This is an optimization exercise on Yosys and OpenROAD, whose aim is small area and few clock cycles, not a production implementation. Where RTL was checked, it was by simulation tests only, not by an equivalence proof against the original. Some runs may be left out. An edit can pass the tests and still lose a function that they never use. No functional check of the RTL was part of run 3. The clock cells of runs 10 and 11 come from the design's own scripts or RTL, not from TritonCTS. The clock input has no modelled driver; a real chip could not lean on it and would need a root buffer or a full tree. Power and IR drop assume default switching activity.

==> flow/design.v <==
`timescale 1ns/1ps
module data_pipe_1ton #(
    parameter   DSIZE   = 8,
    parameter   NSIZE   = 8
)(
    input                           clock,
    input                           rst_n,
    input [DSIZE-1:0]               wr_data,
    input                           wr_vld,
    output logic                    wr_ready,
    input                           wr_align_last,
    output logic[DSIZE*NSIZE-1:0]   rd_data,
    output logic                    rd_vld,
    input                           rd_ready
);
localparam CW = (NSIZE <= 2) ? 1 : (NSIZE <= 4) ? 2 : (NSIZE <= 8) ? 3 : (NSIZE <= 16) ? 4 : (NSIZE <= 32) ? 5 : (NSIZE <= 64) ? 6 : (NSIZE <= 128) ? 7 : 8;
logic [CW-1:0]  cnt;
logic           word_vld;
logic           accept;
logic           last;
assign wr_ready = !word_vld || rd_ready;
assign accept   = wr_vld && wr_ready;
assign last     = (cnt == NSIZE-1);
assign rd_vld   = word_vld;
always @(posedge clock, negedge rst_n) begin
    if (!rst_n) begin
        cnt      <= '0;
        word_vld <= 1'b0;
    end else begin
        if (accept) begin
            if (last || wr_align_last) cnt <= '0;
            else                       cnt <= cnt + 1'b1;
        end
        if (accept && last)  word_vld <= 1'b1;
        else if (rd_ready)   word_vld <= 1'b0;
    end
end
genvar i;
generate
for (i = 0; i < NSIZE; i = i + 1) begin : g_lane
    always @(posedge clock) begin
        if (accept && cnt == i)
            rd_data[DSIZE*(NSIZE-i)-1 -: DSIZE] <= wr_data;
    end
end
endgenerate
endmodule
==> flow/run.sh <==
#!/bin/bash
# synth_recipe.tcl (not shown) runs the flow's synth.tcl, then flattens the netlist and writes it again
# the make line also repeats each setting of config.mk as NAME=value (left out here)
make -C /OpenROAD-flow-scripts/flow DESIGN_CONFIG=/design/flow/config.mk WORK_HOME=/design/flow/orfs CLKGATE_MAP_FILE= SYNTH_SCRIPT=/design/flow/synth_recipe.tcl finish
==> flow/config.mk <==
export PLATFORM = sky130hd
export DESIGN_NAME = data_pipe_1ton
export DESIGN_NICKNAME = data_pipe_1ton
export VERILOG_FILES = /design/flow/design.v
export SDC_FILE = /design/flow/constraint.sdc
export NUM_CORES = 4
export LEC_CHECK = 0
export CAP_MARGIN = 20
export CORE_MARGIN = 2
export CORE_UTILIZATION = 40
export PLACE_DENSITY = 0.6
export SLEW_MARGIN = 20
==> flow/constraint.sdc <==
create_clock -name core_clock -period 5.0 [get_ports {clock}]
set_input_delay 1.0000 -clock core_clock [delete_from_list [all_inputs] [get_ports {clock}]]
set_output_delay 1.0000 -clock core_clock [all_outputs]
set_load 0.01 [all_outputs]
Figure 1. Cells by drive strength (run 1).
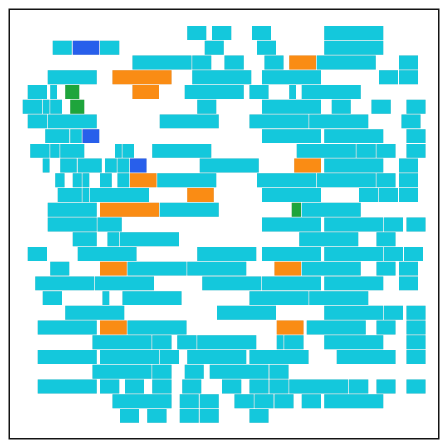
green -> _2 cells  # cells 3, share 1.6%, most used and3_2
blue -> _3 and _4 cells  # cells 3, share 1.6%
cyan -> _0 and _1 cells  # cells 173, share 91%, most used clkdlybuf4s50_1
orange -> _6 and larger  # cells 11, share 5.8%, most used clkbuf_8

Figure 2. Sequential cells grouped by signal name (run 1).
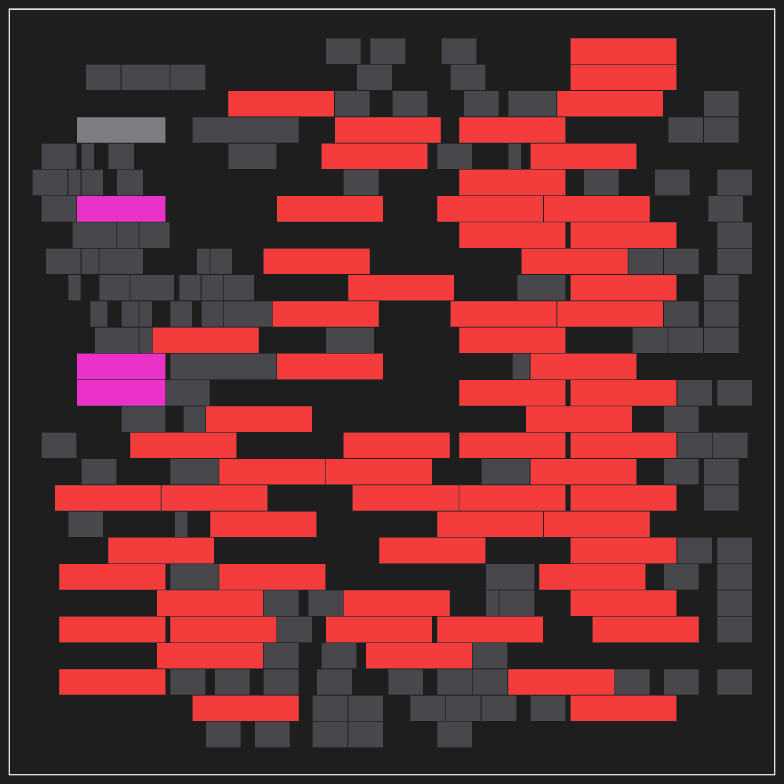
magenta -> cnt  # flops 3
red -> rd_data  # flops 64
not coloured = 1
sequential cell area share: 0.611
Layout Utilization: 0.605
Sequential cell area: 0.00202 mm²
Flop+latch power: 658 µW

Figure 3. Cell outlines without signal wires (run 1).
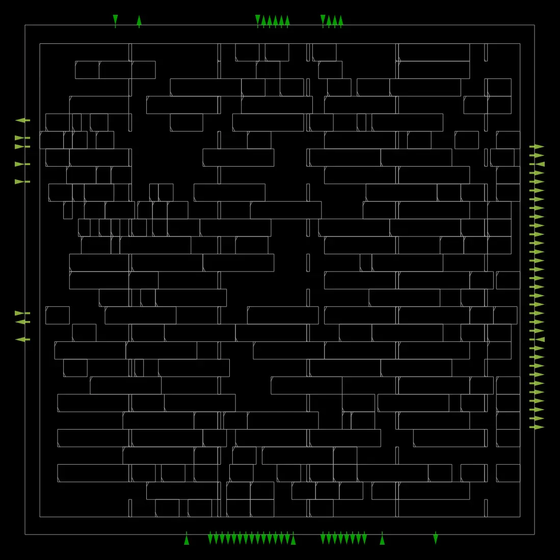
cell row count: 27
area of the placeable core: 0.00547 mm²
final non-filler cell total: 262

==> run notes, run 1 <==
The last weighted congestion value of the routability-driven placer came out at 0.792. In the layout the commonest cells are sky130_fd_sc_hd__clkdlybuf4s50_1 (78), sky130_fd_sc_hd__edfxtp_1 (64), sky130_fd_sc_hd__clkbuf_8 (9). Post-CTS timing repair inserted 0 buffers for setup.

IR analysis of the VDD net gives a maximum drop of about 0.00024 V. The total routing resource utilization after global routing came out at 0.149. In this run the tool buffered the top-level ports with between 70 and 80 buffer cells.

Across the placement rows, the number of tap cells is 72. The share of power burned in combinational logic is 0.072. The average size of a mapped cell came out at 23.0 µm². Setup violations remaining at the end of the flow were counted as 0. In the final layout, the share of cells above drive strength 1 is 0.0895. After layout, the buffer instance count without clock buffers stands at 78.

Before CTS, the worst setup slack after placement is roughly 1900 ps. The top fanout value on the critical path came out at 8. The fraction of synthesized cell area in xor and xnor cells came out at 0. Counting the inverters off the clock network in the layout gives 3. Power spread over the standard cell area amounts to approximately 370 mW/mm². The internal power is about 1000 µW. The post-detailed-route count of antenna-violating nets came out at 0. The multiplexer area fraction after synthesis came out at 0.

The final hold violation count is 0. The die is about 79 µm tall. The clock share of power came out at 0.386. The maximum buffer depth of the clock tree is 2. The number of inserted diodes came out at 0. The worst path in the final design needs a cycle of 3140 ps, including I/O delays and setup. Dividing the final minimum period by the clock period gives 0.629. The total number of yosys warnings came out at 1. The number of gates given a new drive strength after cts came out at 0. For this configuration, the core starts out at a cell density of 0.412.

At the worst endpoint, the arrival time is ~2100 ps. The path class of the tightest hold or removal check is flip-flop to flip-flop. Setup repair after global routing left no endpoint under its margin. Setup total negative slack on the finished layout was measured at 0 ps. From synthesis to final layout, the design area changed by 46.9%. For this run, design rule violations remaining after detail routing come to 0. The wire length of the first global-routing pass is around 6500 µm. The dominant combinational cell family by area after synthesis is simple AND/OR/NAND/NOR gates. The run finished with no timing, DRC or antenna violations. The initial antenna violation count is 0.

After the last flow step, the layout net total stands at between 200 and 250. The non-clock buffer area fraction after layout came out at 0.236. The post-synth design cell area came out at between 0.002 and 0.0025 mm². The largest area contributor in the synthesized netlist is sky130_fd_sc_hd__edfxtp_1. The final setup skew came out at 5.69 ps. The floorplan die area is 0.00625 mm². The critical path is of the input pin to output pin type.

The leakage power is ~1.2 nW. The number of DRC markers in iteration 0 came out at 48. The post-synthesis adder-cell area fraction came out at 0.0333. The share of cell area taken by multi-input logic gates came out at 0.0597.

The synthesis-stage register bit count is around 70. The count of clock buffers in the final design is 12. The peak clock frequency supported by timing is about 0.32 GHz.

The largest net degree at the start of global routing came out at 12. The synthesized net count is roughly 120. The half-perimeter wire length after detailed placement came out at ~3200 µm. The synthesized-area fraction occupied by ao, oa, aoi and oai cells came out at 0.00666. The number of filler cells placed in the layout came out at 407. The fraction of power spent switching nets is 0.198.

The library cell used most frequently in the layout, excluding fill and tap cells, is sky130_fd_sc_hd__clkdlybuf4s50_1. The count of multi-input gates came out at 25. The multi-input gate area in the final layout came out at slightly below 200 µm². The routed design has approximately 4600 µm of wire. By area, the class that comes first in the final layout consists of sequential cells. The worst pin sits at a relative slew slack of 0.668. For the worst setup path, the data required time is about 4000 ps.

The post-synthesis simple-gate area fraction is 0.0478. The count of maximum capacitance violations came out at 0. The worst setup margin is approximately 1900 ps. The number of instances in the placed design came out at approximately 250. In the finished design the tool counted flip-flops and latches totalling 68. TritonCTS built the clock tree. The count of pins over their slew limit came out at 0.

The clock network area share is 0.0631. The number of global-route vias before repair came out at about 1.2k. Clock-pin slew was measured on the worst setup and hold paths at ~60 ps. After synthesis, the cell types taking the most area are sky130_fd_sc_hd__edfxtp_1 (85%), sky130_fd_sc_hd__dfrtp_1 (4.4%), sky130_fd_sc_hd__ha_1 (3.3%). The total vias in the final route is roughly 1.2k. The total iterations of the first detailed-routing run came out at 4. Summed over all layers, the global routing overflow is 0. The share of synthesized area in the top cell type comes to 0.853. The sequential-to-total area share from yosys stat is 0.897. Counting every instance in the synthesized netlist gives around 100. The number of levels in the clock H-tree is 3. The hold buffer count at CTS is 0. The die is around 79 µm wide.

The number of buffers added by the clock tree synthesis step came out at 9. The clock latency reported for the late side of the worst-skew pair came out at 330 ps. Of the total power, registers draw 0.542. The master cell of the clock root buffer is sky130_fd_sc_hd__clkbuf_8. The power dissipated by switching net loads is around 240 µW. The worst setup path is launched from an input pin. The count of different cell masters after synthesis came out at 14. In the final routed layout, each cell accounts on average for 17.5 µm.

In the routed layout, each cell is associated on average with a via count of about 4.6. At the pin with the least slew margin, the transition time is between 400 and 500 ps. 79 I/O pins were placed. STA classifies the critical path endpoint as an output pin. Counting every sink on the clock net gives 68.
Testbench counts for the RTL of run 1, summed over its fixed seeds: cycles 25,608.
==> run 1: registers in the layout, indices dropped and copies added, names as in the netlist <==
name      cells
word_vld      1
cnt           3
rd_data      64
==> run 1: power groups by stage <==
stage	registers (mW)	logic [mW]	clock network, mW
global route	0.659	0.0940	0.500
CTS	0.658	0.0887	0.477
global placement	0.669	0.0857	0
floorplan	0.678	0.0217	0
finish	0.658	0.0873	0.468
detailed placement	0.670	0.0885	0
==> run 1: Yosys cell counts (all sizes together) <==
master and number:
and2 1, and3 8, buf 2, dfrtp 4, edfxtp 64, ha 6, inv 3, nand2 2
nand2b 1, nand4 2, nand4b 1, nor2 1, o21ai 3
==> run 1: critical path: stages <==
cell and delay, ps:
sky130_fd_sc_hd__clkdlybuf4s50_1 450, sky130_fd_sc_hd__nand2b_4 150, sky130_fd_sc_hd__clkdlybuf4s50_1 540
==> run 1: metrics by stage <==
step	total power [mW]	cell area [µm²]	hold WS (ps)
global route	1.25	3310	600
CTS	1.22	3310	572
detailed placement	0.759	3100	555
finish	1.21	3310	570
floorplan	0.699	2250	579
global placement	0.755	3100	551
==> run 1: per-layer routing <==
| layer | up-vias | track usage | wire length, µm |
|---|---|---|---|
| li1 | 559 | - | - |
| met1 | 577 | 0.173 | 1870 |
| met2 | 54 | 0.256 | 2410 |
| met3 | 8 | 0.0330 | 211 |
| met4 | 0 | 0.0862 | 79 |
| met5 | - | 0 | 0 |
==> run 1: logic make-up (layout without fill, tap and decap cells) <==
group | Yosys count | count (layout)
AO/OA/AOI/OAI | 3 | 3
adder cells (fa/ha/maj) | 6 | 6
buffers and inverters | 5 | 97
flip-flops | 68 | 68
AND/OR/NAND/NOR | 16 | 16
==> run 1: worst paths after layout <==
check	startpoint	endpoint	slack, ps	cells after the start
max in group asynchronous	rst_n	cnt[0]$_DFFE_PN0P_	3940	1
setup / recovery	rd_ready	wr_ready	1860	3
setup reg to reg	word_vld$_DFFE_PN0P_	rd_data[50]$_DFFE_PP_	3450	3
min in group asynchronous	rst_n	cnt[1]$_DFFE_PN0P_	880	1
hold / removal	word_vld$_DFFE_PN0P_	word_vld$_DFFE_PN0P_	570	2
hold reg to reg	word_vld$_DFFE_PN0P_	word_vld$_DFFE_PN0P_	570	2
--- run 2 (diff from run 1) ---
==> flow/flow/run.sh (new file) <==
#!/bin/bash
# Standard ORFS layout, with smaller port buffers and a lighter clock tree.
export BUFFER_PORTS_ARGS="-buffer_cell sky130_fd_sc_hd__buf_1"
export CTS_ARGS="-sink_clustering_enable -repair_clock_nets -dont_use_dummy_load -buf_list sky130_fd_sc_hd__clkbuf_4 -root_buf sky130_fd_sc_hd__clkbuf_4 -sink_clustering_size 20"
bash standard.sh finish > standard.log 2>&1
==> flow/standard.sh (new file) <==
#!/bin/bash
# synth_recipe.tcl (not shown) runs the flow's synth.tcl, then flattens the netlist and writes it again
# the make line also repeats each setting of config.mk as NAME=value (left out here)
make -C /OpenROAD-flow-scripts/flow DESIGN_CONFIG=/design/flow/config.mk WORK_HOME=/design/flow/orfs CLKGATE_MAP_FILE= SYNTH_SCRIPT=/design/flow/synth_recipe.tcl "${@:-finish}"
--- a/flow/config.mk
+++ b/flow/config.mk
@@ -7,6 +7,6 @@
 export LEC_CHECK = 0
 export CAP_MARGIN = 20
 export CORE_MARGIN = 2
-export CORE_UTILIZATION = 40
-export PLACE_DENSITY = 0.6
+export CORE_UTILIZATION = 70
+export PLACE_DENSITY = 0.8
 export SLEW_MARGIN = 20
removed: flow/run.sh
Figure 4. Cell outlines without signal wires (run 2).
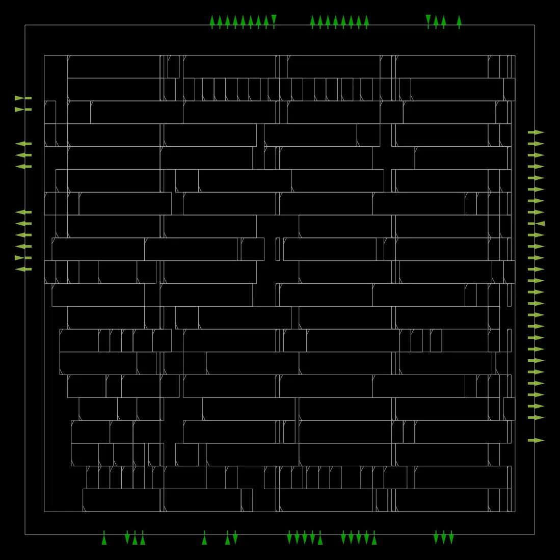
cell row count: 20
number of tapcells: 44
final non-filler cell total: 227
Seq Cell Count: 68

Figure 5. Cells by drive strength (run 2).
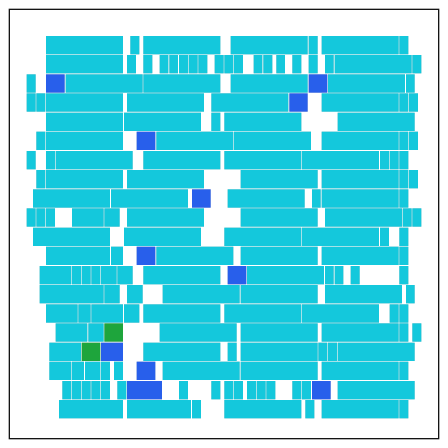
green -> _2 cells  # cells 2, share 1.1%, most used and3_2
cyan -> _0 and _1 cells  # cells 170, share 93%, most used buf_1
blue -> _3 and _4 cells  # cells 11, share 6.0%, most used clkbuf_4

==> run 2 against run 1 <==
  * Maximum frequency rose by 32%
  * Global-route usage rose by 7.8 points
  * Synthesized area did not move
  * Non-clock buffer count did not move
==> run notes, run 2 <==
Sorting the synthesized cells by area gives the leading types as sky130_fd_sc_hd__edfxtp_1 (85%), sky130_fd_sc_hd__dfrtp_1 (4.4%), sky130_fd_sc_hd__ha_1 (3.3%). The number of I/O pins is 79. The largest area contributor in the synthesized netlist is sky130_fd_sc_hd__edfxtp_1. The master cell of the clock root buffer is sky130_fd_sc_hd__clkbuf_4. Post-CTS timing repair inserted 0 buffers for setup. The top cell types in the final layout, fill and taps aside, are sky130_fd_sc_hd__buf_1 (78), sky130_fd_sc_hd__edfxtp_1 (64), sky130_fd_sc_hd__clkbuf_4 (9). The most used cell along the critical path is sky130_fd_sc_hd__buf_1.

The first global-routing pass estimated ~5300 µm of wire. The hold buffer count at CTS is 0. Of all nets on the critical path, the largest fanout is 8. Fill cells in the final layout number approximately 150. The floorplan step defined a die boundary enclosing around 0.0037 mm². The delay contributed by the slowest stage of the critical path came out at roughly 160 ps. In the post-synthesis netlist, the cell with the most instances is sky130_fd_sc_hd__edfxtp_1.

The largest register by flop count is rd_data. IR analysis of the VDD net gives a maximum drop of approximately 0.00025 V. By count the netlist is led by sky130_fd_sc_hd__edfxtp_1 (64), sky130_fd_sc_hd__and3_1 (6), sky130_fd_sc_hd__ha_1 (6), sky130_fd_sc_hd__dfrtp_1 (4). The number of flip-flops in the largest register came out at 64.

The initial core utilization is 0.738. For the worst-skew pair, the clock arrives at the later sink with an insertion delay of roughly 370 ps. The largest registers in the layout are rd_data x64, cnt x3, word_vld x1.

The fraction of synthesis flops using an asynchronous set or reset pin came out at 0.0588. The number of standard cells after synthesis is 98. The internal power came out at roughly 750 µW. STA puts the critical path data required time at 4000 ps. The count of flip-flops with a built-in enable after synthesis came out at 64. The number of port buffers came out at slightly below 80. The area of the core came out at between 0.003 and 0.004 mm².

Dividing the detail-routed wire length by the instance count gives between 15 and 20 µm. The type of element capturing the critical path is an output pin. The final-layout setup total negative slack came out at 0 ps. Timing would allow up to ~0.42 GHz. The number of global-route vias before repair is approximately 1.1k.

For this design the total switching power over the nets is slightly below 200 µW. For the pin with the worst max-slew slack, the measured transition is around 440 ps. The count of pins over their slew limit came to 0. The width of the chip came out at just over 60 µm. The final setup skew is 23.2 ps. The leakage power is roughly 0.9 nW.

Setup repair after global routing left no endpoint under its margin. The number of antenna diodes in the final layout is 0. The average size of a mapped cell is between 20 and 25 µm². The number of gates given a new drive strength after cts came out at 0. TritonCTS built the clock tree. The TritonCTS sink count is 68. For this run, the number of Yosys warnings is 1. The area added between synthesis and finish is 17.4%. The overall routed net length is between 3000 and 4000 µm. After the last flow step, the layout net total stands at ~200.

Before antenna repair, the detailed router went through 4 iterations. The count of different cell masters after synthesis came out at 14. The number of DRC markers in iteration 0 is 82.

Timing analysis after detailed placement gives a worst setup slack of about 2600 ps. The share of total power dissipated in combinational logic is 0.063. The number of buffers added by the clock tree synthesis step came out at 9. The maximum buffer depth of the clock tree came out at 2. Across all setup checks in the final design, the least slack found is between 2000 and 3000 ps. The period utilization is 0.475. The share of Yosys cell area claimed by the top area cell type is 0.853. Headroom to the max-slew limit came out at 0.705. Traced cell by cell, the critical path runs through buf_1 -> nand2b_4 -> buf_1. The sequential-to-total area share from yosys stat came out at 0.897.

The total routing resource utilization after global routing is 0.227. The worst setup path is launched from an input pin. The initial antenna violation count was 0.

The run finished with no timing, DRC or antenna violations. The last weighted congestion value of the routability-driven placer came out at 0.759.
## run 2: cell counts after synthesis
Identical to the previous run, type by type.
## run 2: final cells by class
cell class	count	area, µm²	share of cell area
clock buffer	9	67.6	0.0255
multi-input combinational	25	198	0.0747
timing repair buffer	78	293	0.111
sequential	68	2020	0.764
inverter	3	11.3	0.00426
tap	44	55.1	0.0208
## run 2: logic make-up (layout without fill, tap and decap cells)
group                      Yosys count  after routing  synth area share
AOI/OAI and AO/OA                    3              3           0.00666
adders and majority gates            6              6            0.0333
buffers and inverters                5             90            0.0150
DFF                                 68             68             0.897
and+or+nand+nor                     16             16            0.0477
## run 2: power groups by stage
stage	logic, mW	registers (mW)	clock network [mW]
3_3_place_gp	0.0574	0.669	0
6_report	0.0596	0.657	0.224
4_1_cts	0.0596	0.657	0.231
5_1_grt	0.0665	0.659	0.257
3_5_place_dp	0.0594	0.670	0
2_1_floorplan	0.0217	0.678	0
## run 2: path summary, 6_finish.rpt
kind | from | endpoint | slack (ps) | cells past startpoint
max in group asynchronous | rst_n | word_vld$_DFFE_PN0P_ | 4340 | 1
min in group core_clock | word_vld$_DFFE_PN0P_ | word_vld$_DFFE_PN0P_ | 580 | 2
min reg2reg | word_vld$_DFFE_PN0P_ | word_vld$_DFFE_PN0P_ | 580 | 2
min | rst_n | cnt[0]$_DFFE_PN0P_ | 460 | 1
max reg2reg | cnt[0]$_DFFE_PN0P_ | rd_data[45]$_DFFE_PP_ | 3490 | 3
max | rd_ready | wr_ready | 2630 | 3
## run 2: critical path, delay by kind of cell
family	cells	cell delay, ps
buf+inv	2	220
simple gates	1	150
## run 2: metrics by stage
stage | cell area (µm²) | hold WS, ps | cells | power [mW]
2_1_floorplan | 2250 | 579 | 98 | 0.699
3_3_place_gp | 2580 | 538 | 218 | 0.727
3_5_place_dp | 2580 | 562 | 218 | 0.729
4_1_cts | 2650 | 438 | 227 | 0.947
5_1_grt | 2650 | 413 | 227 | 0.982
6_report | 2650 | 461 | 227 | 0.941
## run 2: per-layer routing
| layer | GRT usage | share of wire |
|---|---|---|
| met3 | 0.109 | 0.082 |
| met1 | 0.293 | 0.42 |
| met5 | 0 | 0 |
| met4 | 0.0932 | 0.015 |
| met2 | 0.338 | 0.48 |
--- run 3 (diff from run 2) ---
--- a/flow/design.v
+++ b/flow/design.v
@@ -14,13 +14,13 @@
     input                           rd_ready
 );
 localparam CW = (NSIZE <= 2) ? 1 : (NSIZE <= 4) ? 2 : (NSIZE <= 8) ? 3 : (NSIZE <= 16) ? 4 : (NSIZE <= 32) ? 5 : (NSIZE <= 64) ? 6 : (NSIZE <= 128) ? 7 : 8;
-logic [CW-1:0]  cnt;
+logic [CW-1:0]  cnt;         
 logic           word_vld;
 logic           accept;
 logic           last;
+assign last     = (cnt == NSIZE-1);
 assign wr_ready = !word_vld || rd_ready;
 assign accept   = wr_vld && wr_ready;
-assign last     = (cnt == NSIZE-1);
 assign rd_vld   = word_vld;
 always @(posedge clock, negedge rst_n) begin
     if (!rst_n) begin
@@ -35,13 +35,8 @@
         else if (rd_ready)   word_vld <= 1'b0;
     end
 end
-genvar i;
-generate
-for (i = 0; i < NSIZE; i = i + 1) begin : g_lane
-    always @(posedge clock) begin
-        if (accept && cnt == i)
-            rd_data[DSIZE*(NSIZE-i)-1 -: DSIZE] <= wr_data;
-    end
+always @(posedge clock) begin
+    if (accept)
+        rd_data <= {rd_data[DSIZE*(NSIZE-1)-1:0], wr_data};
 end
-endgenerate
 endmodule
--- a/flow/config.mk
+++ b/flow/config.mk
@@ -6,7 +6,7 @@
 export NUM_CORES = 4
 export LEC_CHECK = 0
 export CAP_MARGIN = 20
-export CORE_MARGIN = 2
-export CORE_UTILIZATION = 70
+export CORE_AREA = 2 2 60 60
+export DIE_AREA = 0 0 62 62
 export PLACE_DENSITY = 0.8
 export SLEW_MARGIN = 20
Figure 6. Sequential cells grouped by signal name (run 3).
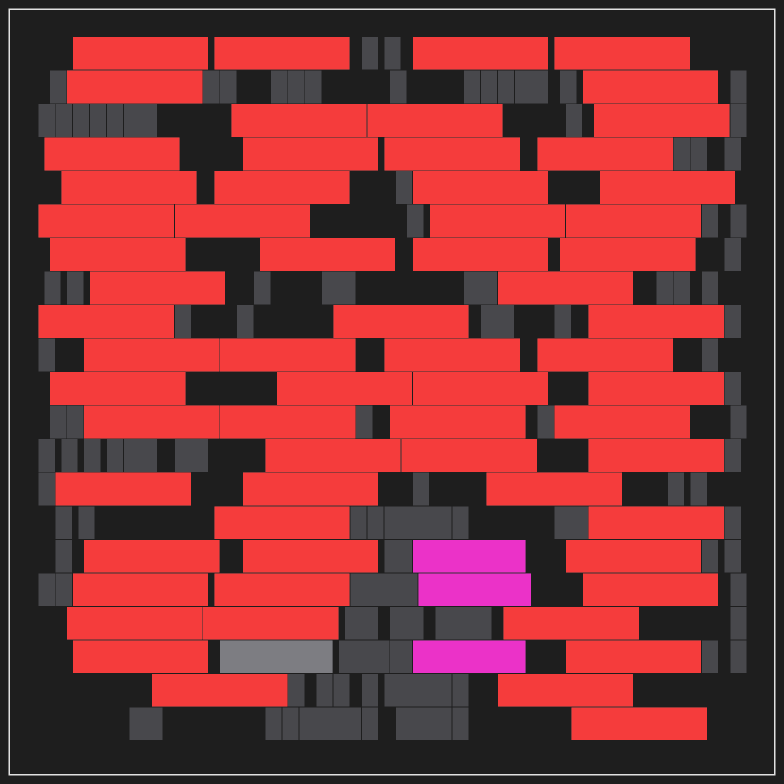
magenta -> cnt  # flops 3
red -> rd_data  # flops 64, where spread over the die
not coloured = 1
Flop+latch power: 685 µW
Layout Utilization: 0.782
sequential cell area share: 0.787

Figure 7. Cells by drive strength (run 3).
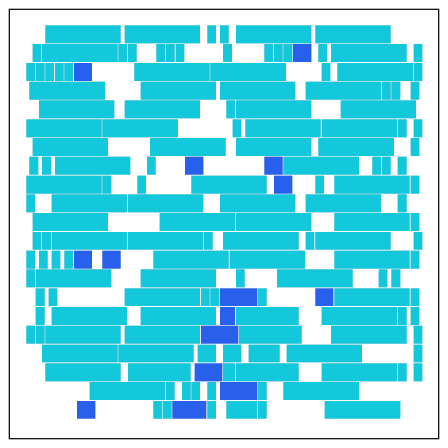
cyan -> _0 and _1 cells  # cells 153, share 91%, most used buf_1
blue -> _3 and _4 cells  # cells 15, share 8.9%, most used clkbuf_4

==> run 3 against run 2 <==
  * Largest cell class unchanged
  * Hold slack worse by 39 ps
  * Non-clock buffer count is the same
  * Sequential share of layout area is 2.3 points higher
==> run notes, run 3 <==
The share of power burned in combinational logic came out at 0.069. The total iterations of the first detailed-routing run came out at 4. The area of the core came out at between 0.003 and 0.004 mm². The largest registers in the layout are rd_data x64, cnt x3, word_vld x1. The type of element capturing the critical path is an output pin. The number of I/O pins came out at 79.

The later pin in the worst-skew pair is clocked with a latency of 370 ps. The largest register by flop count is rd_data. In this run the worst hold path is classified as flip-flop to flip-flop.

The clock share of power came out at 0.231. The fraction of synthesis flops using an asynchronous set or reset pin came out at 0.0588. Summed over all nets, the switching power comes to 203 µW. The last weighted congestion value of the routability-driven placer came out at about 0.80. The top fanout value on the critical path is 3. The worst setup path category is input pin to output pin.

The half-perimeter wire length after detailed placement came out at around 2200 µm. The count of maximum capacitance violations is 0. Buffers placed on the I/O ports in this run total about 80. The number of well taps came out at 46. The sequential-to-total area share from yosys stat came out at 0.941.

Setup violations remaining at the end of the flow were counted as 0. Cell internal power was estimated by the tool at 775 µW. The initial antenna violation count is 0.

The initial utilization of the core area, before any placement, comes to 0.654. The floorplan die area is 0.00384 mm². The number of hold buffers added after CTS was 0.

The share of cells above drive strength 1 came out at 0.0893. The clock network area share came out at 0.0263. The total power density per cell area is around 380 mW/mm². In the finished design, the share of the clock period the worst path needs comes to 0.483. The share of cell area taken by multi-input logic gates came out at 0.0477. The count of different cell masters after synthesis is 10. Across all layers, the routed design uses approximately 1.1k vias. In this run, post-CTS repair resized a total of 0 instances. The area taken by flip-flops and latches is between 0.002 and 0.0025 mm². The fraction of power spent switching nets came out at 0.208.

The number of levels in the clock H-tree came out at 3. The number of DRC markers in iteration 0 is 49. The sequential fraction of design power came out at 0.700.

Multi-input combinational cells in the finished layout were counted as 12. The initialized floorplan defines 21 standard-cell rows. The die height is between 60 and 70 µm. The clock net in this run drives a total of 68 sinks.

The analysis attributes to cell leakage a power of 0.886 nW. Setup repair after global routing left no endpoint under its margin. The number of buffers added by the clock tree synthesis step came out at 9. The commonest non-fill, non-tap cell in the layout is sky130_fd_sc_hd__buf_1. The number of ordinary and repair buffers in the finished layout is between 70 and 80. The synthesized design contains 68 register bits. The number of inserted diodes came out at 0. For the final database, setup skew stands at between 20 and 30 ps. The cell class ranked first by area is sequential cells.

For this run, the leading register cell type out of synthesis is sky130_fd_sc_hd__edfxtp_1. The peak supply drop came out at 0.000252 V. Sorting the synthesized cells by how often they occur yields sky130_fd_sc_hd__edfxtp_1 (64), sky130_fd_sc_hd__dfrtp_1 (4), sky130_fd_sc_hd__mux2_4 (3). The final hold violation count came to 0. The biggest area contributor in the post-synthesis netlist is sky130_fd_sc_hd__edfxtp_1. The non-clock buffer area fraction after layout came out at 0.114. The required time of the critical path is 4000 ps. The peak clock frequency supported by timing came out at around 0.41 GHz. The wire length of the first global-routing pass came out at ~4200 µm. The routed design has slightly above 3000 µm of wire. The count of clock buffers in the final design is 9. Clock-pin slew was measured on the worst setup and hold paths at about 90 ps.

The number of filler cells placed in the layout came out at 187. The top cell types in the final layout, fill and taps aside, are sky130_fd_sc_hd__buf_1 (78), sky130_fd_sc_hd__edfxtp_1 (64), sky130_fd_sc_hd__clkbuf_4 (9). The total number of yosys warnings came out at 1. In this run the remaining antenna-violating nets after routing total 0.

The arrival time at the worst endpoint is around 1400 ps. The via density per instance is around 5.0. Dividing the detail-routed wire length by the instance count gives roughly 14 µm. The total power after layout is a little under 1 mW. The transition time of the tightest slew-check pin came out at between 700 and 800 ps.

The number of global-route vias before repair came out at between 900 and 1k. The area added between synthesis and finish is 19.6%. The leftover overflow at the end of global routing is 0.

By area the synthesized netlist is led by sky130_fd_sc_hd__edfxtp_1 (89%), sky130_fd_sc_hd__dfrtp_1 (4.7%), sky130_fd_sc_hd__mux2_4 (2.1%). The most common cell in the synthesized netlist is sky130_fd_sc_hd__edfxtp_1. The number of flip-flops in the largest register came out at 64. The sequential cell count is 68. The run finished with no timing, DRC or antenna violations. The master cell of the clock root buffer is sky130_fd_sc_hd__clkbuf_4. The number of standard cells after synthesis came out at 81. The normalized max-slew margin came out at 0.524. The average size of a mapped cell came out at ~27 µm². The share of Yosys cell area claimed by the top area cell type came out at 0.895. The worst setup path is launched from an input pin.

The non-clock inverter count in the final layout is 1. The count of flip-flops with a built-in enable after synthesis came out at between 60 and 70. The final routed DRC violation total is 0. Summed over all failing endpoints, the final setup total negative slack is 0 ps.

The maximum buffer depth of the clock tree is 2. The count of nets after finishing came out at 185. The synthesized net count is 96. The count of pins over their slew limit came to 0. The setup fix buffers added after clock tree synthesis came out at 0.

TritonCTS built the clock tree. The shortest clock period the worst path allows after layout is ~2400 ps. The width of the chip is approximately 62 µm. The synthesized netlist occupies a cell area of 0.00215 mm².

The total routing resource utilization after global routing is 0.167. Entering global routing, the biggest net connects 65 pins. In the final layout, the multi-input gates occupy roughly 120 µm².
run 3: cell types whose count changed in the layout (fill, tap and decap cells not counted), moves of 2 or more:
cell | before | now
sky130_fd_sc_hd__nand4_1 | 2 | 0
sky130_fd_sc_hd__mux2_4 | 0 | 3
sky130_fd_sc_hd__ha_1 | 6 | 2
sky130_fd_sc_hd__and3_1 | 6 | 0
sky130_fd_sc_hd__and3_2 | 2 | 0
sky130_fd_sc_hd__o21ai_0 | 3 | 0
sky130_fd_sc_hd__inv_1 | 3 | 0
sky130_fd_sc_hd__nor3b_1 | 0 | 2
run 3: final timing paths:
kind	startpoint	to	cells after the start	slack [ps]
max	rd_ready	wr_ready	3	2590
min	rd_data[49]$_DFFE_PP_	rd_data[57]$_DFFE_PP_	0	420
max reg2reg	word_vld$_DFFE_PN0P_	rd_data[62]$_DFFE_PP_	3	3460
min reg2reg	rd_data[49]$_DFFE_PP_	rd_data[57]$_DFFE_PP_	0	420
max in group asynchronous	rst_n	word_vld$_DFFE_PN0P_	1	4360
min in group asynchronous	rst_n	cnt[1]$_DFFE_PN0P_	1	440
run 3: kinds of logic (layout without fill, tap and decap cells):
logic type,after synthesis,after routing,synth area share
mux,3,3,0.0210
flops,68,68,0.941
buf+inv,1,88,0.00175
simple gates,7,7,0.0245
fa+ha+maj,2,2,0.0116
run 3: layer usage:
layer  routed length (µm)  GRT usage  up-vias
met1                 1190      0.190      497
met4                   87      0.140        0
met3                  264     0.0745        9
li1                     -          -      494
met5                    0          0        -
met2                 1520      0.241       61
run 3: power by group through the flow:
stage / Combinational (mW) / Sequential (mW) / Clock, mW
5_1_grt: 0.0759 / 0.690 / 0.255
3_5_place_dp: 0.0690 / 0.698 / 0
6_report: 0.0677 / 0.685 / 0.226
3_3_place_gp: 0.0663 / 0.694 / 0
2_1_floorplan: 0.0211 / 0.711 / 0
4_1_cts: 0.0687 / 0.685 / 0.236
run 3: per-stage QoR:
stage	instances	cell area [µm²]	worst slack [ps]	hold WS [ps]	utilization
finish	214	2570	2590	423	0.782
global route	214	2570	2560	420	0.782
CTS	214	2570	2580	412	0.782
detailed placement	205	2500	2590	433	0.762
global placement	205	2500	2450	427	0.761
floorplan	81	2150	2110	486	-
run 3: critical path, cell delays in order:
cell	delay, ps
sky130_fd_sc_hd__buf_1	100
sky130_fd_sc_hd__nand2b_4	150
sky130_fd_sc_hd__buf_1	160
--- run 4 (diff from run 3) ---
==> flow/design.v (replaced) <==
`timescale 1ns/1ps
module data_pipe_1ton #(
    parameter   DSIZE   = 8,
    parameter   NSIZE   = 8
)(
    input                           clock,
    input                           rst_n,
    input [DSIZE-1:0]               wr_data,
    input                           wr_vld,
    output logic                    wr_ready,
    input                           wr_align_last,
    output logic[DSIZE*NSIZE-1:0]   rd_data,
    output logic                    rd_vld,
    input                           rd_ready
);
localparam CW = (NSIZE <= 2) ? 1 : (NSIZE <= 4) ? 2 : (NSIZE <= 8) ? 3 : (NSIZE <= 16) ? 4 : (NSIZE <= 32) ? 5 : (NSIZE <= 64) ? 6 : (NSIZE <= 128) ? 7 : 8;
logic [CW-1:0]                  cnt;
logic [DSIZE*(NSIZE-1)-1:0]     sr;
logic                           accept;
logic                           last;
assign last     = (cnt == NSIZE-1);
assign wr_ready = !last || rd_ready;
assign accept   = wr_vld && wr_ready;
assign rd_vld   = wr_vld && rd_ready && last;
assign rd_data  = {sr, wr_data};
always @(posedge clock, negedge rst_n) begin
    if (!rst_n)
        cnt <= '0;
    else if (accept) begin
        if (last || wr_align_last) cnt <= '0;
        else                       cnt <= cnt + 1'b1;
    end
end
always @(posedge clock) begin
    if (accept)
        sr <= {sr[DSIZE*(NSIZE-2)-1:0], wr_data};
end
endmodule
==> flow/run.sh (new file) <==
#!/bin/bash
# synth_recipe.tcl (not shown) runs the flow's synth.tcl, then flattens the netlist and writes it again
# the make line also repeats each setting of config.mk as NAME=value (left out here)
make -C /OpenROAD-flow-scripts/flow DESIGN_CONFIG=/design/flow/config.mk WORK_HOME=/design/flow/orfs CLKGATE_MAP_FILE= SYNTH_SCRIPT=/design/flow/synth_recipe.tcl finish
--- a/flow/config.mk
+++ b/flow/config.mk
@@ -6,7 +6,7 @@
 export NUM_CORES = 4
 export LEC_CHECK = 0
 export CAP_MARGIN = 20
-export CORE_AREA = 2 2 60 60
-export DIE_AREA = 0 0 62 62
-export PLACE_DENSITY = 0.8
+export CORE_MARGIN = 2
+export CORE_UTILIZATION = 40
+export PLACE_DENSITY = 0.6
 export SLEW_MARGIN = 20
removed: flow/flow/run.sh
removed: flow/standard.sh
Figure 8. Cell outlines without signal wires (run 4).
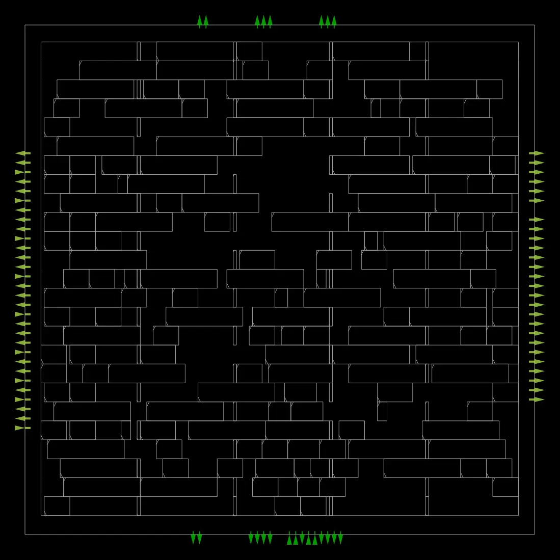
Layout Utilization: 0.613
area of the placeable core: 0.00466 mm²
cell row count: 25

Figure 9. Sequential cells grouped by signal name (run 4).
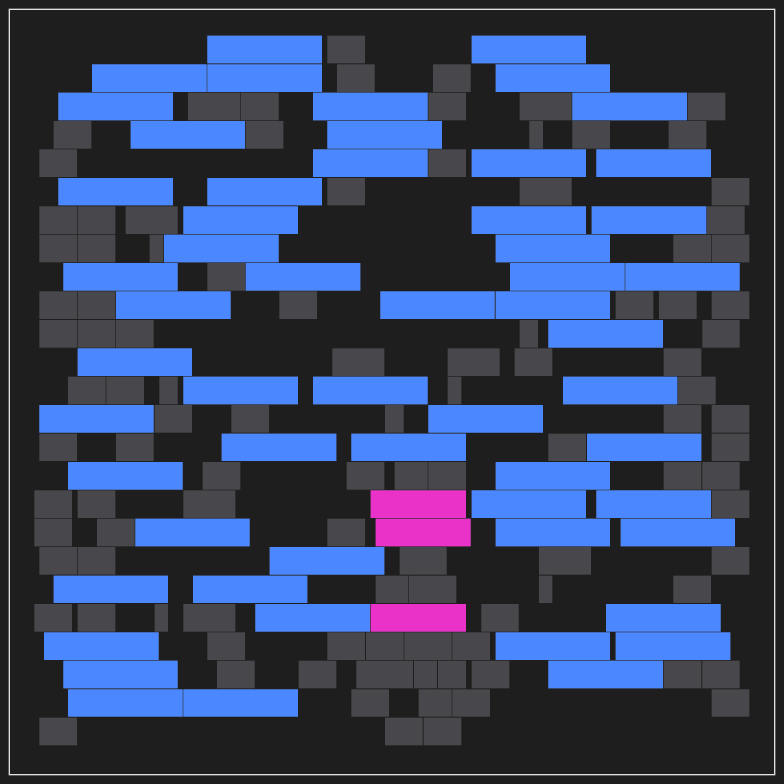
blue -> sr  # flops 56, where spread over the die
magenta -> cnt  # flops 3
sequential cell area share: 0.615
Flop+latch power: 594 µW
Sequential cell area: 0.00176 mm²

==> run 4 against run 3 <==
  * Highest routed layer unchanged
  * Still clean on timing, DRC and antenna
  * Largest cell class unchanged
  * Hold slack improved by 25 ps
  * Largest power group unchanged
  * Total power rose by 5.6%
  * Count of clock-buffer cells in the layout rose by 3
==> run notes, run 4 <==
In the final layout, the registers with the most flip-flops are sr x56, cnt x3. The total iterations of the first detailed-routing run came out at 4. The worst setup margin came out at about 1800 ps. The count of pins over their slew limit came to 0. The initial antenna violation count was 0. The final hold violation count was 0. The number of inserted diodes is 0.

The largest net degree at the start of global routing came out at 57. The period utilization came out at 0.643. By area the synthesized netlist is led by sky130_fd_sc_hd__edfxtp_1 (88%), sky130_fd_sc_hd__dfrtp_1 (3.9%), sky130_fd_sc_hd__buf_4 (3.1%). The last weighted congestion value of the routability-driven placer came out at around 0.64. After routing, the total negative slack on setup checks comes to 0 ps.

Of the total synthesized cell area, the portion taken by AND, OR, NAND and NOR gates is 0.0183. Measured in cells, the most critical reg-to-reg path has a length of 5. The number of I/O pins came out at 79. The post-place instance area is approximately 0.0027 mm². For this run, the register share of the synthesized area comes to 0.918. The type of element capturing the critical path is an output pin.

Before CTS, the worst setup slack after placement is ~1800 ps. The summed area of non-filler cells in the final layout is 0.00286 mm². Sorting the synthesized cells by how often they occur yields sky130_fd_sc_hd__edfxtp_1 (56), sky130_fd_sc_hd__buf_4 (8), sky130_fd_sc_hd__dfrtp_1 (3), sky130_fd_sc_hd__a22o_1 (2), sky130_fd_sc_hd__ha_1 (2).

The non-filler instance count after layout came out at between 200 and 250. The setup-violating endpoint count in the final report came out at 0. The clock latency reported for the late side of the worst-skew pair is about 320 ps. The cell with the most instances after synthesis is sky130_fd_sc_hd__edfxtp_1.

The capture instance of the worst register-to-register path is sr[44]$_DFFE_PP_. The cell count of the worst hold path is 0. In this run the power density over the cells is about 360 mW/mm².

The timing endpoint of the critical path is rd_vld. The setup fix buffers added after clock tree synthesis is 0. The floorplan die area is around 0.0054 mm². TritonCTS built the clock tree.

Dividing the detail-routed via count by the number of cells gives 4.59. The count of nets after finishing came out at approximately 170. The register with the most flip-flops in the layout has 56 of them. The tree is rooted in a sky130_fd_sc_hd__clkbuf_8.

The synthesized-area fraction occupied by ao, oa, aoi and oai cells is 0.00916. The clock tree synthesis step divided the H-tree into 3 levels. The peak supply drop came out at 0.000203 V.

The portion of synthesized area spent on multiplexers is 0.00785. The synthesized net count is between 90 and 100. After synthesis, the largest family of logic cells by area is buffers and inverters.

The TritonCTS sink count came out at 59. The flop-to-flop setup slack came out at between 2000 and 3000 ps. The transition time of the tightest slew-check pin is roughly 880 ps.

The synthesis-stage register bit count is 59. The floorplan step set the die height to roughly 73 µm. For the worst setup path, the data arrival time is between 2000 and 2500 ps. The shortest clock period the worst path allows after layout came out at 3220 ps. The peak clock frequency supported by timing came out at roughly 0.31 GHz.

Leaving out fill and tap cells, the most frequent cell in the layout is sky130_fd_sc_hd__clkdlybuf4s50_1. The most critical setup path has its startpoint at wr_vld. The normalized max-slew margin is 0.410. For this run, the number of Yosys warnings is 1. The count of flip-flops with a built-in enable after synthesis came out at between 50 and 60. For hold timing, the worst endpoint is sr[33]$_DFFE_PP_. The largest register by flop count is sr. For this run the aggregate overflow at the end of global routing stands at 0.

The hold buffer count at CTS is 0. The post-synthesis adder-cell area fraction is 0.0131. The width of the chip is ~73 µm.

STA classifies the critical path startpoint as an input pin. The largest area contributor in the synthesized netlist is sky130_fd_sc_hd__edfxtp_1. Setup repair after global routing left no endpoint under its margin.

Of the total synthesized cell area, the portion taken by XOR and XNOR cells is 0. The maximum buffer depth of the clock tree came out at 2. After detailed routing, the number of remaining DRC violations is 0. The average wire per cell in the routed design came out at ~15 µm. The initial core utilization came out at 0.410. The post-synth design cell area is about 0.0019 mm². The average size of a mapped cell came out at ~25 µm². The flow ran to the end and the layout has no timing, DRC or antenna violations. The fraction of synthesis flops using an asynchronous set or reset pin is 0.0508. The share of Yosys cell area claimed by the top area cell type is 0.879. The start point of the worst min-delay path is sr[25]$_DFFE_PP_. Including well taps, the total number of placed cells is between 200 and 250. The required time of the critical path came out at about 4000 ps. The number of buffers added by the clock tree synthesis step is 9. The detail route stage leaves a number of antenna-violating nets equal to 0.

The final setup skew came out at between 4 and 5 ps. The number of port buffers came out at slightly below 80. The half-perimeter wire length after detailed placement came out at around 2200 µm. The number of gates resized after CTS was 0. For this run, the leading register cell type out of synthesis is sky130_fd_sc_hd__edfxtp_1. The leakage power is 1.03 nW. The top fanout value on the critical path is 3.

Clock-pin slew was measured on the worst setup and hold paths at about 60 ps. The number of standard cells after synthesis came out at between 70 and 80. The critical path is of the input pin to output pin type.

The count of different cell masters after synthesis is 11. The startpoint identified for the worst register-to-register timing path is cnt[0]$_DFFE_PN0P_. The count of maximum capacitance violations came out at 0. In the global route stage, overall resource usage came out at 0.131. The area growth from synthesis to layout is 49.2%.

The class of the most critical hold timing path is flip-flop to flip-flop. The number of global-route vias before repair came out at slightly above 1k. The library cells used most frequently in the layout, excluding fill and tap cells, are sky130_fd_sc_hd__clkdlybuf4s50_1 (78), sky130_fd_sc_hd__edfxtp_1 (56), sky130_fd_sc_hd__clkbuf_8 (9). The number of DRC markers in iteration 0 came out at 63. The overall routed net length came out at ~3200 µm. In the final layout, the share of cells above drive strength 1 is 0.104. The final route contains a little under 1k vias. The wire length of the first global-routing pass came out at about 5000 µm.
Testbench counts for the RTL of run 4, summed over its fixed seeds: cycles 25,600.
run 4: changes by cell type in the layout (fill, tap and decap cells not counted), moves of 2 or more:
cell | before | now
sky130_fd_sc_hd__buf_1 | 78 | 0
sky130_fd_sc_hd__clkdlybuf4s50_1 | 0 | 78
sky130_fd_sc_hd__clkbuf_4 | 9 | 0
sky130_fd_sc_hd__clkbuf_8 | 0 | 9
sky130_fd_sc_hd__edfxtp_1 | 64 | 56
sky130_fd_sc_hd__clkbuf_1 | 0 | 3
sky130_fd_sc_hd__clkinv_2 | 0 | 3
sky130_fd_sc_hd__a22o_1 | 0 | 2
sky130_fd_sc_hd__clkinv_1 | 0 | 2
sky130_fd_sc_hd__mux2_4 | 3 | 1
sky130_fd_sc_hd__nand2_1 | 2 | 0
sky130_fd_sc_hd__nor3b_1 | 2 | 0
run 4: logic make-up after synthesis:
kind of cell	count (synthesis)
compound gates	2
fa+ha+maj	2
buf+inv	9
flops	59
mux	1
simple gates	4
run 4: worst max-delay path: stages:
cell and delay [ps]:
sky130_fd_sc_hd__clkdlybuf4s50_1 500, sky130_fd_sc_hd__and3_2 180, sky130_fd_sc_hd__clkdlybuf4s50_1 530
run 4: through the flow:
stage / power [mW] / hold slack, ps
2_1_floorplan: 0.635 / 477
3_3_place_gp: 0.705 / 429
3_5_place_dp: 0.708 / 436
4_1_cts: 1.05 / 450
5_1_grt: 1.08 / 455
6_report: 1.03 / 448
run 4: where the power goes:
part           switching (mW)  internal (mW)  leakage (nW)  total [mW]
clock                   0.161          0.175        0.0792       0.336
sequential             0.0146          0.579         0.588       0.594
combinational          0.0411         0.0619         0.359       0.103
run 4: metal layers:
| layer | part of all wire | vias to the layer above | track usage |
|---|---|---|---|
| met1 | 0.39 | 462 | 0.144 |
| met2 | 0.47 | 63 | 0.191 |
| met4 | 0.030 | 0 | 0.105 |
| li1 | - | 461 | - |
| met3 | 0.11 | 9 | 0.0649 |
| met5 | 0 | - | 0 |
run 4: cell type report:
class / instances / area [µm²]
Clock buffer: 12 / 135
Clock inverter: 4 / 17.5
Fill cell: 330 / 1810
Inverter: 1 / 5.00
Multi-Input combinational cell: 9 / 92.6
Sequential cell: 59 / 1760
Tap cell: 54 / 67.6
Timing Repair Buffer: 78 / 781
--- run 5 (diff from run 4) ---
==> flow/flow/run.sh (new file) <==
#!/bin/bash
# Standard ORFS layout, with smaller port buffers and a lighter clock tree.
export BUFFER_PORTS_ARGS="-buffer_cell sky130_fd_sc_hd__buf_1"
export CTS_ARGS="-repair_clock_nets -dont_use_dummy_load -buf_list sky130_fd_sc_hd__clkbuf_8 -root_buf sky130_fd_sc_hd__clkbuf_8"
bash standard.sh finish > standard.log 2>&1
==> flow/standard.sh (new file) <==
#!/bin/bash
# synth_recipe.tcl (not shown) runs the flow's synth.tcl, then flattens the netlist and writes it again
# the make line also repeats each setting of config.mk as NAME=value (left out here)
make -C /OpenROAD-flow-scripts/flow DESIGN_CONFIG=/design/flow/config.mk WORK_HOME=/design/flow/orfs CLKGATE_MAP_FILE= SYNTH_SCRIPT=/design/flow/synth_recipe.tcl "${@:-finish}"
--- a/flow/config.mk
+++ b/flow/config.mk
@@ -7,6 +7,6 @@
 export LEC_CHECK = 0
 export CAP_MARGIN = 20
 export CORE_MARGIN = 2
-export CORE_UTILIZATION = 40
-export PLACE_DENSITY = 0.6
+export CORE_UTILIZATION = 70
+export PLACE_DENSITY = 0.8
 export SLEW_MARGIN = 20
removed: flow/run.sh
Figure 10. M3 wires (run 5).
The bar under the picture is 20 µm long. Cells faint in the background.
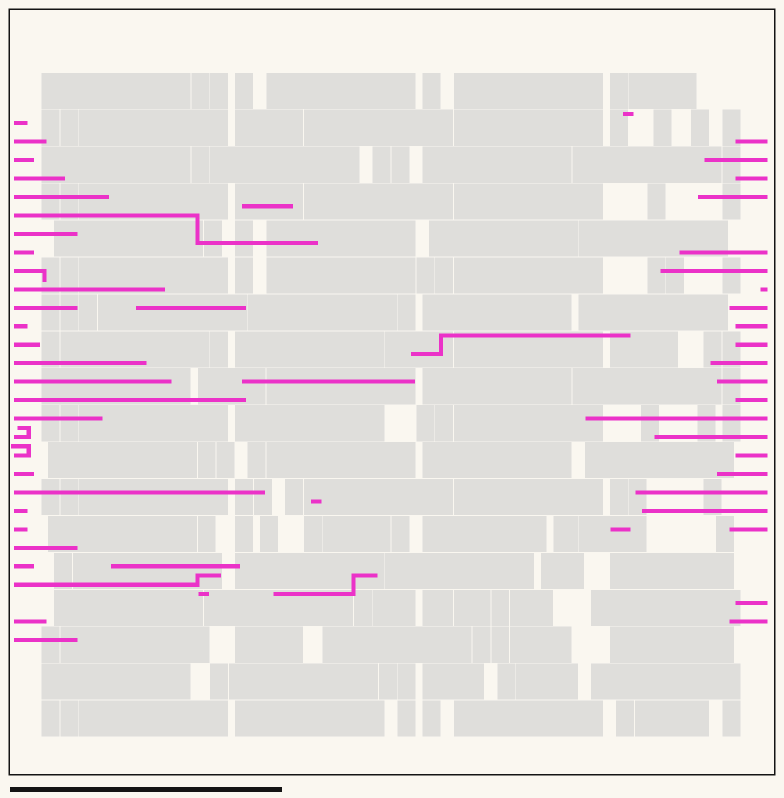
longest straight run = 18.2 µm
share of all routed wire = 9.0%
nets with wire on the layer = 53

Figure 11. Sequential cells grouped by signal name (run 5).
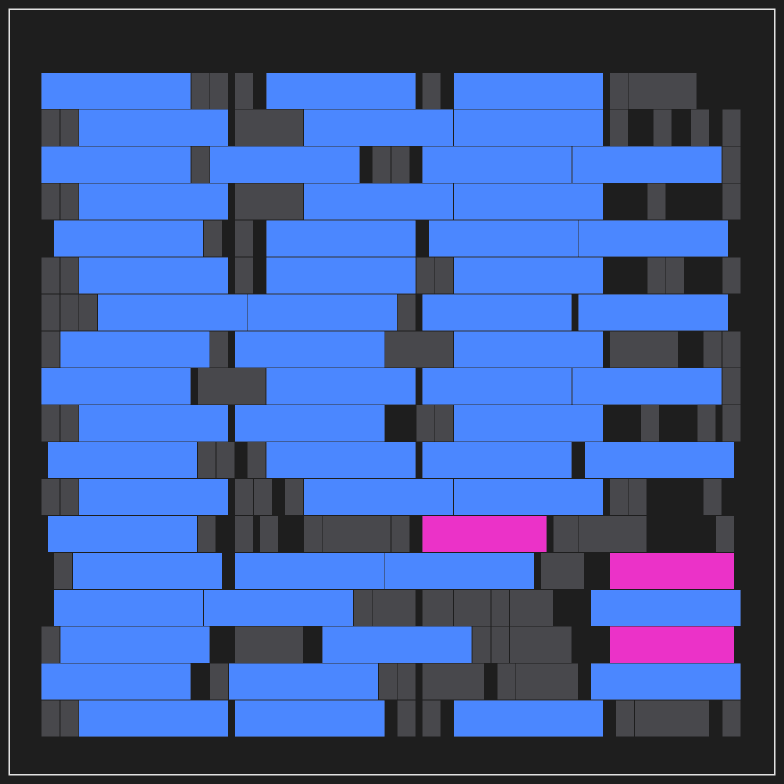
blue -> sr  # flops 56, where spread over the die
magenta -> cnt  # flops 3
sequential cell area share: 0.761
Flop+latch power: 597 µW
Layout Utilization: 0.915

==> run 5 against run 4 <==
  * Setup slack gained 730 ps
  * Synthesized cell count is the same
  * Total power shrank 6.2%
  * First-iteration DRC count shrank 24%
  * Highest routed layer unchanged
  * Sequential power is essentially flat
  * Die area shrank 41%
  * Synthesized area is the same
  * Maximum frequency grew 29%
  * Critical path depth grew 1
  * Largest power group unchanged
==> run notes, run 5 <==
The run finished with no timing, DRC or antenna violations. The start point of the worst min-delay path is sr[41]$_DFFE_PP_. The detail route stage leaves a number of antenna-violating nets equal to 0. The die height came out at 56.3 µm. The half-perimeter wire length after detailed placement came out at between 2000 and 2500 µm.

The worst setup margin came out at around 2500 ps. The wire length of the first global-routing pass came out at approximately 5300 µm. Leaving out fill and tap cells, the most frequent cell in the layout is sky130_fd_sc_hd__buf_1.

The H-tree was split into 3 levels. The tree is rooted in a sky130_fd_sc_hd__clkbuf_8. The number of port buffers came out at ~80. Based on the critical path, the design can be clocked at up to 0.402 GHz. The total number of yosys warnings came out at 1. The number of I/O pins came out at roughly 80. By startpoint and endpoint, the worst setup path is classified as flip-flop to output pin. Using the TritonRoute via totals, the vias-per-cell ratio works out to around 5.4. Yosys attributes the largest share of cell area to sky130_fd_sc_hd__edfxtp_1 (88%), sky130_fd_sc_hd__dfrtp_1 (3.9%), sky130_fd_sc_hd__buf_4 (3.1%). The fraction of synthesis flops using an asynchronous set or reset pin came out at 0.0508. In this run the power density over the cells is 419 mW/mm². The total vias in the final route came out at around 1000. The number of cells on the worst reg-to-reg path came out at 5. The synthesis-stage register bit count came out at 59. Counting both buffers and inverters, the worst setup path holds a total of 1. The required time of the critical path came out at roughly 4000 ps. The initial core utilization came out at 0.758. Of the available clock period, the critical path in the final layout requires 0.497. For the final routed database, the setup TNS stands at 0 ps. Setup repair after global routing left no endpoint under its margin. The peak supply drop is around 0.00038 V. The library cells used most frequently in the layout, excluding fill and tap cells, are sky130_fd_sc_hd__buf_1 (78), sky130_fd_sc_hd__edfxtp_1 (56), sky130_fd_sc_hd__clkbuf_8 (9). The clock edge transition at the registers on the reported setup and hold paths is about 50 ps.

Walking the worst path, the cells encountered are ha_1 -> ha_1 -> and3_2 -> buf_1. The shortest clock period the worst path allows after layout came out at 2490 ps. After detailed routing, the total wire length is ~3500 µm. In the final layout, the multi-input gates occupy 92.6 µm². The worst setup path is launched from a flip-flop.

The average size of a mapped cell is roughly 25 µm². The die covers 0.00317 mm². The flop-to-flop setup slack is roughly 2800 ps.

The kind of cell with the highest combined delay along the critical path is adder cells. The initial antenna violation count is 0. The total routing resource utilization after global routing came out at 0.242.

The number of inserted diodes is 0. The leftover overflow at the end of global routing is 0. The type of element capturing the critical path is an output pin. The final setup skew came out at 15.2 ps. For this design the static power due to leakage is about 0.8 nW. Counting flops per register, the top entry is sr.

By count the netlist is led by sky130_fd_sc_hd__edfxtp_1 (56), sky130_fd_sc_hd__buf_4 (8), sky130_fd_sc_hd__dfrtp_1 (3), sky130_fd_sc_hd__a22o_1 (2), sky130_fd_sc_hd__ha_1 (2). Dividing the detail-routed wire length by the instance count gives ~19 µm. The area taken by flip-flops and latches is between 0.0015 and 0.002 mm². The most used flip-flop cell after synthesis is sky130_fd_sc_hd__edfxtp_1.

The count of pins over their slew limit is 0. The endpoint of the worst hold-timing path is sr[49]$_DFFE_PP_. The count of nets after finishing came out at between 150 and 200. The largest total area in the synthesized netlist belongs to sky130_fd_sc_hd__edfxtp_1. Summing internal, switching and leakage power gives 968 µW. The count of different cell masters after synthesis is 11. The normalized max-slew margin came out at 0.426. The final hold violation count is 0. Setup violations remaining at the end of the flow were counted as 0. The summed area of non-filler cells in the final layout is 0.00231 mm². Routability-driven placement finished with a final weighted congestion of around 0.65.

The clock latency reported for the late side of the worst-skew pair is ~330 ps. The launch point of the worst reg-to-reg path is cnt[0]$_DFFE_PN0P_. The number of flip-flops in the largest register came out at between 50 and 60. The sequential-to-total area share from yosys stat came out at 0.918. The most used cell along the critical path is sky130_fd_sc_hd__ha_1.

TritonCTS built the clock tree. Post-CTS repair changed the size of 0 cells. The area added between synthesis and finish is 20.7%.

In the final layout, the share of cells above drive strength 1 is 0.0962. The number of buffers added by the clock tree synthesis step is 9. The pre-CTS setup slack came out at between 2000 and 3000 ps. In the final layout, the registers with the most flip-flops are sr x56, cnt x3. The cell with the largest stage delay on the worst path is sky130_fd_sc_hd__dfrtp_1. The total iterations of the first detailed-routing run came out at 4. Data on the critical path arrives at its endpoint at 1490 ps. The number of standard cells after synthesis came out at 77. The post-synth design cell area is roughly 0.0019 mm².

The hold buffer count at CTS came out at 0. The number of filler cells placed in the layout is 80. In this run the worst hold path is classified as flip-flop to flip-flop.

The count of standard-cell rows is 18. The largest net degree at the start of global routing is 57. The cell count of the worst hold path is 0.
run 5: changes by cell type in the layout (fill, tap and decap cells not counted):
cell | before | now
sky130_fd_sc_hd__clkinv_2 | 3 | 1
sky130_fd_sc_hd__clkdlybuf4s50_1 | 78 | 0
sky130_fd_sc_hd__clkinv_1 | 2 | 0
sky130_fd_sc_hd__clkbuf_1 | 3 | 0
sky130_fd_sc_hd__buf_1 | 0 | 78
run 5: worst max path at each step:
stage	start	to	slack, ps
5_1_grt	cnt[0]$_DFFE_PN0P_	rd_vld	2450
6_report	cnt[0]$_DFFE_PN0P_	rd_vld	2510
4_1_cts	cnt[0]$_DFFE_PN0P_	rd_vld	2510
3_3_place_gp	rd_ready	sr[3]$_DFFE_PP_	2570
2_1_floorplan	rd_ready	sr[0]$_DFFE_PP_	2270
3_5_place_dp	rd_ready	sr[5]$_DFFE_PP_	2500
run 5: report_power, final:
part	total (mW)	leakage, nW	switching, mW	internal [mW]
registers	0.597	0.588	0.0171	0.580
clock network	0.311	0.0647	0.152	0.160
logic	0.0602	0.146	0.0418	0.0184
run 5: metrics by stage:
stage | cells | utilization | hold slack [ps]
floorplan | 77 | - | 477
global placement | 177 | 0.866 | 428
detailed placement | 177 | 0.866 | 433
CTS | 186 | 0.915 | 450
global route | 186 | 0.915 | 454
finish | 186 | 0.915 | 441
run 5: per-layer routing:
metal,part of all wire,vias to the layer above,global-route usage
li1,-,450,-
met1,0.40,474,0.305
met2,0.49,64,0.350
met3,0.090,10,0.101
met4,0.028,0,0.156
met5,0,-,0
run 5: worst register-to-register path: cells and delay by family, from the launching register on:
family	cells	cell delay (ps)
fa+ha+maj	2	380
simple gates	2	210
buf+inv	1	680
flops	1	380
run 5: final cells by class:
cell class,instances,area share
Inverter,1,0.00217
Sequential cell,59,0.761
Multi-Input combinational cell,9,0.0401
Tap cell,30,0.0163
Timing Repair Buffer,78,0.127
Clock buffer,9,0.0537
run 5: cells by family (layout without fill, tap and decap cells):
family          Yosys count  count (layout)  share of synthesized area
compound gates            2               2                    0.00916
fa+ha+maj                 2               2                     0.0131
buf+inv                   9              88                     0.0334
flops                    59              59                      0.918
mux                       1               1                    0.00785
simple gates              4               4                     0.0183
--- run 6 (diff from run 5) ---
==> flow/flow/run.sh (replaced) <==
#!/bin/bash
# Standard ORFS layout, with smaller port buffers and a lighter clock tree.
export BUFFER_PORTS_ARGS="-buffer_cell sky130_fd_sc_hd__buf_1"
export CTS_ARGS="-sink_clustering_enable -repair_clock_nets -dont_use_dummy_load -sink_clustering_size 30 -sink_clustering_max_diameter 200 -buf_list sky130_fd_sc_hd__clkbuf_4 -root_buf sky130_fd_sc_hd__clkbuf_4"
bash standard.sh finish > standard.log 2>&1
Figure 12. Cell outlines without signal wires (run 6).
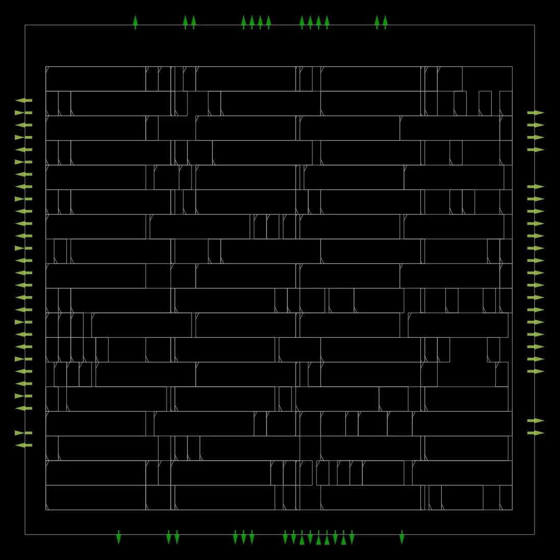
number of fillers in the final layout: 86
final non-filler cell total: 186
Layout Utilization: 0.893
area of the placeable core: 0.00252 mm²

Figure 13. Sequential cells grouped by signal name (run 6).
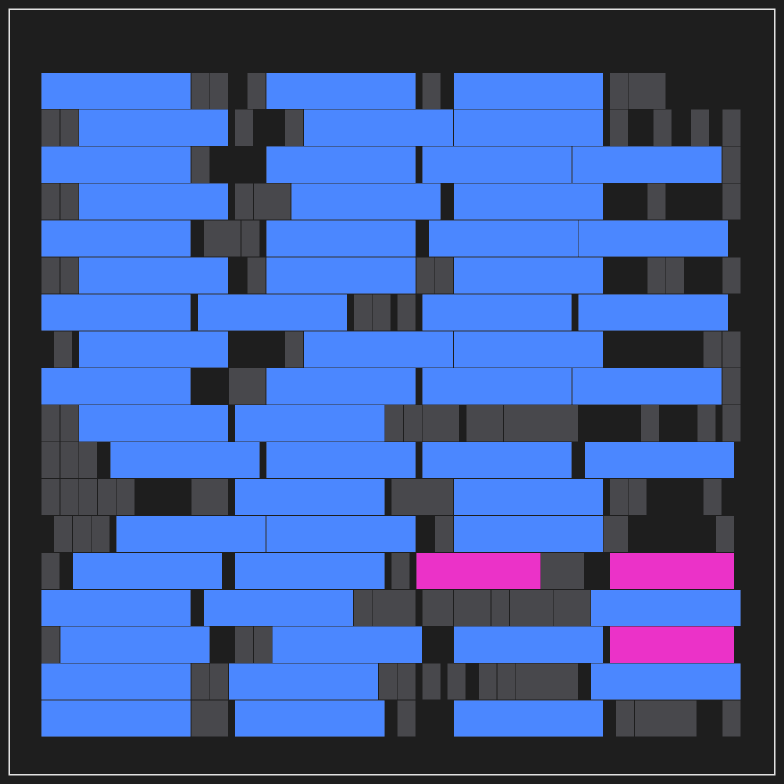
blue -> sr  # flops 56, where spread over the die
magenta -> cnt  # flops 3

==> run 6 against run 5 <==
  * Combinational power is 1% higher
  * Total power is 9.7% lower
  * Global-route usage is 0.72 points higher
  * Still clean
  * First-iteration DRC count is 23% lower
  * Largest cell class unchanged
  * Cell count stayed put
  * Critical path depth stayed put
  * Count of clock-buffer cells in the layout stayed put
  * Setup slack worse by 68 ps
  * Die area stayed put
  * Highest routed layer unchanged
  * Clock power is about 30% lower
  * Synthesized cell count stayed put
==> run notes, run 6 <==
The flow ran to the end and the layout has no timing, DRC or antenna violations. The count of standard-cell rows is 18. In the final layout, the registers with the most flip-flops are sr x56, cnt x3. The worst setup path is captured at an output pin.

The clock share of power came out at 0.249. The floorplan die area is roughly 0.0032 mm². The number of cells on the worst reg-to-reg path came out at 5. The fraction of power spent switching nets came out at 0.222. Once the clock tree was built, the resizer swapped 0 gates to a different size. The area added between synthesis and finish came out at 17.7%. The flop-to-flop setup slack is 2800 ps. The total routing resource utilization after global routing came out at 0.249. The largest area contributor in the synthesized netlist is sky130_fd_sc_hd__edfxtp_1. The commonest non-fill, non-tap cell in the layout is sky130_fd_sc_hd__buf_1.

The count of different cell masters after synthesis came out at 11. In the final layout, the share of cells above drive strength 1 is 0.0962. In this run the cell area of the synthesized design comes to 0.00191 mm².

The number of setup buffers added after CTS is 0. In this run the vertical extent of the chip is about 56 µm. The final hold violation count came out at 0. The share of Yosys cell area claimed by the top area cell type is 0.879. The wire length of the first global-routing pass came out at 5420 µm. The count of nets after finishing came out at 173. The number of instances in the placed design is between 150 and 200. The overall routed net length came out at around 3600 µm. The top fanout value on the critical path came out at 3. The leakage power came out at between 0.7 and 0.8 nW. STA classifies the critical path startpoint as a flip-flop.

The post-place instance area is 0.00218 mm². The sequential fraction of design power is 0.682. Ranked by flip-flop count, first place goes to sr.

Summing all non-filler instances in the final layout gives an area of ~0.0023 mm². By instance count, the leading cell after synthesis is sky130_fd_sc_hd__edfxtp_1. The synthesis-stage register bit count is 59. Once routing completed, OpenROAD measured the worst setup slack at 2450 ps.

The TritonCTS sink count is around 60. The pre-CTS setup slack came out at roughly 2500 ps. Setup repair after global routing left no endpoint under its margin. The peak supply drop came out at between 0.0003 and 0.0004 V. The maximum buffer depth of the clock tree is 2. The share of total power dissipated in combinational logic is 0.070. The internal power is just under 700 µW. In this run the critical register-to-register path is launched from cnt[0]$_DFFE_PN0P_. The minimum hold slack is between 400 and 500 ps. The count of flip-flops with a built-in enable after synthesis is 56. The hold buffer count at CTS came out at 0.

The clock tree from TritonCTS is yes. The tool flagged a number of max-cap violations equal to 0. By count the netlist is led by sky130_fd_sc_hd__edfxtp_1 (56), sky130_fd_sc_hd__buf_4 (8), sky130_fd_sc_hd__dfrtp_1 (3), sky130_fd_sc_hd__a22o_1 (2), sky130_fd_sc_hd__ha_1 (2).

After synthesis, the cell types taking the most area are sky130_fd_sc_hd__edfxtp_1 (88%), sky130_fd_sc_hd__dfrtp_1 (3.9%), sky130_fd_sc_hd__buf_4 (3.1%). The number of global-route vias before repair is approximately 1.0k. The final routed DRC violation total came out at 0.

At the pin with the least slew margin, the transition time is between 800 and 900 ps. The number of I/O pins came out at 79. The library cells used most frequently in the layout, excluding fill and tap cells, are sky130_fd_sc_hd__buf_1 (78), sky130_fd_sc_hd__edfxtp_1 (56), sky130_fd_sc_hd__clkbuf_4 (9). The class of the most critical hold timing path is input pin to async pin.

The master cell of the clock root buffer is sky130_fd_sc_hd__clkbuf_4. The arrival time at the worst endpoint came out at around 1600 ps. The width of the chip came out at between 50 and 60 µm. The normalized max-slew margin came out at 0.421. The total power after layout came out at about 870 µW. The average instance in the mapped netlist occupies ~25 µm². The worst setup path category is flip-flop to output pin. The final-layout setup total negative slack came out at 0 ps.

The total overflow left after global routing is 0. The initial utilization of the core area, before any placement, comes to 0.758. The number of DRC markers in iteration 0 came out at 37. The detail route stage leaves a number of antenna-violating nets equal to 0. The via density per instance is about 5.6. The count of pins over their slew limit was 0. The number of standard cells after synthesis came out at 77.

The total vias in the final route came out at around 1.0k. The number of buffers added by the clock tree synthesis step came out at 9. For the worst setup path, the data required time is 4000 ps. For this run, the number of Yosys warnings is 1.

The number of port buffers came out at between 70 and 80. The capture instance of the worst register-to-register path is sr[36]$_DFFE_PP_. The clock latency reported for the late side of the worst-skew pair came out at ~370 ps.

The number of flip-flops in the largest register is 56. In the synthesized netlist the async set-or-reset flop fraction comes to 0.0508. The number of levels in the clock H-tree is 3.

Entering global routing, the biggest net connects between 50 and 60 pins. Before antenna repair, the detailed router went through 4 iterations. The average wire per cell in the routed design came out at between 15 and 20 µm. The last weighted congestion value of the routability-driven placer came out at 0.647. The sequential-to-total area share from yosys stat came out at 0.918. The peak clock frequency supported by timing is 0.392 GHz. The clock edge transition at the registers on the reported setup and hold paths came out at ~70 ps. The half-perimeter wire length after detailed placement came out at around 2100 µm. Of the available clock period, the critical path in the final layout requires 0.511. The final setup skew came out at 22.0 ps. Setup violations remaining at the end of the flow were counted as 0.

The initial antenna violation count came out at 0. The power dissipated by switching net loads is 194 µW. Synthesis produced a netlist with a net count of ~90. The total power density per cell area is 388 mW/mm². 0 antenna diodes ended up in the layout. The most used flip-flop cell after synthesis is sky130_fd_sc_hd__edfxtp_1. The worst path in the final design needs a cycle of between 2000 and 3000 ps, including I/O delays and setup.
[run 6: cell types whose count changed in the layout (fill, tap and decap cells not counted)]
cell / previous run / this run
sky130_fd_sc_hd__clkbuf_4: 0 / 9
sky130_fd_sc_hd__clkbuf_8: 9 / 0
[run 6: critical path: stages (launching register included)]
cell                      delay [ps]
sky130_fd_sc_hd__dfrtp_1         410
sky130_fd_sc_hd__ha_1            220
sky130_fd_sc_hd__ha_1            240
sky130_fd_sc_hd__and3_2          220
sky130_fd_sc_hd__buf_1           120
[run 6: layout make-up]
class	count	area (µm²)	share of cell area
flip-flops and latches	59	1760	0.780
multi-input cells	9	92.6	0.0411
repair buffers	78	293	0.130
clock buffers	9	67.6	0.0300
inverters	1	5.00	0.00222
well taps	30	37.5	0.0167
[run 6: logic make-up (layout without fill, tap and decap cells)]
group,after synthesis,in the layout,synth area share
AO/OA/AOI/OAI,2,2,0.00916
adder cells (fa/ha/maj),2,2,0.0131
buffers and inverters,9,88,0.0334
multiplexers,1,1,0.00785
AND/OR/NAND/NOR,4,4,0.0183
flip-flops,59,59,0.918
[run 6: worst max path at each step]
stage	from	end
after floorplan	rd_ready	sr[0]$_DFFE_PP_
after global placement	rd_ready	sr[3]$_DFFE_PP_
after detailed placement	rd_ready	sr[5]$_DFFE_PP_
after CTS	cnt[0]$_DFFE_PN0P_	rd_vld
after global routing	cnt[0]$_DFFE_PN0P_	rd_vld
final	cnt[0]$_DFFE_PN0P_	rd_vld
[run 6: power groups by stage]
stage | clock network [mW] | registers (mW) | logic (mW)
finish | 0.217 | 0.596 | 0.0611
global route | 0.244 | 0.599 | 0.0661
CTS | 0.223 | 0.596 | 0.0616
detailed placement | 0 | 0.605 | 0.0595
global placement | 0 | 0.601 | 0.0570
floorplan | 0 | 0.616 | 0.0191
[run 6: per-layer routing]
| layer | routed length (µm) | up-vias | GRT usage |
|---|---|---|---|
| li1 | - | 452 | - |
| met1 | 1300 | 497 | 0.287 |
| met2 | 1830 | 86 | 0.405 |
| met3 | 376 | 12 | 0.0783 |
| met4 | 116 | 0 | 0.160 |
| met5 | 0 | - | 0 |
--- run 7 (diff from run 6) ---
==> flow/flow/run.sh (replaced) <==
#!/bin/bash
# Standard ORFS layout, with smaller port buffers and a lighter clock tree.
export BUFFER_PORTS_ARGS="-buffer_cell sky130_fd_sc_hd__buf_1"
export CTS_ARGS="-sink_clustering_enable -repair_clock_nets -dont_use_dummy_load -sink_clustering_size 60 -sink_clustering_max_diameter 500 -buf_list sky130_fd_sc_hd__clkbuf_8 -root_buf sky130_fd_sc_hd__clkbuf_8"
bash standard.sh finish > standard.log 2>&1
Figure 14. Cells by drive strength (run 7).
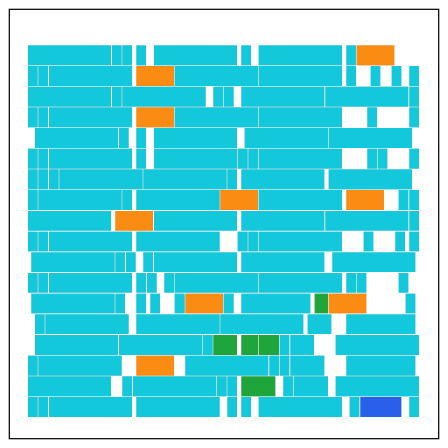
orange -> _6 and larger  # cells 9, share 5.8%, most used clkbuf_8
blue -> _3 and _4 cells  # cells 1, share 0.64%, most used mux2_4
green -> _2 cells  # cells 5, share 3.2%
cyan -> _0 and _1 cells  # cells 141, share 90%, most used buf_1
setup slack after layout: 2510 ps
nonclk buf count: 78
synthesis-to-finish area growth: 20.7%
Final Cell Area: 0.00231 mm²

Figure 15. Close-up of the layout (run 7).
Window x 13 to 43, y 13 to 43 µm. Cells in grey, sequential cells in the stronger grey; small squares are vias.
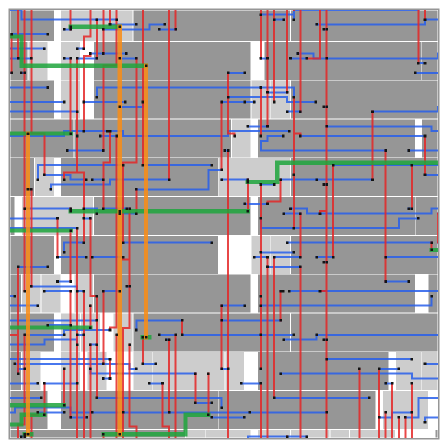
green -> metal 3
red -> metal 2
orange -> metal 4
blue -> metal 1
most frequent = buf_1 (20), edfxtp_1 (20), clkbuf_8 (4)
cells with their middle in the window = 47
netlist names of flops here include = sr (20), cnt (1)
sequential cells in the window = 21

==> run 7 against run 6 <==
  * Still clean on timing, DRC and antenna
  * Total power is 11% higher
  * Combinational power shrank 1%
  * Non-clock buffer count is the same
  * Maximum frequency rose by 2.7%
  * Synthesized cell count unchanged
  * First-iteration DRC count increased by 30%
  * Clock skew decreased by 6.8 ps
  * Synthesized area unchanged
  * Critical path depth stayed put
  * Hold slack got worse by 3.8 ps
  * Flip-flop and latch count stayed put
  * Largest power group unchanged
  * Highest routed layer unchanged
==> run notes, run 7 <==
The final hold violation count is 0. The cell with the most instances after synthesis is sky130_fd_sc_hd__edfxtp_1. The synthesized net count came out at 92. The synthesized-area fraction occupied by ao, oa, aoi and oai cells is 0.00916. The overall routed net length came out at approximately 3500 µm. The multiplexer area fraction after synthesis came out at 0.00785. The clock latency reported for the late side of the worst-skew pair is 330 ps.

The average wire per cell in the routed design is 18.9 µm. The count of pins over their slew limit came out at 0. The hold buffer count at CTS came out at 0. The maximum buffer depth of the clock tree is 2.

The number of standard cells after synthesis is just under 80. The core region is about 0.0025 mm². The area taken by flip-flops and latches came out at 0.00176 mm².

STA classifies the critical path startpoint as a flip-flop. The top flip-flop cell by instance count after synthesis is sky130_fd_sc_hd__edfxtp_1. In the layout the commonest cells are sky130_fd_sc_hd__buf_1 (78), sky130_fd_sc_hd__edfxtp_1 (56), sky130_fd_sc_hd__clkbuf_8 (9). The number of DRC markers in iteration 0 is 48.

Max-cap violations in this run came to 0. The total vias in the final route is about 1000. The total number of yosys warnings came out at 1.

In the final layout, the share of cells above drive strength 1 is 0.0962. The number of I/O pins is between 70 and 80. The shortest clock period the worst path allows after layout is approximately 2500 ps. The number of buffers added by the clock tree synthesis step is 9. The largest net degree at the start of global routing is 57. The via density per instance is ~5.4. After clock tree synthesis, the clock-pin slew on the worst setup and hold paths is about 50 ps. The master cell of the clock root buffer is sky130_fd_sc_hd__clkbuf_8. After synthesis, the mean cell area works out to around 25 µm².

The post-synthesis simple-gate area fraction came out at 0.0183. By area, the combinational part of the netlist is dominated by buffers and inverters. The tree built by TritonCTS fans out to around 60 sinks. The number of gates given a new drive strength after cts came out at 0.

The die height is 56.3 µm. The half-perimeter wire length after detailed placement is approximately 2100 µm. The total power density per cell area is between 400 and 500 mW/mm². The commonest non-fill, non-tap cell in the layout is sky130_fd_sc_hd__buf_1. The total iterations of the first detailed-routing run came out at 4.

The leftover overflow at the end of global routing is 0. The peak clock frequency supported by timing came out at between 0.4 and 0.5 GHz. The count of flip-flops with a built-in enable after synthesis came out at 56. The slowest stage of the critical path belongs to the cell sky130_fd_sc_hd__dfrtp_1. Setup violations remaining at the end of the flow were counted as 0. Setup repair after global routing left no endpoint under its margin. The number of global-route vias before repair is 1005.

Port buffering added 78 buffers. The period utilization came out at 0.497. The initial utilization of the core area, before any placement, comes to 0.758. The transition time of the tightest slew-check pin is roughly 860 ps. Between clock sinks in the finished design, the worst skew comes to around 15 ps. The number of levels in the clock H-tree came out at 3. The floorplan die area came out at about 0.0032 mm². The initial antenna violation count came out at 0. The floorplan has 18 rows. In the final design database the tool counted between 150 and 200 nets.

Ranked by instance count, the synthesized netlist is headed by sky130_fd_sc_hd__edfxtp_1 (56), sky130_fd_sc_hd__buf_4 (8), sky130_fd_sc_hd__dfrtp_1 (3), sky130_fd_sc_hd__a22o_1 (2), sky130_fd_sc_hd__ha_1 (2). The largest area contributor in the synthesized netlist is sky130_fd_sc_hd__edfxtp_1. The synthesis-stage register bit count is slightly below 60.

The fraction of synthesized cell area in xor and xnor cells is 0. The width of the chip came out at ~56 µm. The top fanout value on the critical path is 3. The number of instances in the placed design is between 150 and 200. The post-detailed-route count of antenna-violating nets is 0. The leakage power came out at 0.798 nW. The total power after layout is a little under 1 mW. Walking the worst path, the cells encountered are ha_1 -> ha_1 -> and3_2 -> buf_1. The start point of the critical path is cnt[0]$_DFFE_PN0P_. After detailed routing, the number of remaining DRC violations is 0. Fill cells in the final layout number 80.

The fraction of synthesis flops using an asynchronous set or reset pin came out at 0.0508. Of the synthesized area, sequential elements account for 0.918. The worst setup path is of the flip-flop to output pin kind.

The normalized max-slew margin came out at 0.426. Yosys mapped the design onto 11 distinct sky130hd cell types. The arrival time at the worst endpoint is between 1000 and 1500 ps. By area the synthesized netlist is led by sky130_fd_sc_hd__edfxtp_1 (88%), sky130_fd_sc_hd__dfrtp_1 (3.9%), sky130_fd_sc_hd__buf_4 (3.1%). The number of inserted diodes came out at 0. For the worst setup path, the data required time is around 4000 ps. In this run the critical register-to-register path is launched from cnt[0]$_DFFE_PN0P_. The final-layout setup total negative slack is 0 ps.

Of the total synthesized cell area, the portion taken by full adders, half adders and majority gates is 0.0131. The cell area that synthesis handed to floorplanning was 0.00191 mm². In this design, the stage delay of the slowest critical-path cell is roughly 400 ps. At the end of routability-driven placement, the weighted congestion stood at about 0.65. The setup fix buffers added after clock tree synthesis came out at 0. In the final layout, the registers with the most flip-flops are sr x56, cnt x3. The number of flip-flops in the largest register came out at 56.

The non-filler instance count after layout is approximately 190. The wire length of the first global-routing pass came out at 5260 µm. The peak supply drop is 0.000378 V. STA classifies the critical path endpoint as an output pin. TritonCTS built the clock tree. The flow ran to the end and the layout has no timing, DRC or antenna violations. The total routing resource utilization after global routing came out at 0.242. The start point of the worst min-delay path is sr[41]$_DFFE_PP_. More flip-flops sit in one register than any other, and that register is sr. The multi-input gate area in the final layout came out at 92.6 µm². In this design, the critical path's most frequently occurring cell is sky130_fd_sc_hd__ha_1. The share of Yosys cell area claimed by the top area cell type is 0.879. The class of the most critical hold timing path is flip-flop to flip-flop.
## run 7: cell counts after synthesis
No cell type changed its count.
## run 7: kinds of logic (layout without fill, tap and decap cells)
group                      after synthesis  count (layout)
and+or+nand+nor                          4               4
adders and majority gates                2               2
muxes                                    1               1
AOI/OAI and AO/OA                        2               2
buffers and inverters                    9              88
DFF                                     59              59
## run 7: critical path, delay by kind of cell, from the launching register on
| family | cells | cell delay [ps] |
|---|---|---|
| adders and majority gates | 2 | 440 |
| buffers and inverters | 1 | 120 |
| and+or+nand+nor | 1 | 220 |
| DFF | 1 | 400 |
## run 7: metal layers
layer  global-route usage  wire length [µm]  up-vias
met1                0.305              1390      474
met2                0.350              1710       64
li1                     -                 -      450
met4                0.156                99        0
met3                0.101               317       10
met5                    0                 0        -
## run 7: stage by stage
stage,worst slack [ps],hold WS [ps],instance area (µm²),utilization
4_1_cts,2510,450,2310,0.915
3_5_place_dp,2500,433,2180,0.866
2_1_floorplan,2270,477,1910,-
6_report,2510,441,2310,0.915
5_1_grt,2450,454,2310,0.915
3_3_place_gp,2570,428,2180,0.866
## run 7: layout make-up
cell class	count	area share
inverters	1	0.00217
well taps	30	0.0163
multi-input cells	9	0.0401
repair buffers	78	0.127
flip-flops and latches	59	0.761
clock buffers	9	0.0537
## run 7: path summary, 6_finish.rpt
kind / slack [ps] / endpoint / cells past startpoint
max: 2510 / rd_vld / 4
min reg2reg: 440 / sr[49]$_DFFE_PP_ / 0
min in group asynchronous: 490 / cnt[2]$_DFFE_PN0P_ / 1
max reg2reg: 2830 / sr[36]$_DFFE_PP_ / 5
max in group asynchronous: 4350 / cnt[0]$_DFFE_PN0P_ / 1
min: 440 / sr[49]$_DFFE_PP_ / 0
## run 7: power by group
part	internal, mW	switching [mW]
clock network	0.160	0.152
registers	0.580	0.0171
logic	0.0184	0.0418
total	0.758	0.211
--- run 8 (diff from run 7) ---
==> flow/flow/run.sh (replaced) <==
#!/bin/bash
# Standard ORFS layout, with smaller port buffers and a lighter clock tree.
export BUFFER_PORTS_ARGS="-buffer_cell sky130_fd_sc_hd__buf_1"
export CTS_ARGS="-sink_clustering_enable -repair_clock_nets -dont_use_dummy_load -buf_list sky130_fd_sc_hd__clkbuf_4 -root_buf sky130_fd_sc_hd__clkbuf_4 -sink_clustering_size 20"
bash standard.sh finish > standard.log 2>&1
--- a/flow/config.mk
+++ b/flow/config.mk
@@ -6,7 +6,7 @@
 export NUM_CORES = 4
 export LEC_CHECK = 0
 export CAP_MARGIN = 20
-export CORE_MARGIN = 2
-export CORE_UTILIZATION = 70
+export CORE_AREA = 2 2 60 60
+export DIE_AREA = 0 0 62 62
 export PLACE_DENSITY = 0.8
 export SLEW_MARGIN = 20
Figure 16. M3 wires (run 8).
The bar under the picture is 20 µm long. Cells faint in the background.
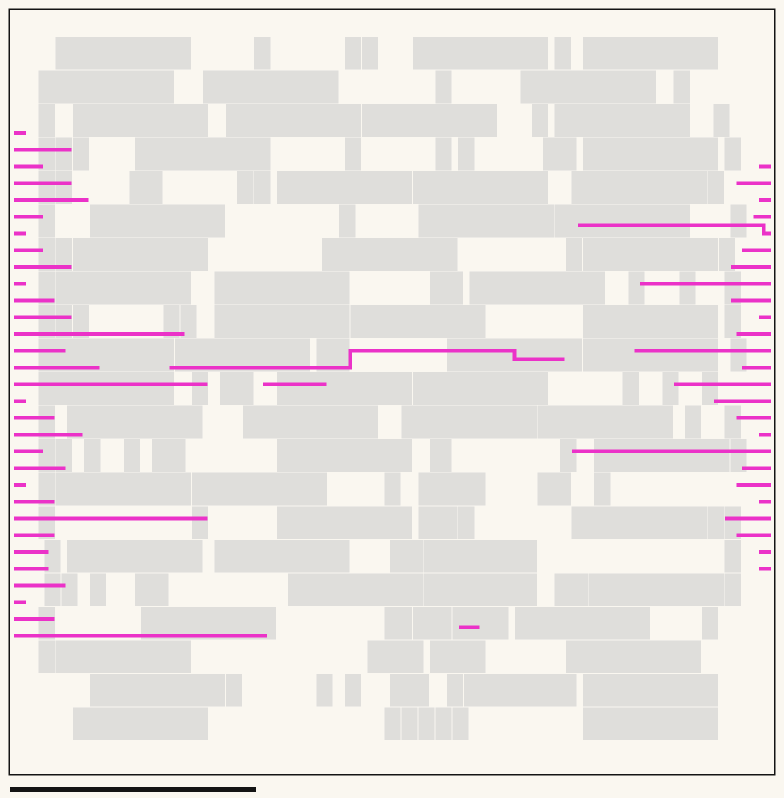
longest straight run = 20.2 µm
nets with wire on the layer = 58
vias after detailed routing: 970
met3 track demand over resource: 0.0745

Figure 17. Sequential cells grouped by signal name (run 8).
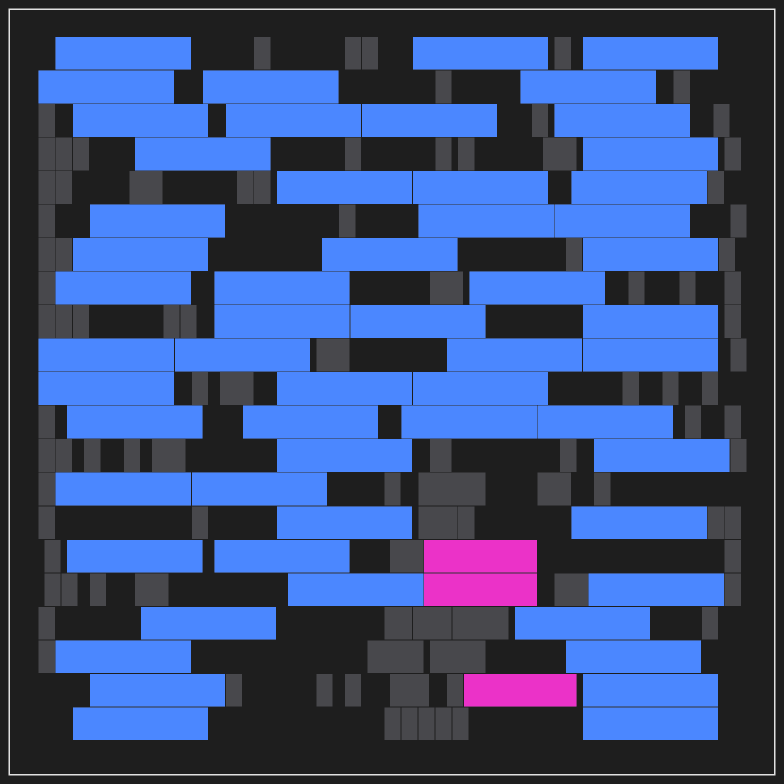
blue -> sr  # flops 56, where spread over the die
magenta -> cnt  # flops 3
sequential cell area share: 0.773
Flop+latch power: 593 µW
Layout Utilization: 0.692

==> run 8 against run 7 <==
  * Non-clock buffer count is the same
  * Critical endpoint unchanged
  * Critical path type unchanged
  * Hold slack hardly changed
  * Still clean
  * Combinational power fell by 4.7%
==> run notes, run 8 <==
The run finished with no timing, DRC or antenna violations. The initial antenna violation count came out at 0. The number of port buffers is a little under 80. More flip-flops sit in one register than any other, and that register is sr. The wire length of the first global-routing pass came out at about 3700 µm. The count of maximum capacitance violations came out at 0. The register with the most flip-flops in the layout has 56 of them.

Of the total power, the share spent switching nets is 0.210. The sequential fraction of design power came out at 0.689. The library cell used most frequently in the layout, excluding fill and tap cells, is sky130_fd_sc_hd__buf_1.

The overall routed net length came out at between 2000 and 3000 µm. The normalized max-slew margin is 0.428. Buffers added to address setup during post-CTS repair amount to 0. The synthesis-stage register bit count is approximately 60. The multiplexer area fraction after synthesis is 0.00785.

During I/O placement, the number of pins put on the boundary was 79. The count of different cell masters after synthesis is 11. Of all flip-flops after synthesis, the portion carrying an async set or reset was 0.0508. The share of Yosys cell area claimed by the top area cell type came out at 0.879. The maximum buffer depth of the clock tree came out at 2. For the final routed database, the setup TNS stands at 0 ps. The top fanout value on the critical path came out at 3.

The average wire per cell in the routed design is roughly 13 µm. The most numerous cell type found on the critical path is sky130_fd_sc_hd__ha_1. Setup repair after global routing left no endpoint under its margin. The peak supply drop came out at around 0.00025 V. The floorplan die area came out at between 0.003 and 0.004 mm². The number of standard cells after synthesis is between 70 and 80.

The share of total power dissipated in the clock network is 0.244. The number of DRC markers in iteration 0 came out at 38. Cell internal power was estimated by the tool at around 680 µW. In this run the clock root is driven by a sky130_fd_sc_hd__clkbuf_4. Of the total synthesized cell area, the portion taken by XOR and XNOR cells is 0. The arrival time at the worst endpoint is roughly 1500 ps. The number of global-route vias before repair is 838.

The width of the chip is a little over 60 µm. The initial core utilization came out at 0.582. The class of the most critical hold timing path is input pin to async pin. Timing would allow up to between 0.3 and 0.4 GHz.

The transition time of the tightest slew-check pin is 857 ps. The clock edge transition at the registers on the reported setup and hold paths came out at around 70 ps. The count of pins over their slew limit came out at 0. The total power density per cell area is about 380 mW/mm². Summed over all layers, the global routing overflow is 0.

The number of instances in the placed design came out at 193. Entering global routing, the biggest net connects 57 pins. Among all stages on the critical path, the largest delay is contributed by sky130_fd_sc_hd__dfrtp_1. TritonCTS built the clock tree. The clock latency reported for the late side of the worst-skew pair is roughly 360 ps. After detailed routing, the number of remaining DRC violations is 0. The total area inside the core boundary comes to roughly 0.0033 mm². The power dissipated by switching net loads came out at 180 µW. The shortest clock period the worst path allows after layout is between 2000 and 3000 ps. The largest registers in the layout are sr x56, cnt x3. After detailed routing, the number of vias per cell comes to 4.80.

The post-synthesis adder-cell area fraction is 0.0131. The total iterations of the first detailed-routing run came out at 4. Summing every instance area after synthesis gives 0.00191 mm². STA classifies the critical path startpoint as a flip-flop. The count of flip-flops with a built-in enable after synthesis is 56. The share of total power dissipated in combinational logic is 0.067.

Of the total synthesized cell area, the portion taken by AND, OR, NAND and NOR gates is 0.0183. Gates resized during post-CTS repair numbered 0. Yosys attributes the largest share of cell area to sky130_fd_sc_hd__edfxtp_1 (88%), sky130_fd_sc_hd__dfrtp_1 (3.9%), sky130_fd_sc_hd__buf_4 (3.1%).

The number of filler cells placed in the layout is around 240. Yosys instantiated no cell more often than sky130_fd_sc_hd__edfxtp_1. In this run the remaining antenna-violating nets after routing total 0. Clock skew on the completed layout was measured at 19.1 ps. STA classifies the critical path endpoint as an output pin.

By area, the combinational part of the netlist is dominated by buffers and inverters. The period utilization came out at 0.508. Summed over all instances, the cell type with the most area after synthesis is sky130_fd_sc_hd__edfxtp_1. The synthesized-area fraction occupied by ao, oa, aoi and oai cells came out at 0.00916. A synthesized cell averages approximately 25 µm².

On the worst path, the slowest cell contributes a delay of slightly above 400 ps. The number of levels in the clock H-tree came out at 3. The number of inserted diodes came out at 0. The total number of yosys warnings is 1. The hold buffer count at CTS came out at 0. The worst setup path is of the flip-flop to output pin kind. By count the netlist is led by sky130_fd_sc_hd__edfxtp_1 (56), sky130_fd_sc_hd__buf_4 (8), sky130_fd_sc_hd__dfrtp_1 (3), sky130_fd_sc_hd__a22o_1 (2), sky130_fd_sc_hd__ha_1 (2).

TritonCTS created 9 clock buffers. Summed over all nets, the half-perimeter wirelength after detailed placement is a little under 2000 µm. The sequential-to-total area share from yosys stat is 0.918. The share of cells above drive strength 1 is 0.0962. The final hold violation count was 0. Once layout is complete, the cells apart from fillers number around 200. The total routing resource utilization after global routing came out at 0.149.

Synthesis produced a netlist with a net count of just over 90. The area added between synthesis and finish came out at 18.8%. Measured along the y axis, the die boundary spans 62 µm. In the synthesized netlist the dominant register cell turns out to be sky130_fd_sc_hd__edfxtp_1. The count of standard-cell rows is 21.

Setup violations remaining at the end of the flow were counted as 0. Walking the worst path, the cells encountered are ha_1 -> ha_1 -> and3_2 -> buf_1. The last weighted congestion value of the routability-driven placer is about 0.66. The library cells used most frequently in the layout, excluding fill and tap cells, are sky130_fd_sc_hd__buf_1 (78), sky130_fd_sc_hd__edfxtp_1 (56), sky130_fd_sc_hd__clkbuf_4 (9). The leakage power came out at slightly below 0.8 nW. The required time of the critical path came out at roughly 4000 ps. The count of nets after finishing is ~170. For this design, the sink count on the clock tree is 59.
## run 8: cell counts after synthesis
Identical to the previous run, type by type.
## run 8: logic make-up (layout without fill, tap and decap cells)
kind of cell	after synthesis	in the layout
DFF	59	59
buffers and inverters	9	88
and+or+nand+nor	4	4
adders and majority gates	2	2
AOI/OAI and AO/OA	2	2
muxes	1	1
## run 8: area by class of cell
cell class                 count  area [µm²]  area share
clock buffer                   9        67.6      0.0297
inverter                       1        5.00     0.00220
multi-input combinational      9        92.6      0.0407
sequential                    59        1760       0.773
tap                           46        57.6      0.0253
timing repair buffer          78         293       0.129
## run 8: per-layer routing
metal | global-route usage | routed length [µm]
met5 | 0 | 0
met3 | 0.0745 | 282
met2 | 0.225 | 1370
met1 | 0.161 | 1050
met4 | 0.109 | 20
## run 8: power by group through the flow
| stage | Clock [mW] | Combinational [mW] | Sequential (mW) |
|---|---|---|---|
| 2_1_floorplan | 0 | 0.0191 | 0.616 |
| 3_3_place_gp | 0 | 0.0570 | 0.602 |
| 3_5_place_dp | 0 | 0.0587 | 0.604 |
| 4_1_cts | 0.221 | 0.0586 | 0.594 |
| 5_1_grt | 0.242 | 0.0644 | 0.598 |
| 6_report | 0.210 | 0.0574 | 0.593 |
## run 8: metrics by stage
step	power, mW	setup WS (ps)	hold slack [ps]	instance area, µm²	utilization
2_1_floorplan	0.635	2270	477	1910	-
3_3_place_gp	0.659	2560	428	2200	0.671
3_5_place_dp	0.663	2490	432	2200	0.671
4_1_cts	0.873	2430	420	2270	0.691
5_1_grt	0.904	2390	418	2270	0.692
6_report	0.860	2460	441	2270	0.692
## run 8: final timing paths
path                            slack (ps)  depth (start not counted)            endpoint               start
worst max-delay path                  2460                          4              rd_vld  cnt[0]$_DFFE_PN0P_
worst min-delay path                   440                          1  cnt[0]$_DFFE_PN0P_               rst_n
worst max register to register        2840                          5    sr[44]$_DFFE_PP_  cnt[0]$_DFFE_PN0P_
worst min register to register         440                          0    sr[52]$_DFFE_PP_    sr[44]$_DFFE_PP_
max in group asynchronous             4400                          1  cnt[1]$_DFFE_PN0P_               rst_n
min in group core_clock                440                          0    sr[52]$_DFFE_PP_    sr[44]$_DFFE_PP_
## run 8: critical path: cells and delay by family, from the launching register on
kind	cells	cell delay, ps
adders and majority gates	2	440
buffers and inverters	1	120
DFF	1	410
and+or+nand+nor	1	230
--- run 9 (diff from run 8) ---
--- a/flow/design.v
+++ b/flow/design.v
@@ -14,22 +14,32 @@
     input                           rd_ready
 );
 localparam CW = (NSIZE <= 2) ? 1 : (NSIZE <= 4) ? 2 : (NSIZE <= 8) ? 3 : (NSIZE <= 16) ? 4 : (NSIZE <= 32) ? 5 : (NSIZE <= 64) ? 6 : (NSIZE <= 128) ? 7 : 8;
-logic [CW-1:0]                  cnt;
+logic [CW-1:0]                  cnt;         
+logic [CW-1:0]                  cnt_next;    
 logic [DSIZE*(NSIZE-1)-1:0]     sr;
 logic                           accept;
 logic                           last;
-assign last     = (cnt == NSIZE-1);
+generate
+if (NSIZE == 8) begin : g_seq8
+    assign cnt_next = {cnt[1:0], (cnt[2] ~^ (cnt[0] & ~cnt[1]))};
+    assign last     = (cnt == 3'b100);
+end else begin : g_bin
+    assign cnt_next = (cnt == NSIZE-1) ? '0 : cnt + 1'b1;
+    assign last     = (cnt == NSIZE-1);
+end
+endgenerate
 assign wr_ready = !last || rd_ready;
 assign accept   = wr_vld && wr_ready;
 assign rd_vld   = wr_vld && rd_ready && last;
 assign rd_data  = {sr, wr_data};
+logic shift, hold;
+assign shift = accept && !wr_align_last;
+assign hold  = !accept;
 always @(posedge clock, negedge rst_n) begin
     if (!rst_n)
         cnt <= '0;
-    else if (accept) begin
-        if (last || wr_align_last) cnt <= '0;
-        else                       cnt <= cnt + 1'b1;
-    end
+    else
+        cnt <= ({CW{shift}} & cnt_next) | ({CW{hold}} & cnt);
 end
 always @(posedge clock) begin
     if (accept)
Figure 18. M3 wires (run 9).
The bar under the picture is 20 µm long. Cells faint in the background.
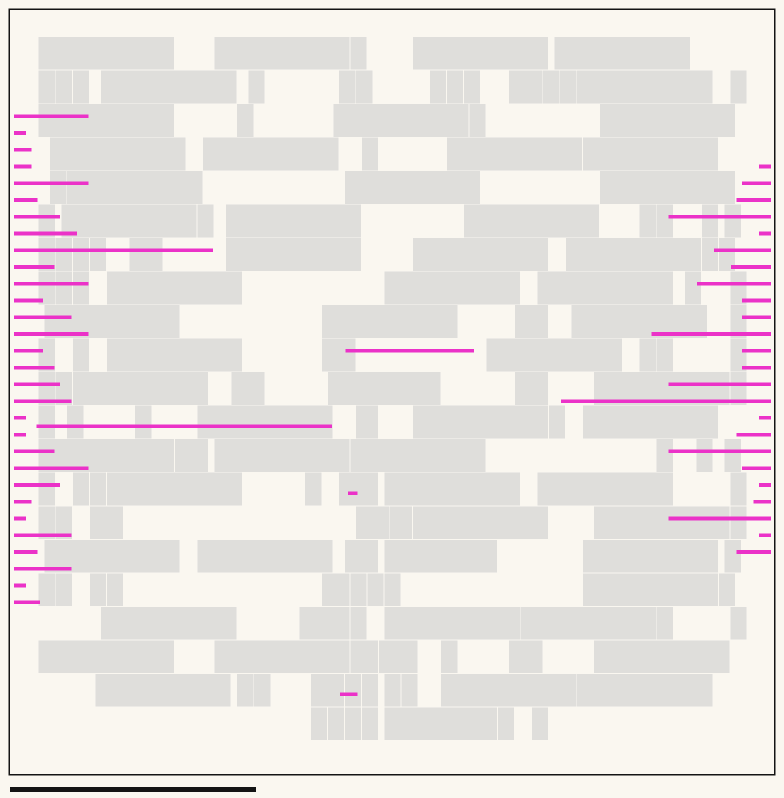
share of all routed wire = 8.0%
longest straight run = 23.7 µm

Figure 19. Cell outlines without signal wires (run 9).
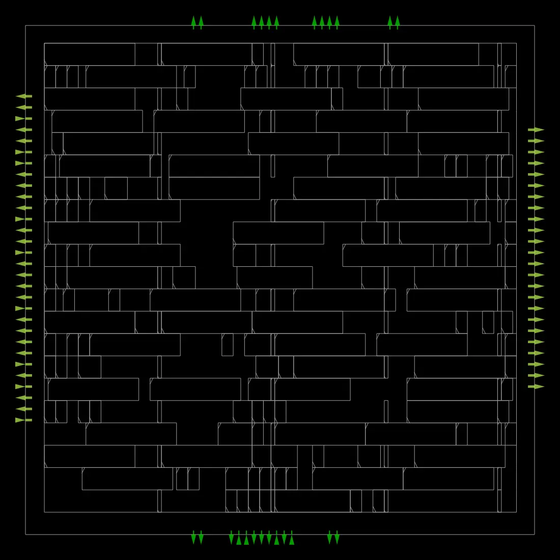
number of fillers in the final layout: 232
final non-filler cell total: 207
cell row count: 21

==> run 9 against run 8 <==
  * Die area stayed put
  * Sequential power is 6.7% higher
  * Core utilization down 0.15 points
  * Register-to-register slack better by 430 ps
  * Hold slack lost 16 ps
  * Still clean
  * Largest power group unchanged
  * Critical path depth down 1
==> run notes, run 9 <==
The endpoint identified for the worst register-to-register timing path is sr[17]$_DFFE_PP_. The critical path goes through buf_1 -> or4_4 -> buf_1. The number of flip-flops in the largest register is 56. The final hold violation count came out at 0. The clock tree from TritonCTS is yes.

In this run the clock root is driven by a sky130_fd_sc_hd__clkbuf_4. The required time of the critical path is 4000 ps. The run finished with no timing, DRC or antenna violations.

The die is roughly 62 µm tall. The mapped netlist covers roughly 0.0019 mm². The total vias in the final route came out at about 1k.

The delay contributed by the slowest stage of the critical path came out at 550 ps. Entering global routing, the biggest net connects 57 pins. In this run the worst hold path is classified as flip-flop to flip-flop. The area taken by flip-flops and latches is about 0.0018 mm². The number of cells on the worst reg-to-reg path came out at 2. In the synthesized netlist the async set-or-reset flop fraction comes to 0.0508. The worst setup path category is input pin to output pin. Setup repair after global routing left no endpoint under its margin. For the final routed database, the setup TNS stands at 0 ps.

Counting the buffers created by CTS gives 9. The final layout contains routed wiring with a total length of roughly 2900 µm. Data on the critical path arrives at its endpoint at ~1800 ps. The worst setup path is captured at an output pin. The number of port buffers is a little under 80.

For this run, the number of Yosys warnings is 1. Of all cell types, the one taking the most synthesized area is sky130_fd_sc_hd__edfxtp_1. By area the synthesized netlist is led by sky130_fd_sc_hd__edfxtp_1 (88%), sky130_fd_sc_hd__dfrtp_1 (3.9%), sky130_fd_sc_hd__buf_4 (3.1%). For this design the ratio of total power to cell area is approximately 420 mW/mm². Among cell families on the critical path, the largest total delay comes from simple AND/OR/NAND/NOR gates. Counting instances, the worst hold path has a depth of 0. The number of instances in the placed design is a little under 200. The final core area utilization came out at 0.690.

The count of nets after finishing is 176. The TritonCTS sink count came out at 59. In the final layout, the multi-input gates occupy between 80 and 90 µm². The clock latency reported for the late side of the worst-skew pair is 350 ps. In this run the horizontal extent of the chip is slightly above 60 µm. Leaving out fill and tap cells, the most frequent cell in the layout is sky130_fd_sc_hd__buf_1. The sequential-to-total area share from yosys stat came out at 0.920. The number of standard cells after synthesis came out at between 80 and 90. Measured against its own limit, the worst slew margin works out to 0.541. Synthesis produced a netlist with a net count of 95.

The final routed DRC violation total came out at 0. The hold buffer count at CTS came out at 0. The share of cells above drive strength 1 came out at 0.0683.

The number of DRC markers in iteration 0 is 57. The initial antenna violation count came to 0. In the post-synthesis netlist, the cell with the most instances is sky130_fd_sc_hd__edfxtp_1. The clock edge transition at the registers on the reported setup and hold paths came out at 80 ps. Dividing the final minimum period by the clock period gives 0.558.

In this run, synthesis produced a sequential element count of between 50 and 60. The most numerous cell type found on the critical path is sky130_fd_sc_hd__buf_1. The worst register-to-register path has a setup slack of about 3300 ps. The average wire per cell in the routed design came out at ~14 µm. The largest registers in the layout are sr x56, cnt x3. The maximum buffer depth of the clock tree came out at 2. The initial utilization of the core area, before any placement, comes to 0.581. The number of gates given a new drive strength after cts came out at 0. The largest register by flop count is sr. The number of global-route vias before repair came to around 870. The total power after layout is about 950 µW. STA classifies the critical path startpoint as an input pin. The start point of the worst min-delay path is sr[26]$_DFFE_PP_. The leftover overflow at the end of global routing came out at 0.

The half-perimeter wire length after detailed placement is slightly below 2000 µm. The congestion estimate from routability-driven global placement came to 0.882. The endpoint of the worst hold-timing path is sr[34]$_DFFE_PP_. The top fanout value on the critical path is 3. After clock tree synthesis, the setup repair step added 0 buffers. The count of pins over their slew limit is 0. The shortest clock period the worst path allows after layout came out at ~2800 ps.

The die covers 0.00384 mm². The count of flip-flops with a built-in enable after synthesis came out at 56. In this run, distinct cell masters in the synthesized netlist total 14.

The peak clock frequency supported by timing came out at about 0.36 GHz. Of the post-synthesis cell area, the dominant cell type holds 0.881. The area added between synthesis and finish is 18.7%. The most used flip-flop cell after synthesis is sky130_fd_sc_hd__edfxtp_1. The pre-CTS setup slack is between 2000 and 2500 ps. The leakage power is 0.748 nW. The buffering stage count on the worst path with inverters included came out at 2. The peak supply drop is 0.000217 V. Averaged over all synthesized cells, the footprint is around 23 µm². The post-detailed-route count of antenna-violating nets came out at 0. The top cell types in the final layout, fill and taps aside, are sky130_fd_sc_hd__buf_1 (78), sky130_fd_sc_hd__edfxtp_1 (56), sky130_fd_sc_hd__clkbuf_4 (9). The total routing resource utilization after global routing is 0.149. The cell with the largest stage delay on the worst path is sky130_fd_sc_hd__or4_4. The wire length of the first global-routing pass came out at 3710 µm. The setup-violating endpoint count in the final report is 0.
Testbench counts for the RTL of run 9, summed over its fixed seeds: cycles 25,600.
-- run 9: cell types whose count changed in the layout (fill, tap and decap cells not counted), moves of 2 or more --
| cell | before | now |
|---|---|---|
| sky130_fd_sc_hd__nand2_1 | 0 | 3 |
| sky130_fd_sc_hd__a22o_1 | 2 | 0 |
| sky130_fd_sc_hd__ha_1 | 2 | 0 |
| sky130_fd_sc_hd__inv_1 | 0 | 2 |
| sky130_fd_sc_hd__or2b_1 | 0 | 2 |
-- run 9: cell families after synthesis --
logic type      share of synthesized area
flops                               0.920
simple gates                       0.0334
buf+inv                            0.0354
compound gates                     0.0111
-- run 9: report_power, final --
part           internal, mW  switching [mW]
clock                0.0836           0.131
sequential            0.607          0.0260
combinational        0.0286          0.0692
total                 0.719           0.226
-- run 9: cell type report --
cell class | instances | share of cell area
inverters | 2 | 0.00331
flip-flops and latches | 59 | 0.775
repair buffers | 78 | 0.129
multi-input cells | 13 | 0.0375
clock buffers | 9 | 0.0298
well taps | 46 | 0.0254
-- run 9: through the flow --
stage / hold WS [ps] / instance area (µm²)
global route: 408 / 2270
detailed placement: 433 / 2200
finish: 425 / 2270
floorplan: 499 / 1910
CTS: 425 / 2270
global placement: 426 / 2200
-- run 9: worst max-delay path by stage --
stage | startpoint | endpoint | slack, ps | depth (start not counted)
floorplan | rd_ready | wr_ready | 2450 | 1
global placement | rd_ready | wr_ready | 2240 | 3
detailed placement | rd_ready | wr_ready | 2220 | 3
CTS | rd_ready | wr_ready | 2220 | 3
global route | rd_ready | wr_ready | 2200 | 3
finish | rd_ready | wr_ready | 2210 | 3
-- run 9: worst reg2reg max path: cells and delay by family (launching register included) --
kind             cells  cell delay (ps)
DFF                  1              440
and+or+nand+nor      2              940
-- run 9: per-layer routing --
layer,share of wire,global-route usage
met1,0.42,0.154
met2,0.49,0.231
met3,0.079,0.0704
met4,0.010,0.119
met5,0,0
--- run 10 (diff from run 9) ---
==> flow/design.v (replaced) <==
`timescale 1ns/1ps
module data_pipe_1ton #(
    parameter   DSIZE   = 8,
    parameter   NSIZE   = 8
)(
    input                           clock,
    input                           rst_n,
    input [DSIZE-1:0]               wr_data,
    input                           wr_vld,
    output logic                    wr_ready,
    input                           wr_align_last,
    output logic[DSIZE*NSIZE-1:0]   rd_data,
    output logic                    rd_vld,
    input                           rd_ready
);
localparam CW = (NSIZE <= 2) ? 1 : (NSIZE <= 4) ? 2 : (NSIZE <= 8) ? 3 : (NSIZE <= 16) ? 4 : (NSIZE <= 32) ? 5 : (NSIZE <= 64) ? 6 : (NSIZE <= 128) ? 7 : 8;
logic [CW-1:0]                  cnt;
logic [DSIZE*(NSIZE-1)-1:0]     sr;
logic                           accept;
logic                           last;
assign last     = (cnt == NSIZE-1);
assign wr_ready = !last || rd_ready;
assign accept   = wr_vld && wr_ready;
assign rd_vld   = wr_vld && rd_ready && last;
assign rd_data  = {sr, wr_data};
always @(posedge clock, negedge rst_n) begin
    if (!rst_n)
        cnt <= '0;
    else if (accept) begin
        if (last || wr_align_last) cnt <= '0;
        else                       cnt <= cnt + 1'b1;
    end
end
always @(posedge clock) begin
    if (accept)
        sr <= {sr[DSIZE*(NSIZE-2)-1:0], wr_data};
end
endmodule
==> flow/flow/run.sh (replaced) <==
#!/bin/bash
# Standard ORFS layout, with the smallest buffer on the ports and a one-level
# clock tree built by flow/pre_cts.tcl in place of ORFS's CTS.
export BUFFER_PORTS_ARGS="-buffer_cell sky130_fd_sc_hd__buf_1"
export PRE_CTS_TCL="$PWD/flow/pre_cts.tcl"
bash standard.sh finish > standard.log 2>&1
==> flow/flow/ctsbuf.tcl (new file) <==
# Clock tree of a few buffers: the flip-flops are split into CTS_NBUF groups by
# position (k-means), and each group gets one clock buffer at its centroid,
# fed straight from the clock port.
proc my_clock_buffers { nbuf cell } {
  set block [ord::get_db_block]
  set dbu [$block getDbUnitsPerMicron]
  set sinks [get_pins -of_objects [get_nets clock] -filter "direction==input"]
  set pts {}
  foreach p $sinks {
    set inst [sta::sta_to_db_inst [$p instance]]
    set bb [$inst getBBox]
    lappend pts [list [get_full_name $p] [expr {([$bb xMin]+[$bb xMax])/2.0/$dbu}] [expr {([$bb yMin]+[$bb yMax])/2.0/$dbu}]]
  }
  # initial centres: spread along x
  set sorted [lsort -real -index 1 $pts]
  set n [llength $sorted]
  set cent {}
  for {set k 0} {$k < $nbuf} {incr k} {
    set e [lindex $sorted [expr {int(($k + 0.5) * $n / $nbuf)}]]
    lappend cent [list [lindex $e 1] [lindex $e 2]]
  }
  for {set it 0} {$it < 20} {incr it} {
    set groups {}
    for {set k 0} {$k < $nbuf} {incr k} { lappend groups {} }
    foreach e $pts {
      set best 0; set bd 1e30
      for {set k 0} {$k < $nbuf} {incr k} {
        set c [lindex $cent $k]
        set d [expr {abs([lindex $e 1]-[lindex $c 0]) + abs([lindex $e 2]-[lindex $c 1])}]
        if {$d < $bd} { set bd $d; set best $k }
      }
      lset groups $best [concat [lindex $groups $best] [list $e]]
    }
    set cent {}
    foreach g $groups {
      set sx 0; set sy 0
      foreach e $g { set sx [expr {$sx + [lindex $e 1]}]; set sy [expr {$sy + [lindex $e 2]}] }
      set m [expr {max(1,[llength $g])}]
      lappend cent [list [expr {$sx/$m}] [expr {$sy/$m}]]
    }
  }
  set k 0
  foreach g $groups c $cent {
    if {[llength $g] == 0} continue
    set pins {}
    foreach e $g { lappend pins [get_pins [lindex $e 0]] }
    puts "clock buffer $k: [llength $g] sinks at $c"
    insert_buffer -buffer_cell $cell -net clock -load_pins $pins -location $c -buffer_name clkbuf_bench_$k -net_name clknet_bench_$k
    incr k
  }
}
==> flow/flow/pre_cts.tcl (new file) <==
# Runs before ORFS's CTS step: builds the clock tree here (one level of
# clock buffers, see ctsbuf.tcl) and turns ORFS's clock_tree_synthesis call
# into a no-op.
source [file join [file dirname [info script]] ctsbuf.tcl]
my_clock_buffers 4 sky130_fd_sc_hd__clkbuf_8
set_propagated_clock [all_clocks]
rename clock_tree_synthesis orfs_clock_tree_synthesis
proc clock_tree_synthesis { args } { puts "clock tree built by pre_cts.tcl" }
Figure 20. Close-up of the layout (run 10).
Window x 16 to 46, y 16 to 46 µm. Cells in grey, sequential cells in the stronger grey; small squares are vias.
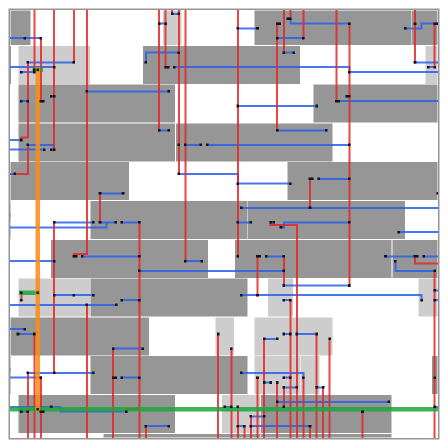
green -> metal 3
orange -> metal 4
blue -> metal 1
red -> metal 2
most frequent = edfxtp_1 (16), buf_1 (5), clkbuf_8 (2)
netlist names of flops here include = sr (16), cnt (1)
sequential cells in the window = 17
cells with their middle in the window = 28

Figure 21. Sequential cells grouped by signal name (run 10).
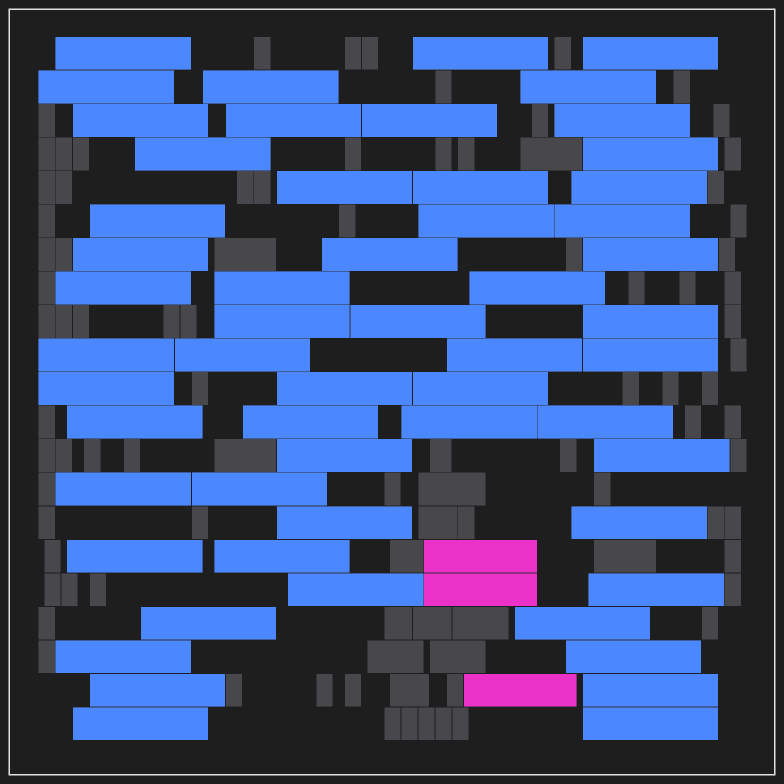
blue -> sr  # flops 56, where spread over the die
magenta -> cnt  # flops 3
sequential cell area share: 0.777
Layout Utilization: 0.688

==> run 10 against run 9 <==
  * Highest routed layer unchanged
  * Wire length shrank 9.2%
  * Register-to-register slack lost 430 ps
  * First-iteration DRC count shrank 39%
  * Sequential power shrank 6.3%
  * Largest cell class unchanged
  * Flip-flop and latch count is the same
  * Still clean on timing, DRC and antenna
==> run notes, run 10 <==
The flow ran to the end and the layout has no timing, DRC or antenna violations. The count of pins over their slew limit is 0. Counting flops per register, the top entry is sr.

The first global-routing pass estimated 3540 µm of wire. The total routing resource utilization after global routing is 0.123. The total power after layout came out at ~830 µW.

Entering global routing, the biggest net connects 57 pins. Across the run, the number of max-cap violations was 0. The overall routed net length came out at around 2700 µm. The peak supply drop is 0.000214 V. The class of the most critical hold timing path is flip-flop to flip-flop. The share of total power dissipated in the clock network is 0.213. The critical path is of the input pin to output pin type. The minimum hold slack came out at about 430 ps. The initial core utilization came out at 0.582. The count of nets after finishing is between 150 and 200. After layout, the minimum clock period comes to between 2000 and 2500 ps. The non-filler instance count after layout came out at about 200.

The area added between synthesis and finish is 18.1%. The number of global-route vias before repair is 797. The die covers approximately 0.0038 mm². The hold buffer count at CTS is 0.

The number of standard cells after synthesis is 77. Once the clock tree was built, the resizer swapped 0 gates to a different size. After routing, the total negative slack on setup checks comes to 0 ps. The top fanout value on the critical path came out at 3. The largest registers in the layout are sr x56, cnt x3. The synthesis-stage register bit count is 59. The share of Yosys cell area claimed by the top area cell type is 0.879. For this run, the leading register cell type out of synthesis is sky130_fd_sc_hd__edfxtp_1. The post-detailed-route count of antenna-violating nets came out at 0. The average wire per cell in the routed design came out at 13.5 µm. Counting tap cells, the placed design contains a total of between 150 and 200 instances. The leakage power came out at about 0.76 nW.

The arrival time at the worst endpoint came out at between 1000 and 1500 ps. The largest area contributor in the synthesized netlist is sky130_fd_sc_hd__edfxtp_1. The synthesized net count came out at 92. The setup-violating endpoint count in the final report came out at 0. After detailed routing, the number of remaining DRC violations is 0. The die height is 62 µm.

Clock-pin slew was measured on the worst setup and hold paths at roughly 100 ps. The worst hold path terminates at sr[33]$_DFFE_PP_. The flop-to-flop setup slack came out at 2840 ps. The worst setup path is captured at an output pin. The number of I/O pins came out at a little under 80. The synthesized netlist occupies a cell area of between 0.0015 and 0.002 mm². Setup repair after global routing left no endpoint under its margin. The start point of the worst min-delay path is sr[25]$_DFFE_PP_.

In this run the critical register-to-register path is captured at sr[48]$_DFFE_PP_. The initial antenna violation count came to 0. The total iterations of the first detailed-routing run is 3. STA classifies the critical path startpoint as an input pin. The clock latency reported for the late side of the worst-skew pair came out at ~160 ps. In this run the critical register-to-register path is launched from cnt[0]$_DFFE_PN0P_. The transition time of the tightest slew-check pin is 858 ps. The sequential fraction of design power is 0.717.

The fraction of power spent switching nets is 0.190. The width of the chip is between 60 and 70 µm. By count the netlist is led by sky130_fd_sc_hd__edfxtp_1 (56), sky130_fd_sc_hd__buf_4 (8), sky130_fd_sc_hd__dfrtp_1 (3), sky130_fd_sc_hd__a22o_1 (2), sky130_fd_sc_hd__ha_1 (2). Summed over all nets, the half-perimeter wirelength after detailed placement is 1920 µm. In this run the core area contains 21 standard-cell rows. The synthesized design contains 56 enable-type register cells. The total power density per cell area came out at 366 mW/mm².

The number of inserted diodes came out at 0. The via density per instance is about 4.8. The cell count of the worst hold path is 0. Timing would allow up to 0.406 GHz.

The library cell used most frequently in the layout, excluding fill and tap cells, is sky130_fd_sc_hd__buf_1. The period utilization came out at 0.493. The total vias in the final route is about 950.

The normalized max-slew margin came out at 0.427. The congestion estimate from routability-driven global placement came to 0.660. In the layout the commonest cells are sky130_fd_sc_hd__buf_1 (78), sky130_fd_sc_hd__edfxtp_1 (56), sky130_fd_sc_hd__clkbuf_8 (4). The internal power is 670 µW. The average size of a mapped cell is between 20 and 25 µm². The power dissipated by switching net loads is roughly 160 µW. Of the cells placed in the final design, the portion with a size suffix greater than 1 is 0.0662. For this run, the number of Yosys warnings is 1. The leftover overflow at the end of global routing is 0. The number of port buffers is just under 80. The final setup skew is between 20 and 30 ps.

The area of the core is between 0.003 and 0.004 mm². The required time of the critical path is 4000 ps. sky130_fd_sc_hd__edfxtp_1 is the most common cell in the netlist. The register with the most flip-flops in the layout has 56 of them.

The fraction of synthesis flops using an asynchronous set or reset pin came out at 0.0508. Ranked by total cell area, the synthesized netlist is headed by sky130_fd_sc_hd__edfxtp_1 (88%), sky130_fd_sc_hd__dfrtp_1 (3.9%), sky130_fd_sc_hd__buf_4 (3.1%). The sequential-to-total area share from yosys stat is 0.918. The number of cells on the worst reg-to-reg path came out at 5. The setup fix buffers added after clock tree synthesis is 0. The count of different cell masters after synthesis is 11. The number of DRC markers in iteration 0 came out at 35. The share of power burned in combinational logic came out at 0.070. The final hold violation count is 0.
Testbench counts for the RTL of run 10, summed over its fixed seeds: cycles 25,600.
[run 10: kinds of logic (layout without fill, tap and decap cells)]
logic type / count (synthesis) / after routing / synth area share
buffers and inverters: 9 / 83 / 0.0334
DFF: 59 / 59 / 0.918
adders and majority gates: 2 / 2 / 0.0131
and+or+nand+nor: 4 / 4 / 0.0183
AOI/OAI and AO/OA: 2 / 2 / 0.00916
muxes: 1 / 1 / 0.00785
[run 10: metrics by stage]
stage                util  setup slack, ps  instance area, µm²
finish              0.688             2530                2260
floorplan               -             2270                1910
detailed placement  0.671             2490                2200
global placement    0.671             2560                2200
CTS                 0.688             2540                2260
global route        0.688             2390                2260
[run 10: worst max-delay path, stage by stage]
cell	delay, ps
sky130_fd_sc_hd__buf_1	120
sky130_fd_sc_hd__and3_2	200
sky130_fd_sc_hd__buf_1	150
[run 10: cell type report, without the clock buffers]
cell class | instances | area (µm²)
fill | 233 | 1020
multi-input combinational | 9 | 92.6
tap | 46 | 57.6
sequential | 59 | 1760
inverter | 1 | 5.00
timing repair buffer | 78 | 293
[run 10: worst max-delay path by stage]
| stage | start | endpoint | slack (ps) | cells after the start |
|---|---|---|---|---|
| 4_1_cts | wr_vld | rd_vld | 2540 | 3 |
| 5_1_grt | rd_ready | sr[43]$_DFFE_PP_ | 2390 | 4 |
| 2_1_floorplan | rd_ready | sr[0]$_DFFE_PP_ | 2270 | 3 |
| 3_3_place_gp | rd_ready | sr[2]$_DFFE_PP_ | 2560 | 4 |
| 3_5_place_dp | rd_ready | sr[1]$_DFFE_PP_ | 2490 | 4 |
| 6_report | wr_vld | rd_vld | 2530 | 3 |
[run 10: per-layer routing]
metal,global-route usage,wire length [µm],vias to the layer above
met3,0.0393,303,5
met5,0,0,-
li1,-,-,437
met2,0.226,1340,62
met4,0.0182,30,0
met1,0.145,989,448
[run 10: power groups by stage]
stage          Clock [mW]  Combinational, mW  Sequential, mW
6_report            0.177             0.0575           0.593
5_1_grt             0.197             0.0644           0.598
4_1_cts             0.182             0.0586           0.594
3_3_place_gp            0             0.0570           0.602
2_1_floorplan           0             0.0191           0.616
3_5_place_dp            0             0.0587           0.604
--- run 11 (diff from run 10) ---
--- a/flow/config.mk
+++ b/flow/config.mk
@@ -5,6 +5,7 @@
 export SDC_FILE = /design/flow/constraint.sdc
 export NUM_CORES = 4
 export LEC_CHECK = 0
+export ABC_AREA = 1
 export CAP_MARGIN = 20
 export CORE_AREA = 2 2 60 60
 export DIE_AREA = 0 0 62 62
Figure 22. Cell outlines without signal wires (run 11).
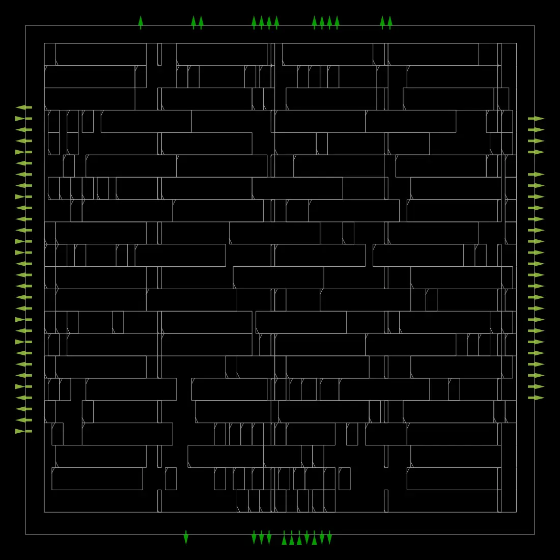
Seq Cell Count: 59
final non-filler cell total: 214
Layout Utilization: 0.709

Figure 23. Sequential cells grouped by signal name (run 11).
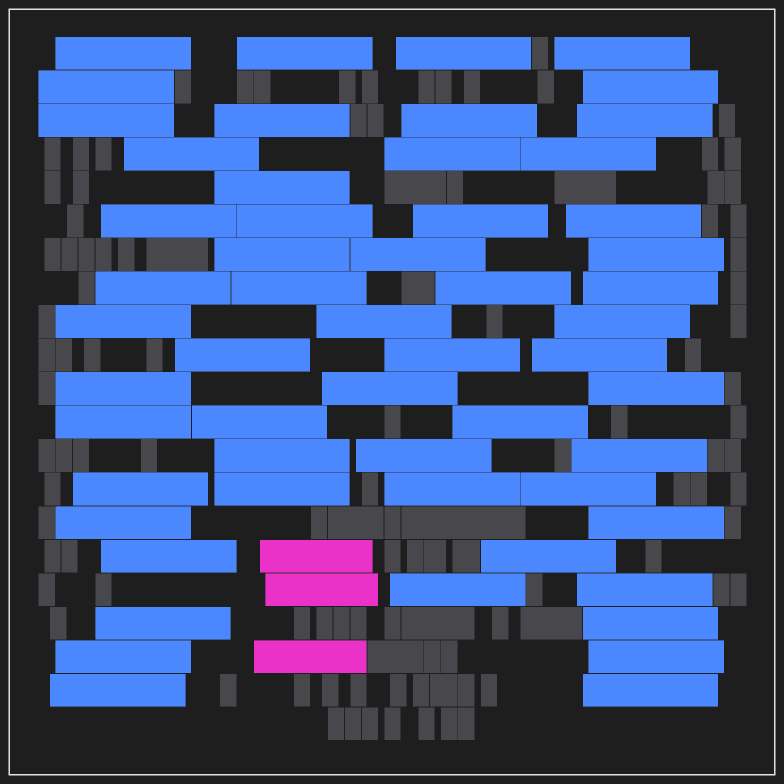
magenta -> cnt  # flops 3
blue -> sr  # flops 56, where spread over the die
Flop+latch power: 592 µW
sequential cell area share: 0.755

==> run 11 against run 10 <==
  * Clock power about the same
  * Setup slack got worse by 37 ps
  * Critical path depth up 1
  * Synthesized area increased by 1.4%
  * Register-to-register slack lost 50 ps
  * Largest cell class unchanged
  * Highest routed layer unchanged
==> run notes, run 11 <==
Before CTS, the worst setup slack after placement is 2220 ps. The wire length of the first global-routing pass is 3840 µm. The number of global-route vias before repair is 870. In the layout the commonest cells are sky130_fd_sc_hd__buf_1 (78), sky130_fd_sc_hd__edfxtp_1 (56), sky130_fd_sc_hd__nand2_1 (10). The final setup skew is ~22 ps.

The initial utilization of the core area, before any placement, comes to 0.590. The final hold violation count came out at 0. The arrival time at the worst endpoint came out at around 1500 ps. The run finished with no timing, DRC or antenna violations. Setup violations remaining at the end of the flow were counted as 0. The flop-to-flop setup slack is between 2000 and 3000 ps. The total number of yosys warnings came out at 1.

Summed over all cells, the static leakage comes to 0.810 nW. The die is 62 µm tall. The cell area that synthesis handed to floorplanning was around 0.0019 mm². The floorplan die area came out at between 0.003 and 0.004 mm². After routing the design area is 0.00233 mm². Across all setup checks in the final design, the least slack found is 2500 ps.

Dividing the final minimum period by the clock period gives 0.500. The path class of the tightest hold or removal check is flip-flop to flip-flop. The peak supply drop is ~0.00029 V.

The hold buffer count at CTS is 0. For this design the ratio of total power to cell area is 360 mW/mm². The type of element capturing the critical path is an output pin.

The leftover overflow at the end of global routing is 0. Among all cell types in the netlist, the one instantiated most often is sky130_fd_sc_hd__edfxtp_1. The largest net degree at the start of global routing is 39. The worst setup path is of the input pin to output pin kind. The last weighted congestion value of the routability-driven placer is 0.794. The element type at the critical path start is an input pin.

Synthesis produced a netlist whose cell count is 92. In the final timing run, aggregate negative setup slack is 0 ps. In the global route stage, overall resource usage came out at 0.135. The number of I/O pins is 79.

The number of inserted diodes is 0. The startpoint identified for the worst hold timing path is sr[38]$_DFFE_PP_. The initial antenna violation count came out at 0. The sequential-to-total area share from yosys stat is 0.906. Counting flops and latches in the post-synthesis netlist gives about 60.

The overall routed net length came out at approximately 2800 µm. After clock tree synthesis, the setup repair step added 0 buffers. From synthesis to final layout, the design area changed by 20.0%. The count of different cell masters after synthesis is 11.

The count of nets after finishing came out at between 150 and 200. The via density per instance is between 4 and 5. The share of cells above drive strength 1 came out at 0.0714. The endpoint identified for the worst register-to-register timing path is sr[47]$_DFFE_PP_. The count of flip-flops with a built-in enable after synthesis came out at 56.

Setup repair after global routing left no endpoint under its margin. The critical path goes through buf_1 -> inv_2 -> nor3_1 -> buf_1. Of all cell types, the one taking the most synthesized area is sky130_fd_sc_hd__edfxtp_1. The normalized max-slew margin came out at 0.653.

The clock latency reported for the late side of the worst-skew pair came out at approximately 160 ps. The number of cells on the worst reg-to-reg path is 5. The synthesized net count came out at 107.

The average wire per cell in the routed design came out at around 13 µm. The commonest non-fill, non-tap cell in the layout is sky130_fd_sc_hd__buf_1. The die is roughly 62 µm wide. The top flip-flop cell by instance count after synthesis is sky130_fd_sc_hd__edfxtp_1. The post-place instance area came out at 0.00224 mm².

The delay contributed by the slowest stage of the critical path is 180 ps. The total vias in the final route came out at between 1k and 1.5k.
## run 11: how the worst max path moves through the flow
stage                                   to  depth (start not counted)  startpoint  slack (ps)
final                               rd_vld                          4      wr_vld        2500
after global routing                rd_vld                          4      wr_vld        2430
after CTS                 sr[47]$_DFFE_PP_                          4    rd_ready        2380
after detailed placement  sr[44]$_DFFE_PP_                          4    rd_ready        2220
after global placement    sr[42]$_DFFE_PP_                          4    rd_ready        2260
after floorplan            sr[0]$_DFFE_PP_                          2    rd_ready        1830
## run 11: logic make-up (layout without fill, tap and decap cells)
group	Yosys count	count (layout)	share of synthesized area
DFF	59	59	0.906
adders and majority gates	2	2	0.0129
and+or+nand+nor	16	16	0.0342
buffers and inverters	14	90	0.0426
AOI/OAI and AO/OA	1	1	0.00452
## run 11: critical path, delay by kind of cell
kind	cells	cell delay, ps
buffers and inverters	3	340
and+or+nand+nor	1	150
## run 11: stage by stage
| stage | utilization | hold slack, ps |
|---|---|---|
| floorplan | - | 453 |
| global placement | 0.683 | 429 |
| detailed placement | 0.683 | 434 |
| CTS | 0.700 | 445 |
| global route | 0.709 | 471 |
| finish | 0.709 | 440 |
## run 11: cell type report, without the clock buffers
class / count / area share
inverter: 6 / 0.00968
multi-input combinational: 19 / 0.0462
tap: 46 / 0.0247
timing repair buffer: 80 / 0.141
sequential: 59 / 0.755
## run 11: per-layer routing
layer / GRT usage / wire (µm)
met5: 0 / 0
met4: 0.0365 / 68
met3: 0.0269 / 269
met2: 0.225 / 1320
met1: 0.183 / 1110
## run 11: where the power goes
| group | leakage, nW | switching [mW] | internal [mW] |
|---|---|---|---|
| sequential | 0.588 | 0.0146 | 0.577 |
| combinational | 0.193 | 0.0440 | 0.0209 |
| clock | 0.0288 | 0.106 | 0.0736 |

## port drivers added, routing unchanged
Ports are ideal in the flow. The routed layouts listed here were re-timed in OpenROAD. Step 1 sets driving cells, clkbuf_16 on the clock port and buf_2 on the other inputs (assumed; they add their load-dependent delay and slew). Step 2 times the ports against the registers' clock, not the clock port: input delays grow and output delays shrink by t, the midpoint of the rising clock arrivals with the driver on. Three values: no drivers, after step 1, after step 2; two values: the first two.
| run | t (ns) | setup slack, ns | hold WS [ns] |
|---|---|---|---|
| run 1 | 0.349 | 1.856 / 1.829 / 1.829 | 0.570 / 0.570 / 0.570 |
| run 2 | 0.385 | 2.626 / 2.598 / 2.598 | 0.461 / 0.463 / 0.576 |
| run 3 | 0.376 | 2.587 / 2.534 / 2.534 | 0.423 / 0.423 / 0.423 |
| run 4 | 0.343 | 1.785 / 1.756 / 1.756 | 0.448 / 0.448 / 0.448 |
| run 5 | 0.343 | 2.514 / 2.489 / 2.380 | 0.441 / 0.441 / 0.441 |
| run 6 | 0.378 | 2.446 / 2.426 / 2.394 | 0.445 / 0.449 / 0.449 |
| run 7 | 0.343 | 2.514 / 2.489 / 2.380 | 0.441 / 0.441 / 0.441 |
| run 8 | 0.369 | 2.459 / 2.436 / 2.394 | 0.441 / 0.441 / 0.441 |
| run 9 | 0.361 | 2.211 / 2.190 / 2.190 | 0.425 / 0.425 / 0.425 |
| run 10 | 0.195 | 2.535 / 2.513 / 2.384 | 0.429 / 0.429 / 0.429 |
| run 11 | 0.196 | 2.498 / 2.473 / 2.473 | 0.440 / 0.440 / 0.440 |
After both steps every run listed still meets setup and hold. For run 10, which loses most, drivers alone change the setup slack by -0.022 ns; drivers and shift together by -0.151 ns.
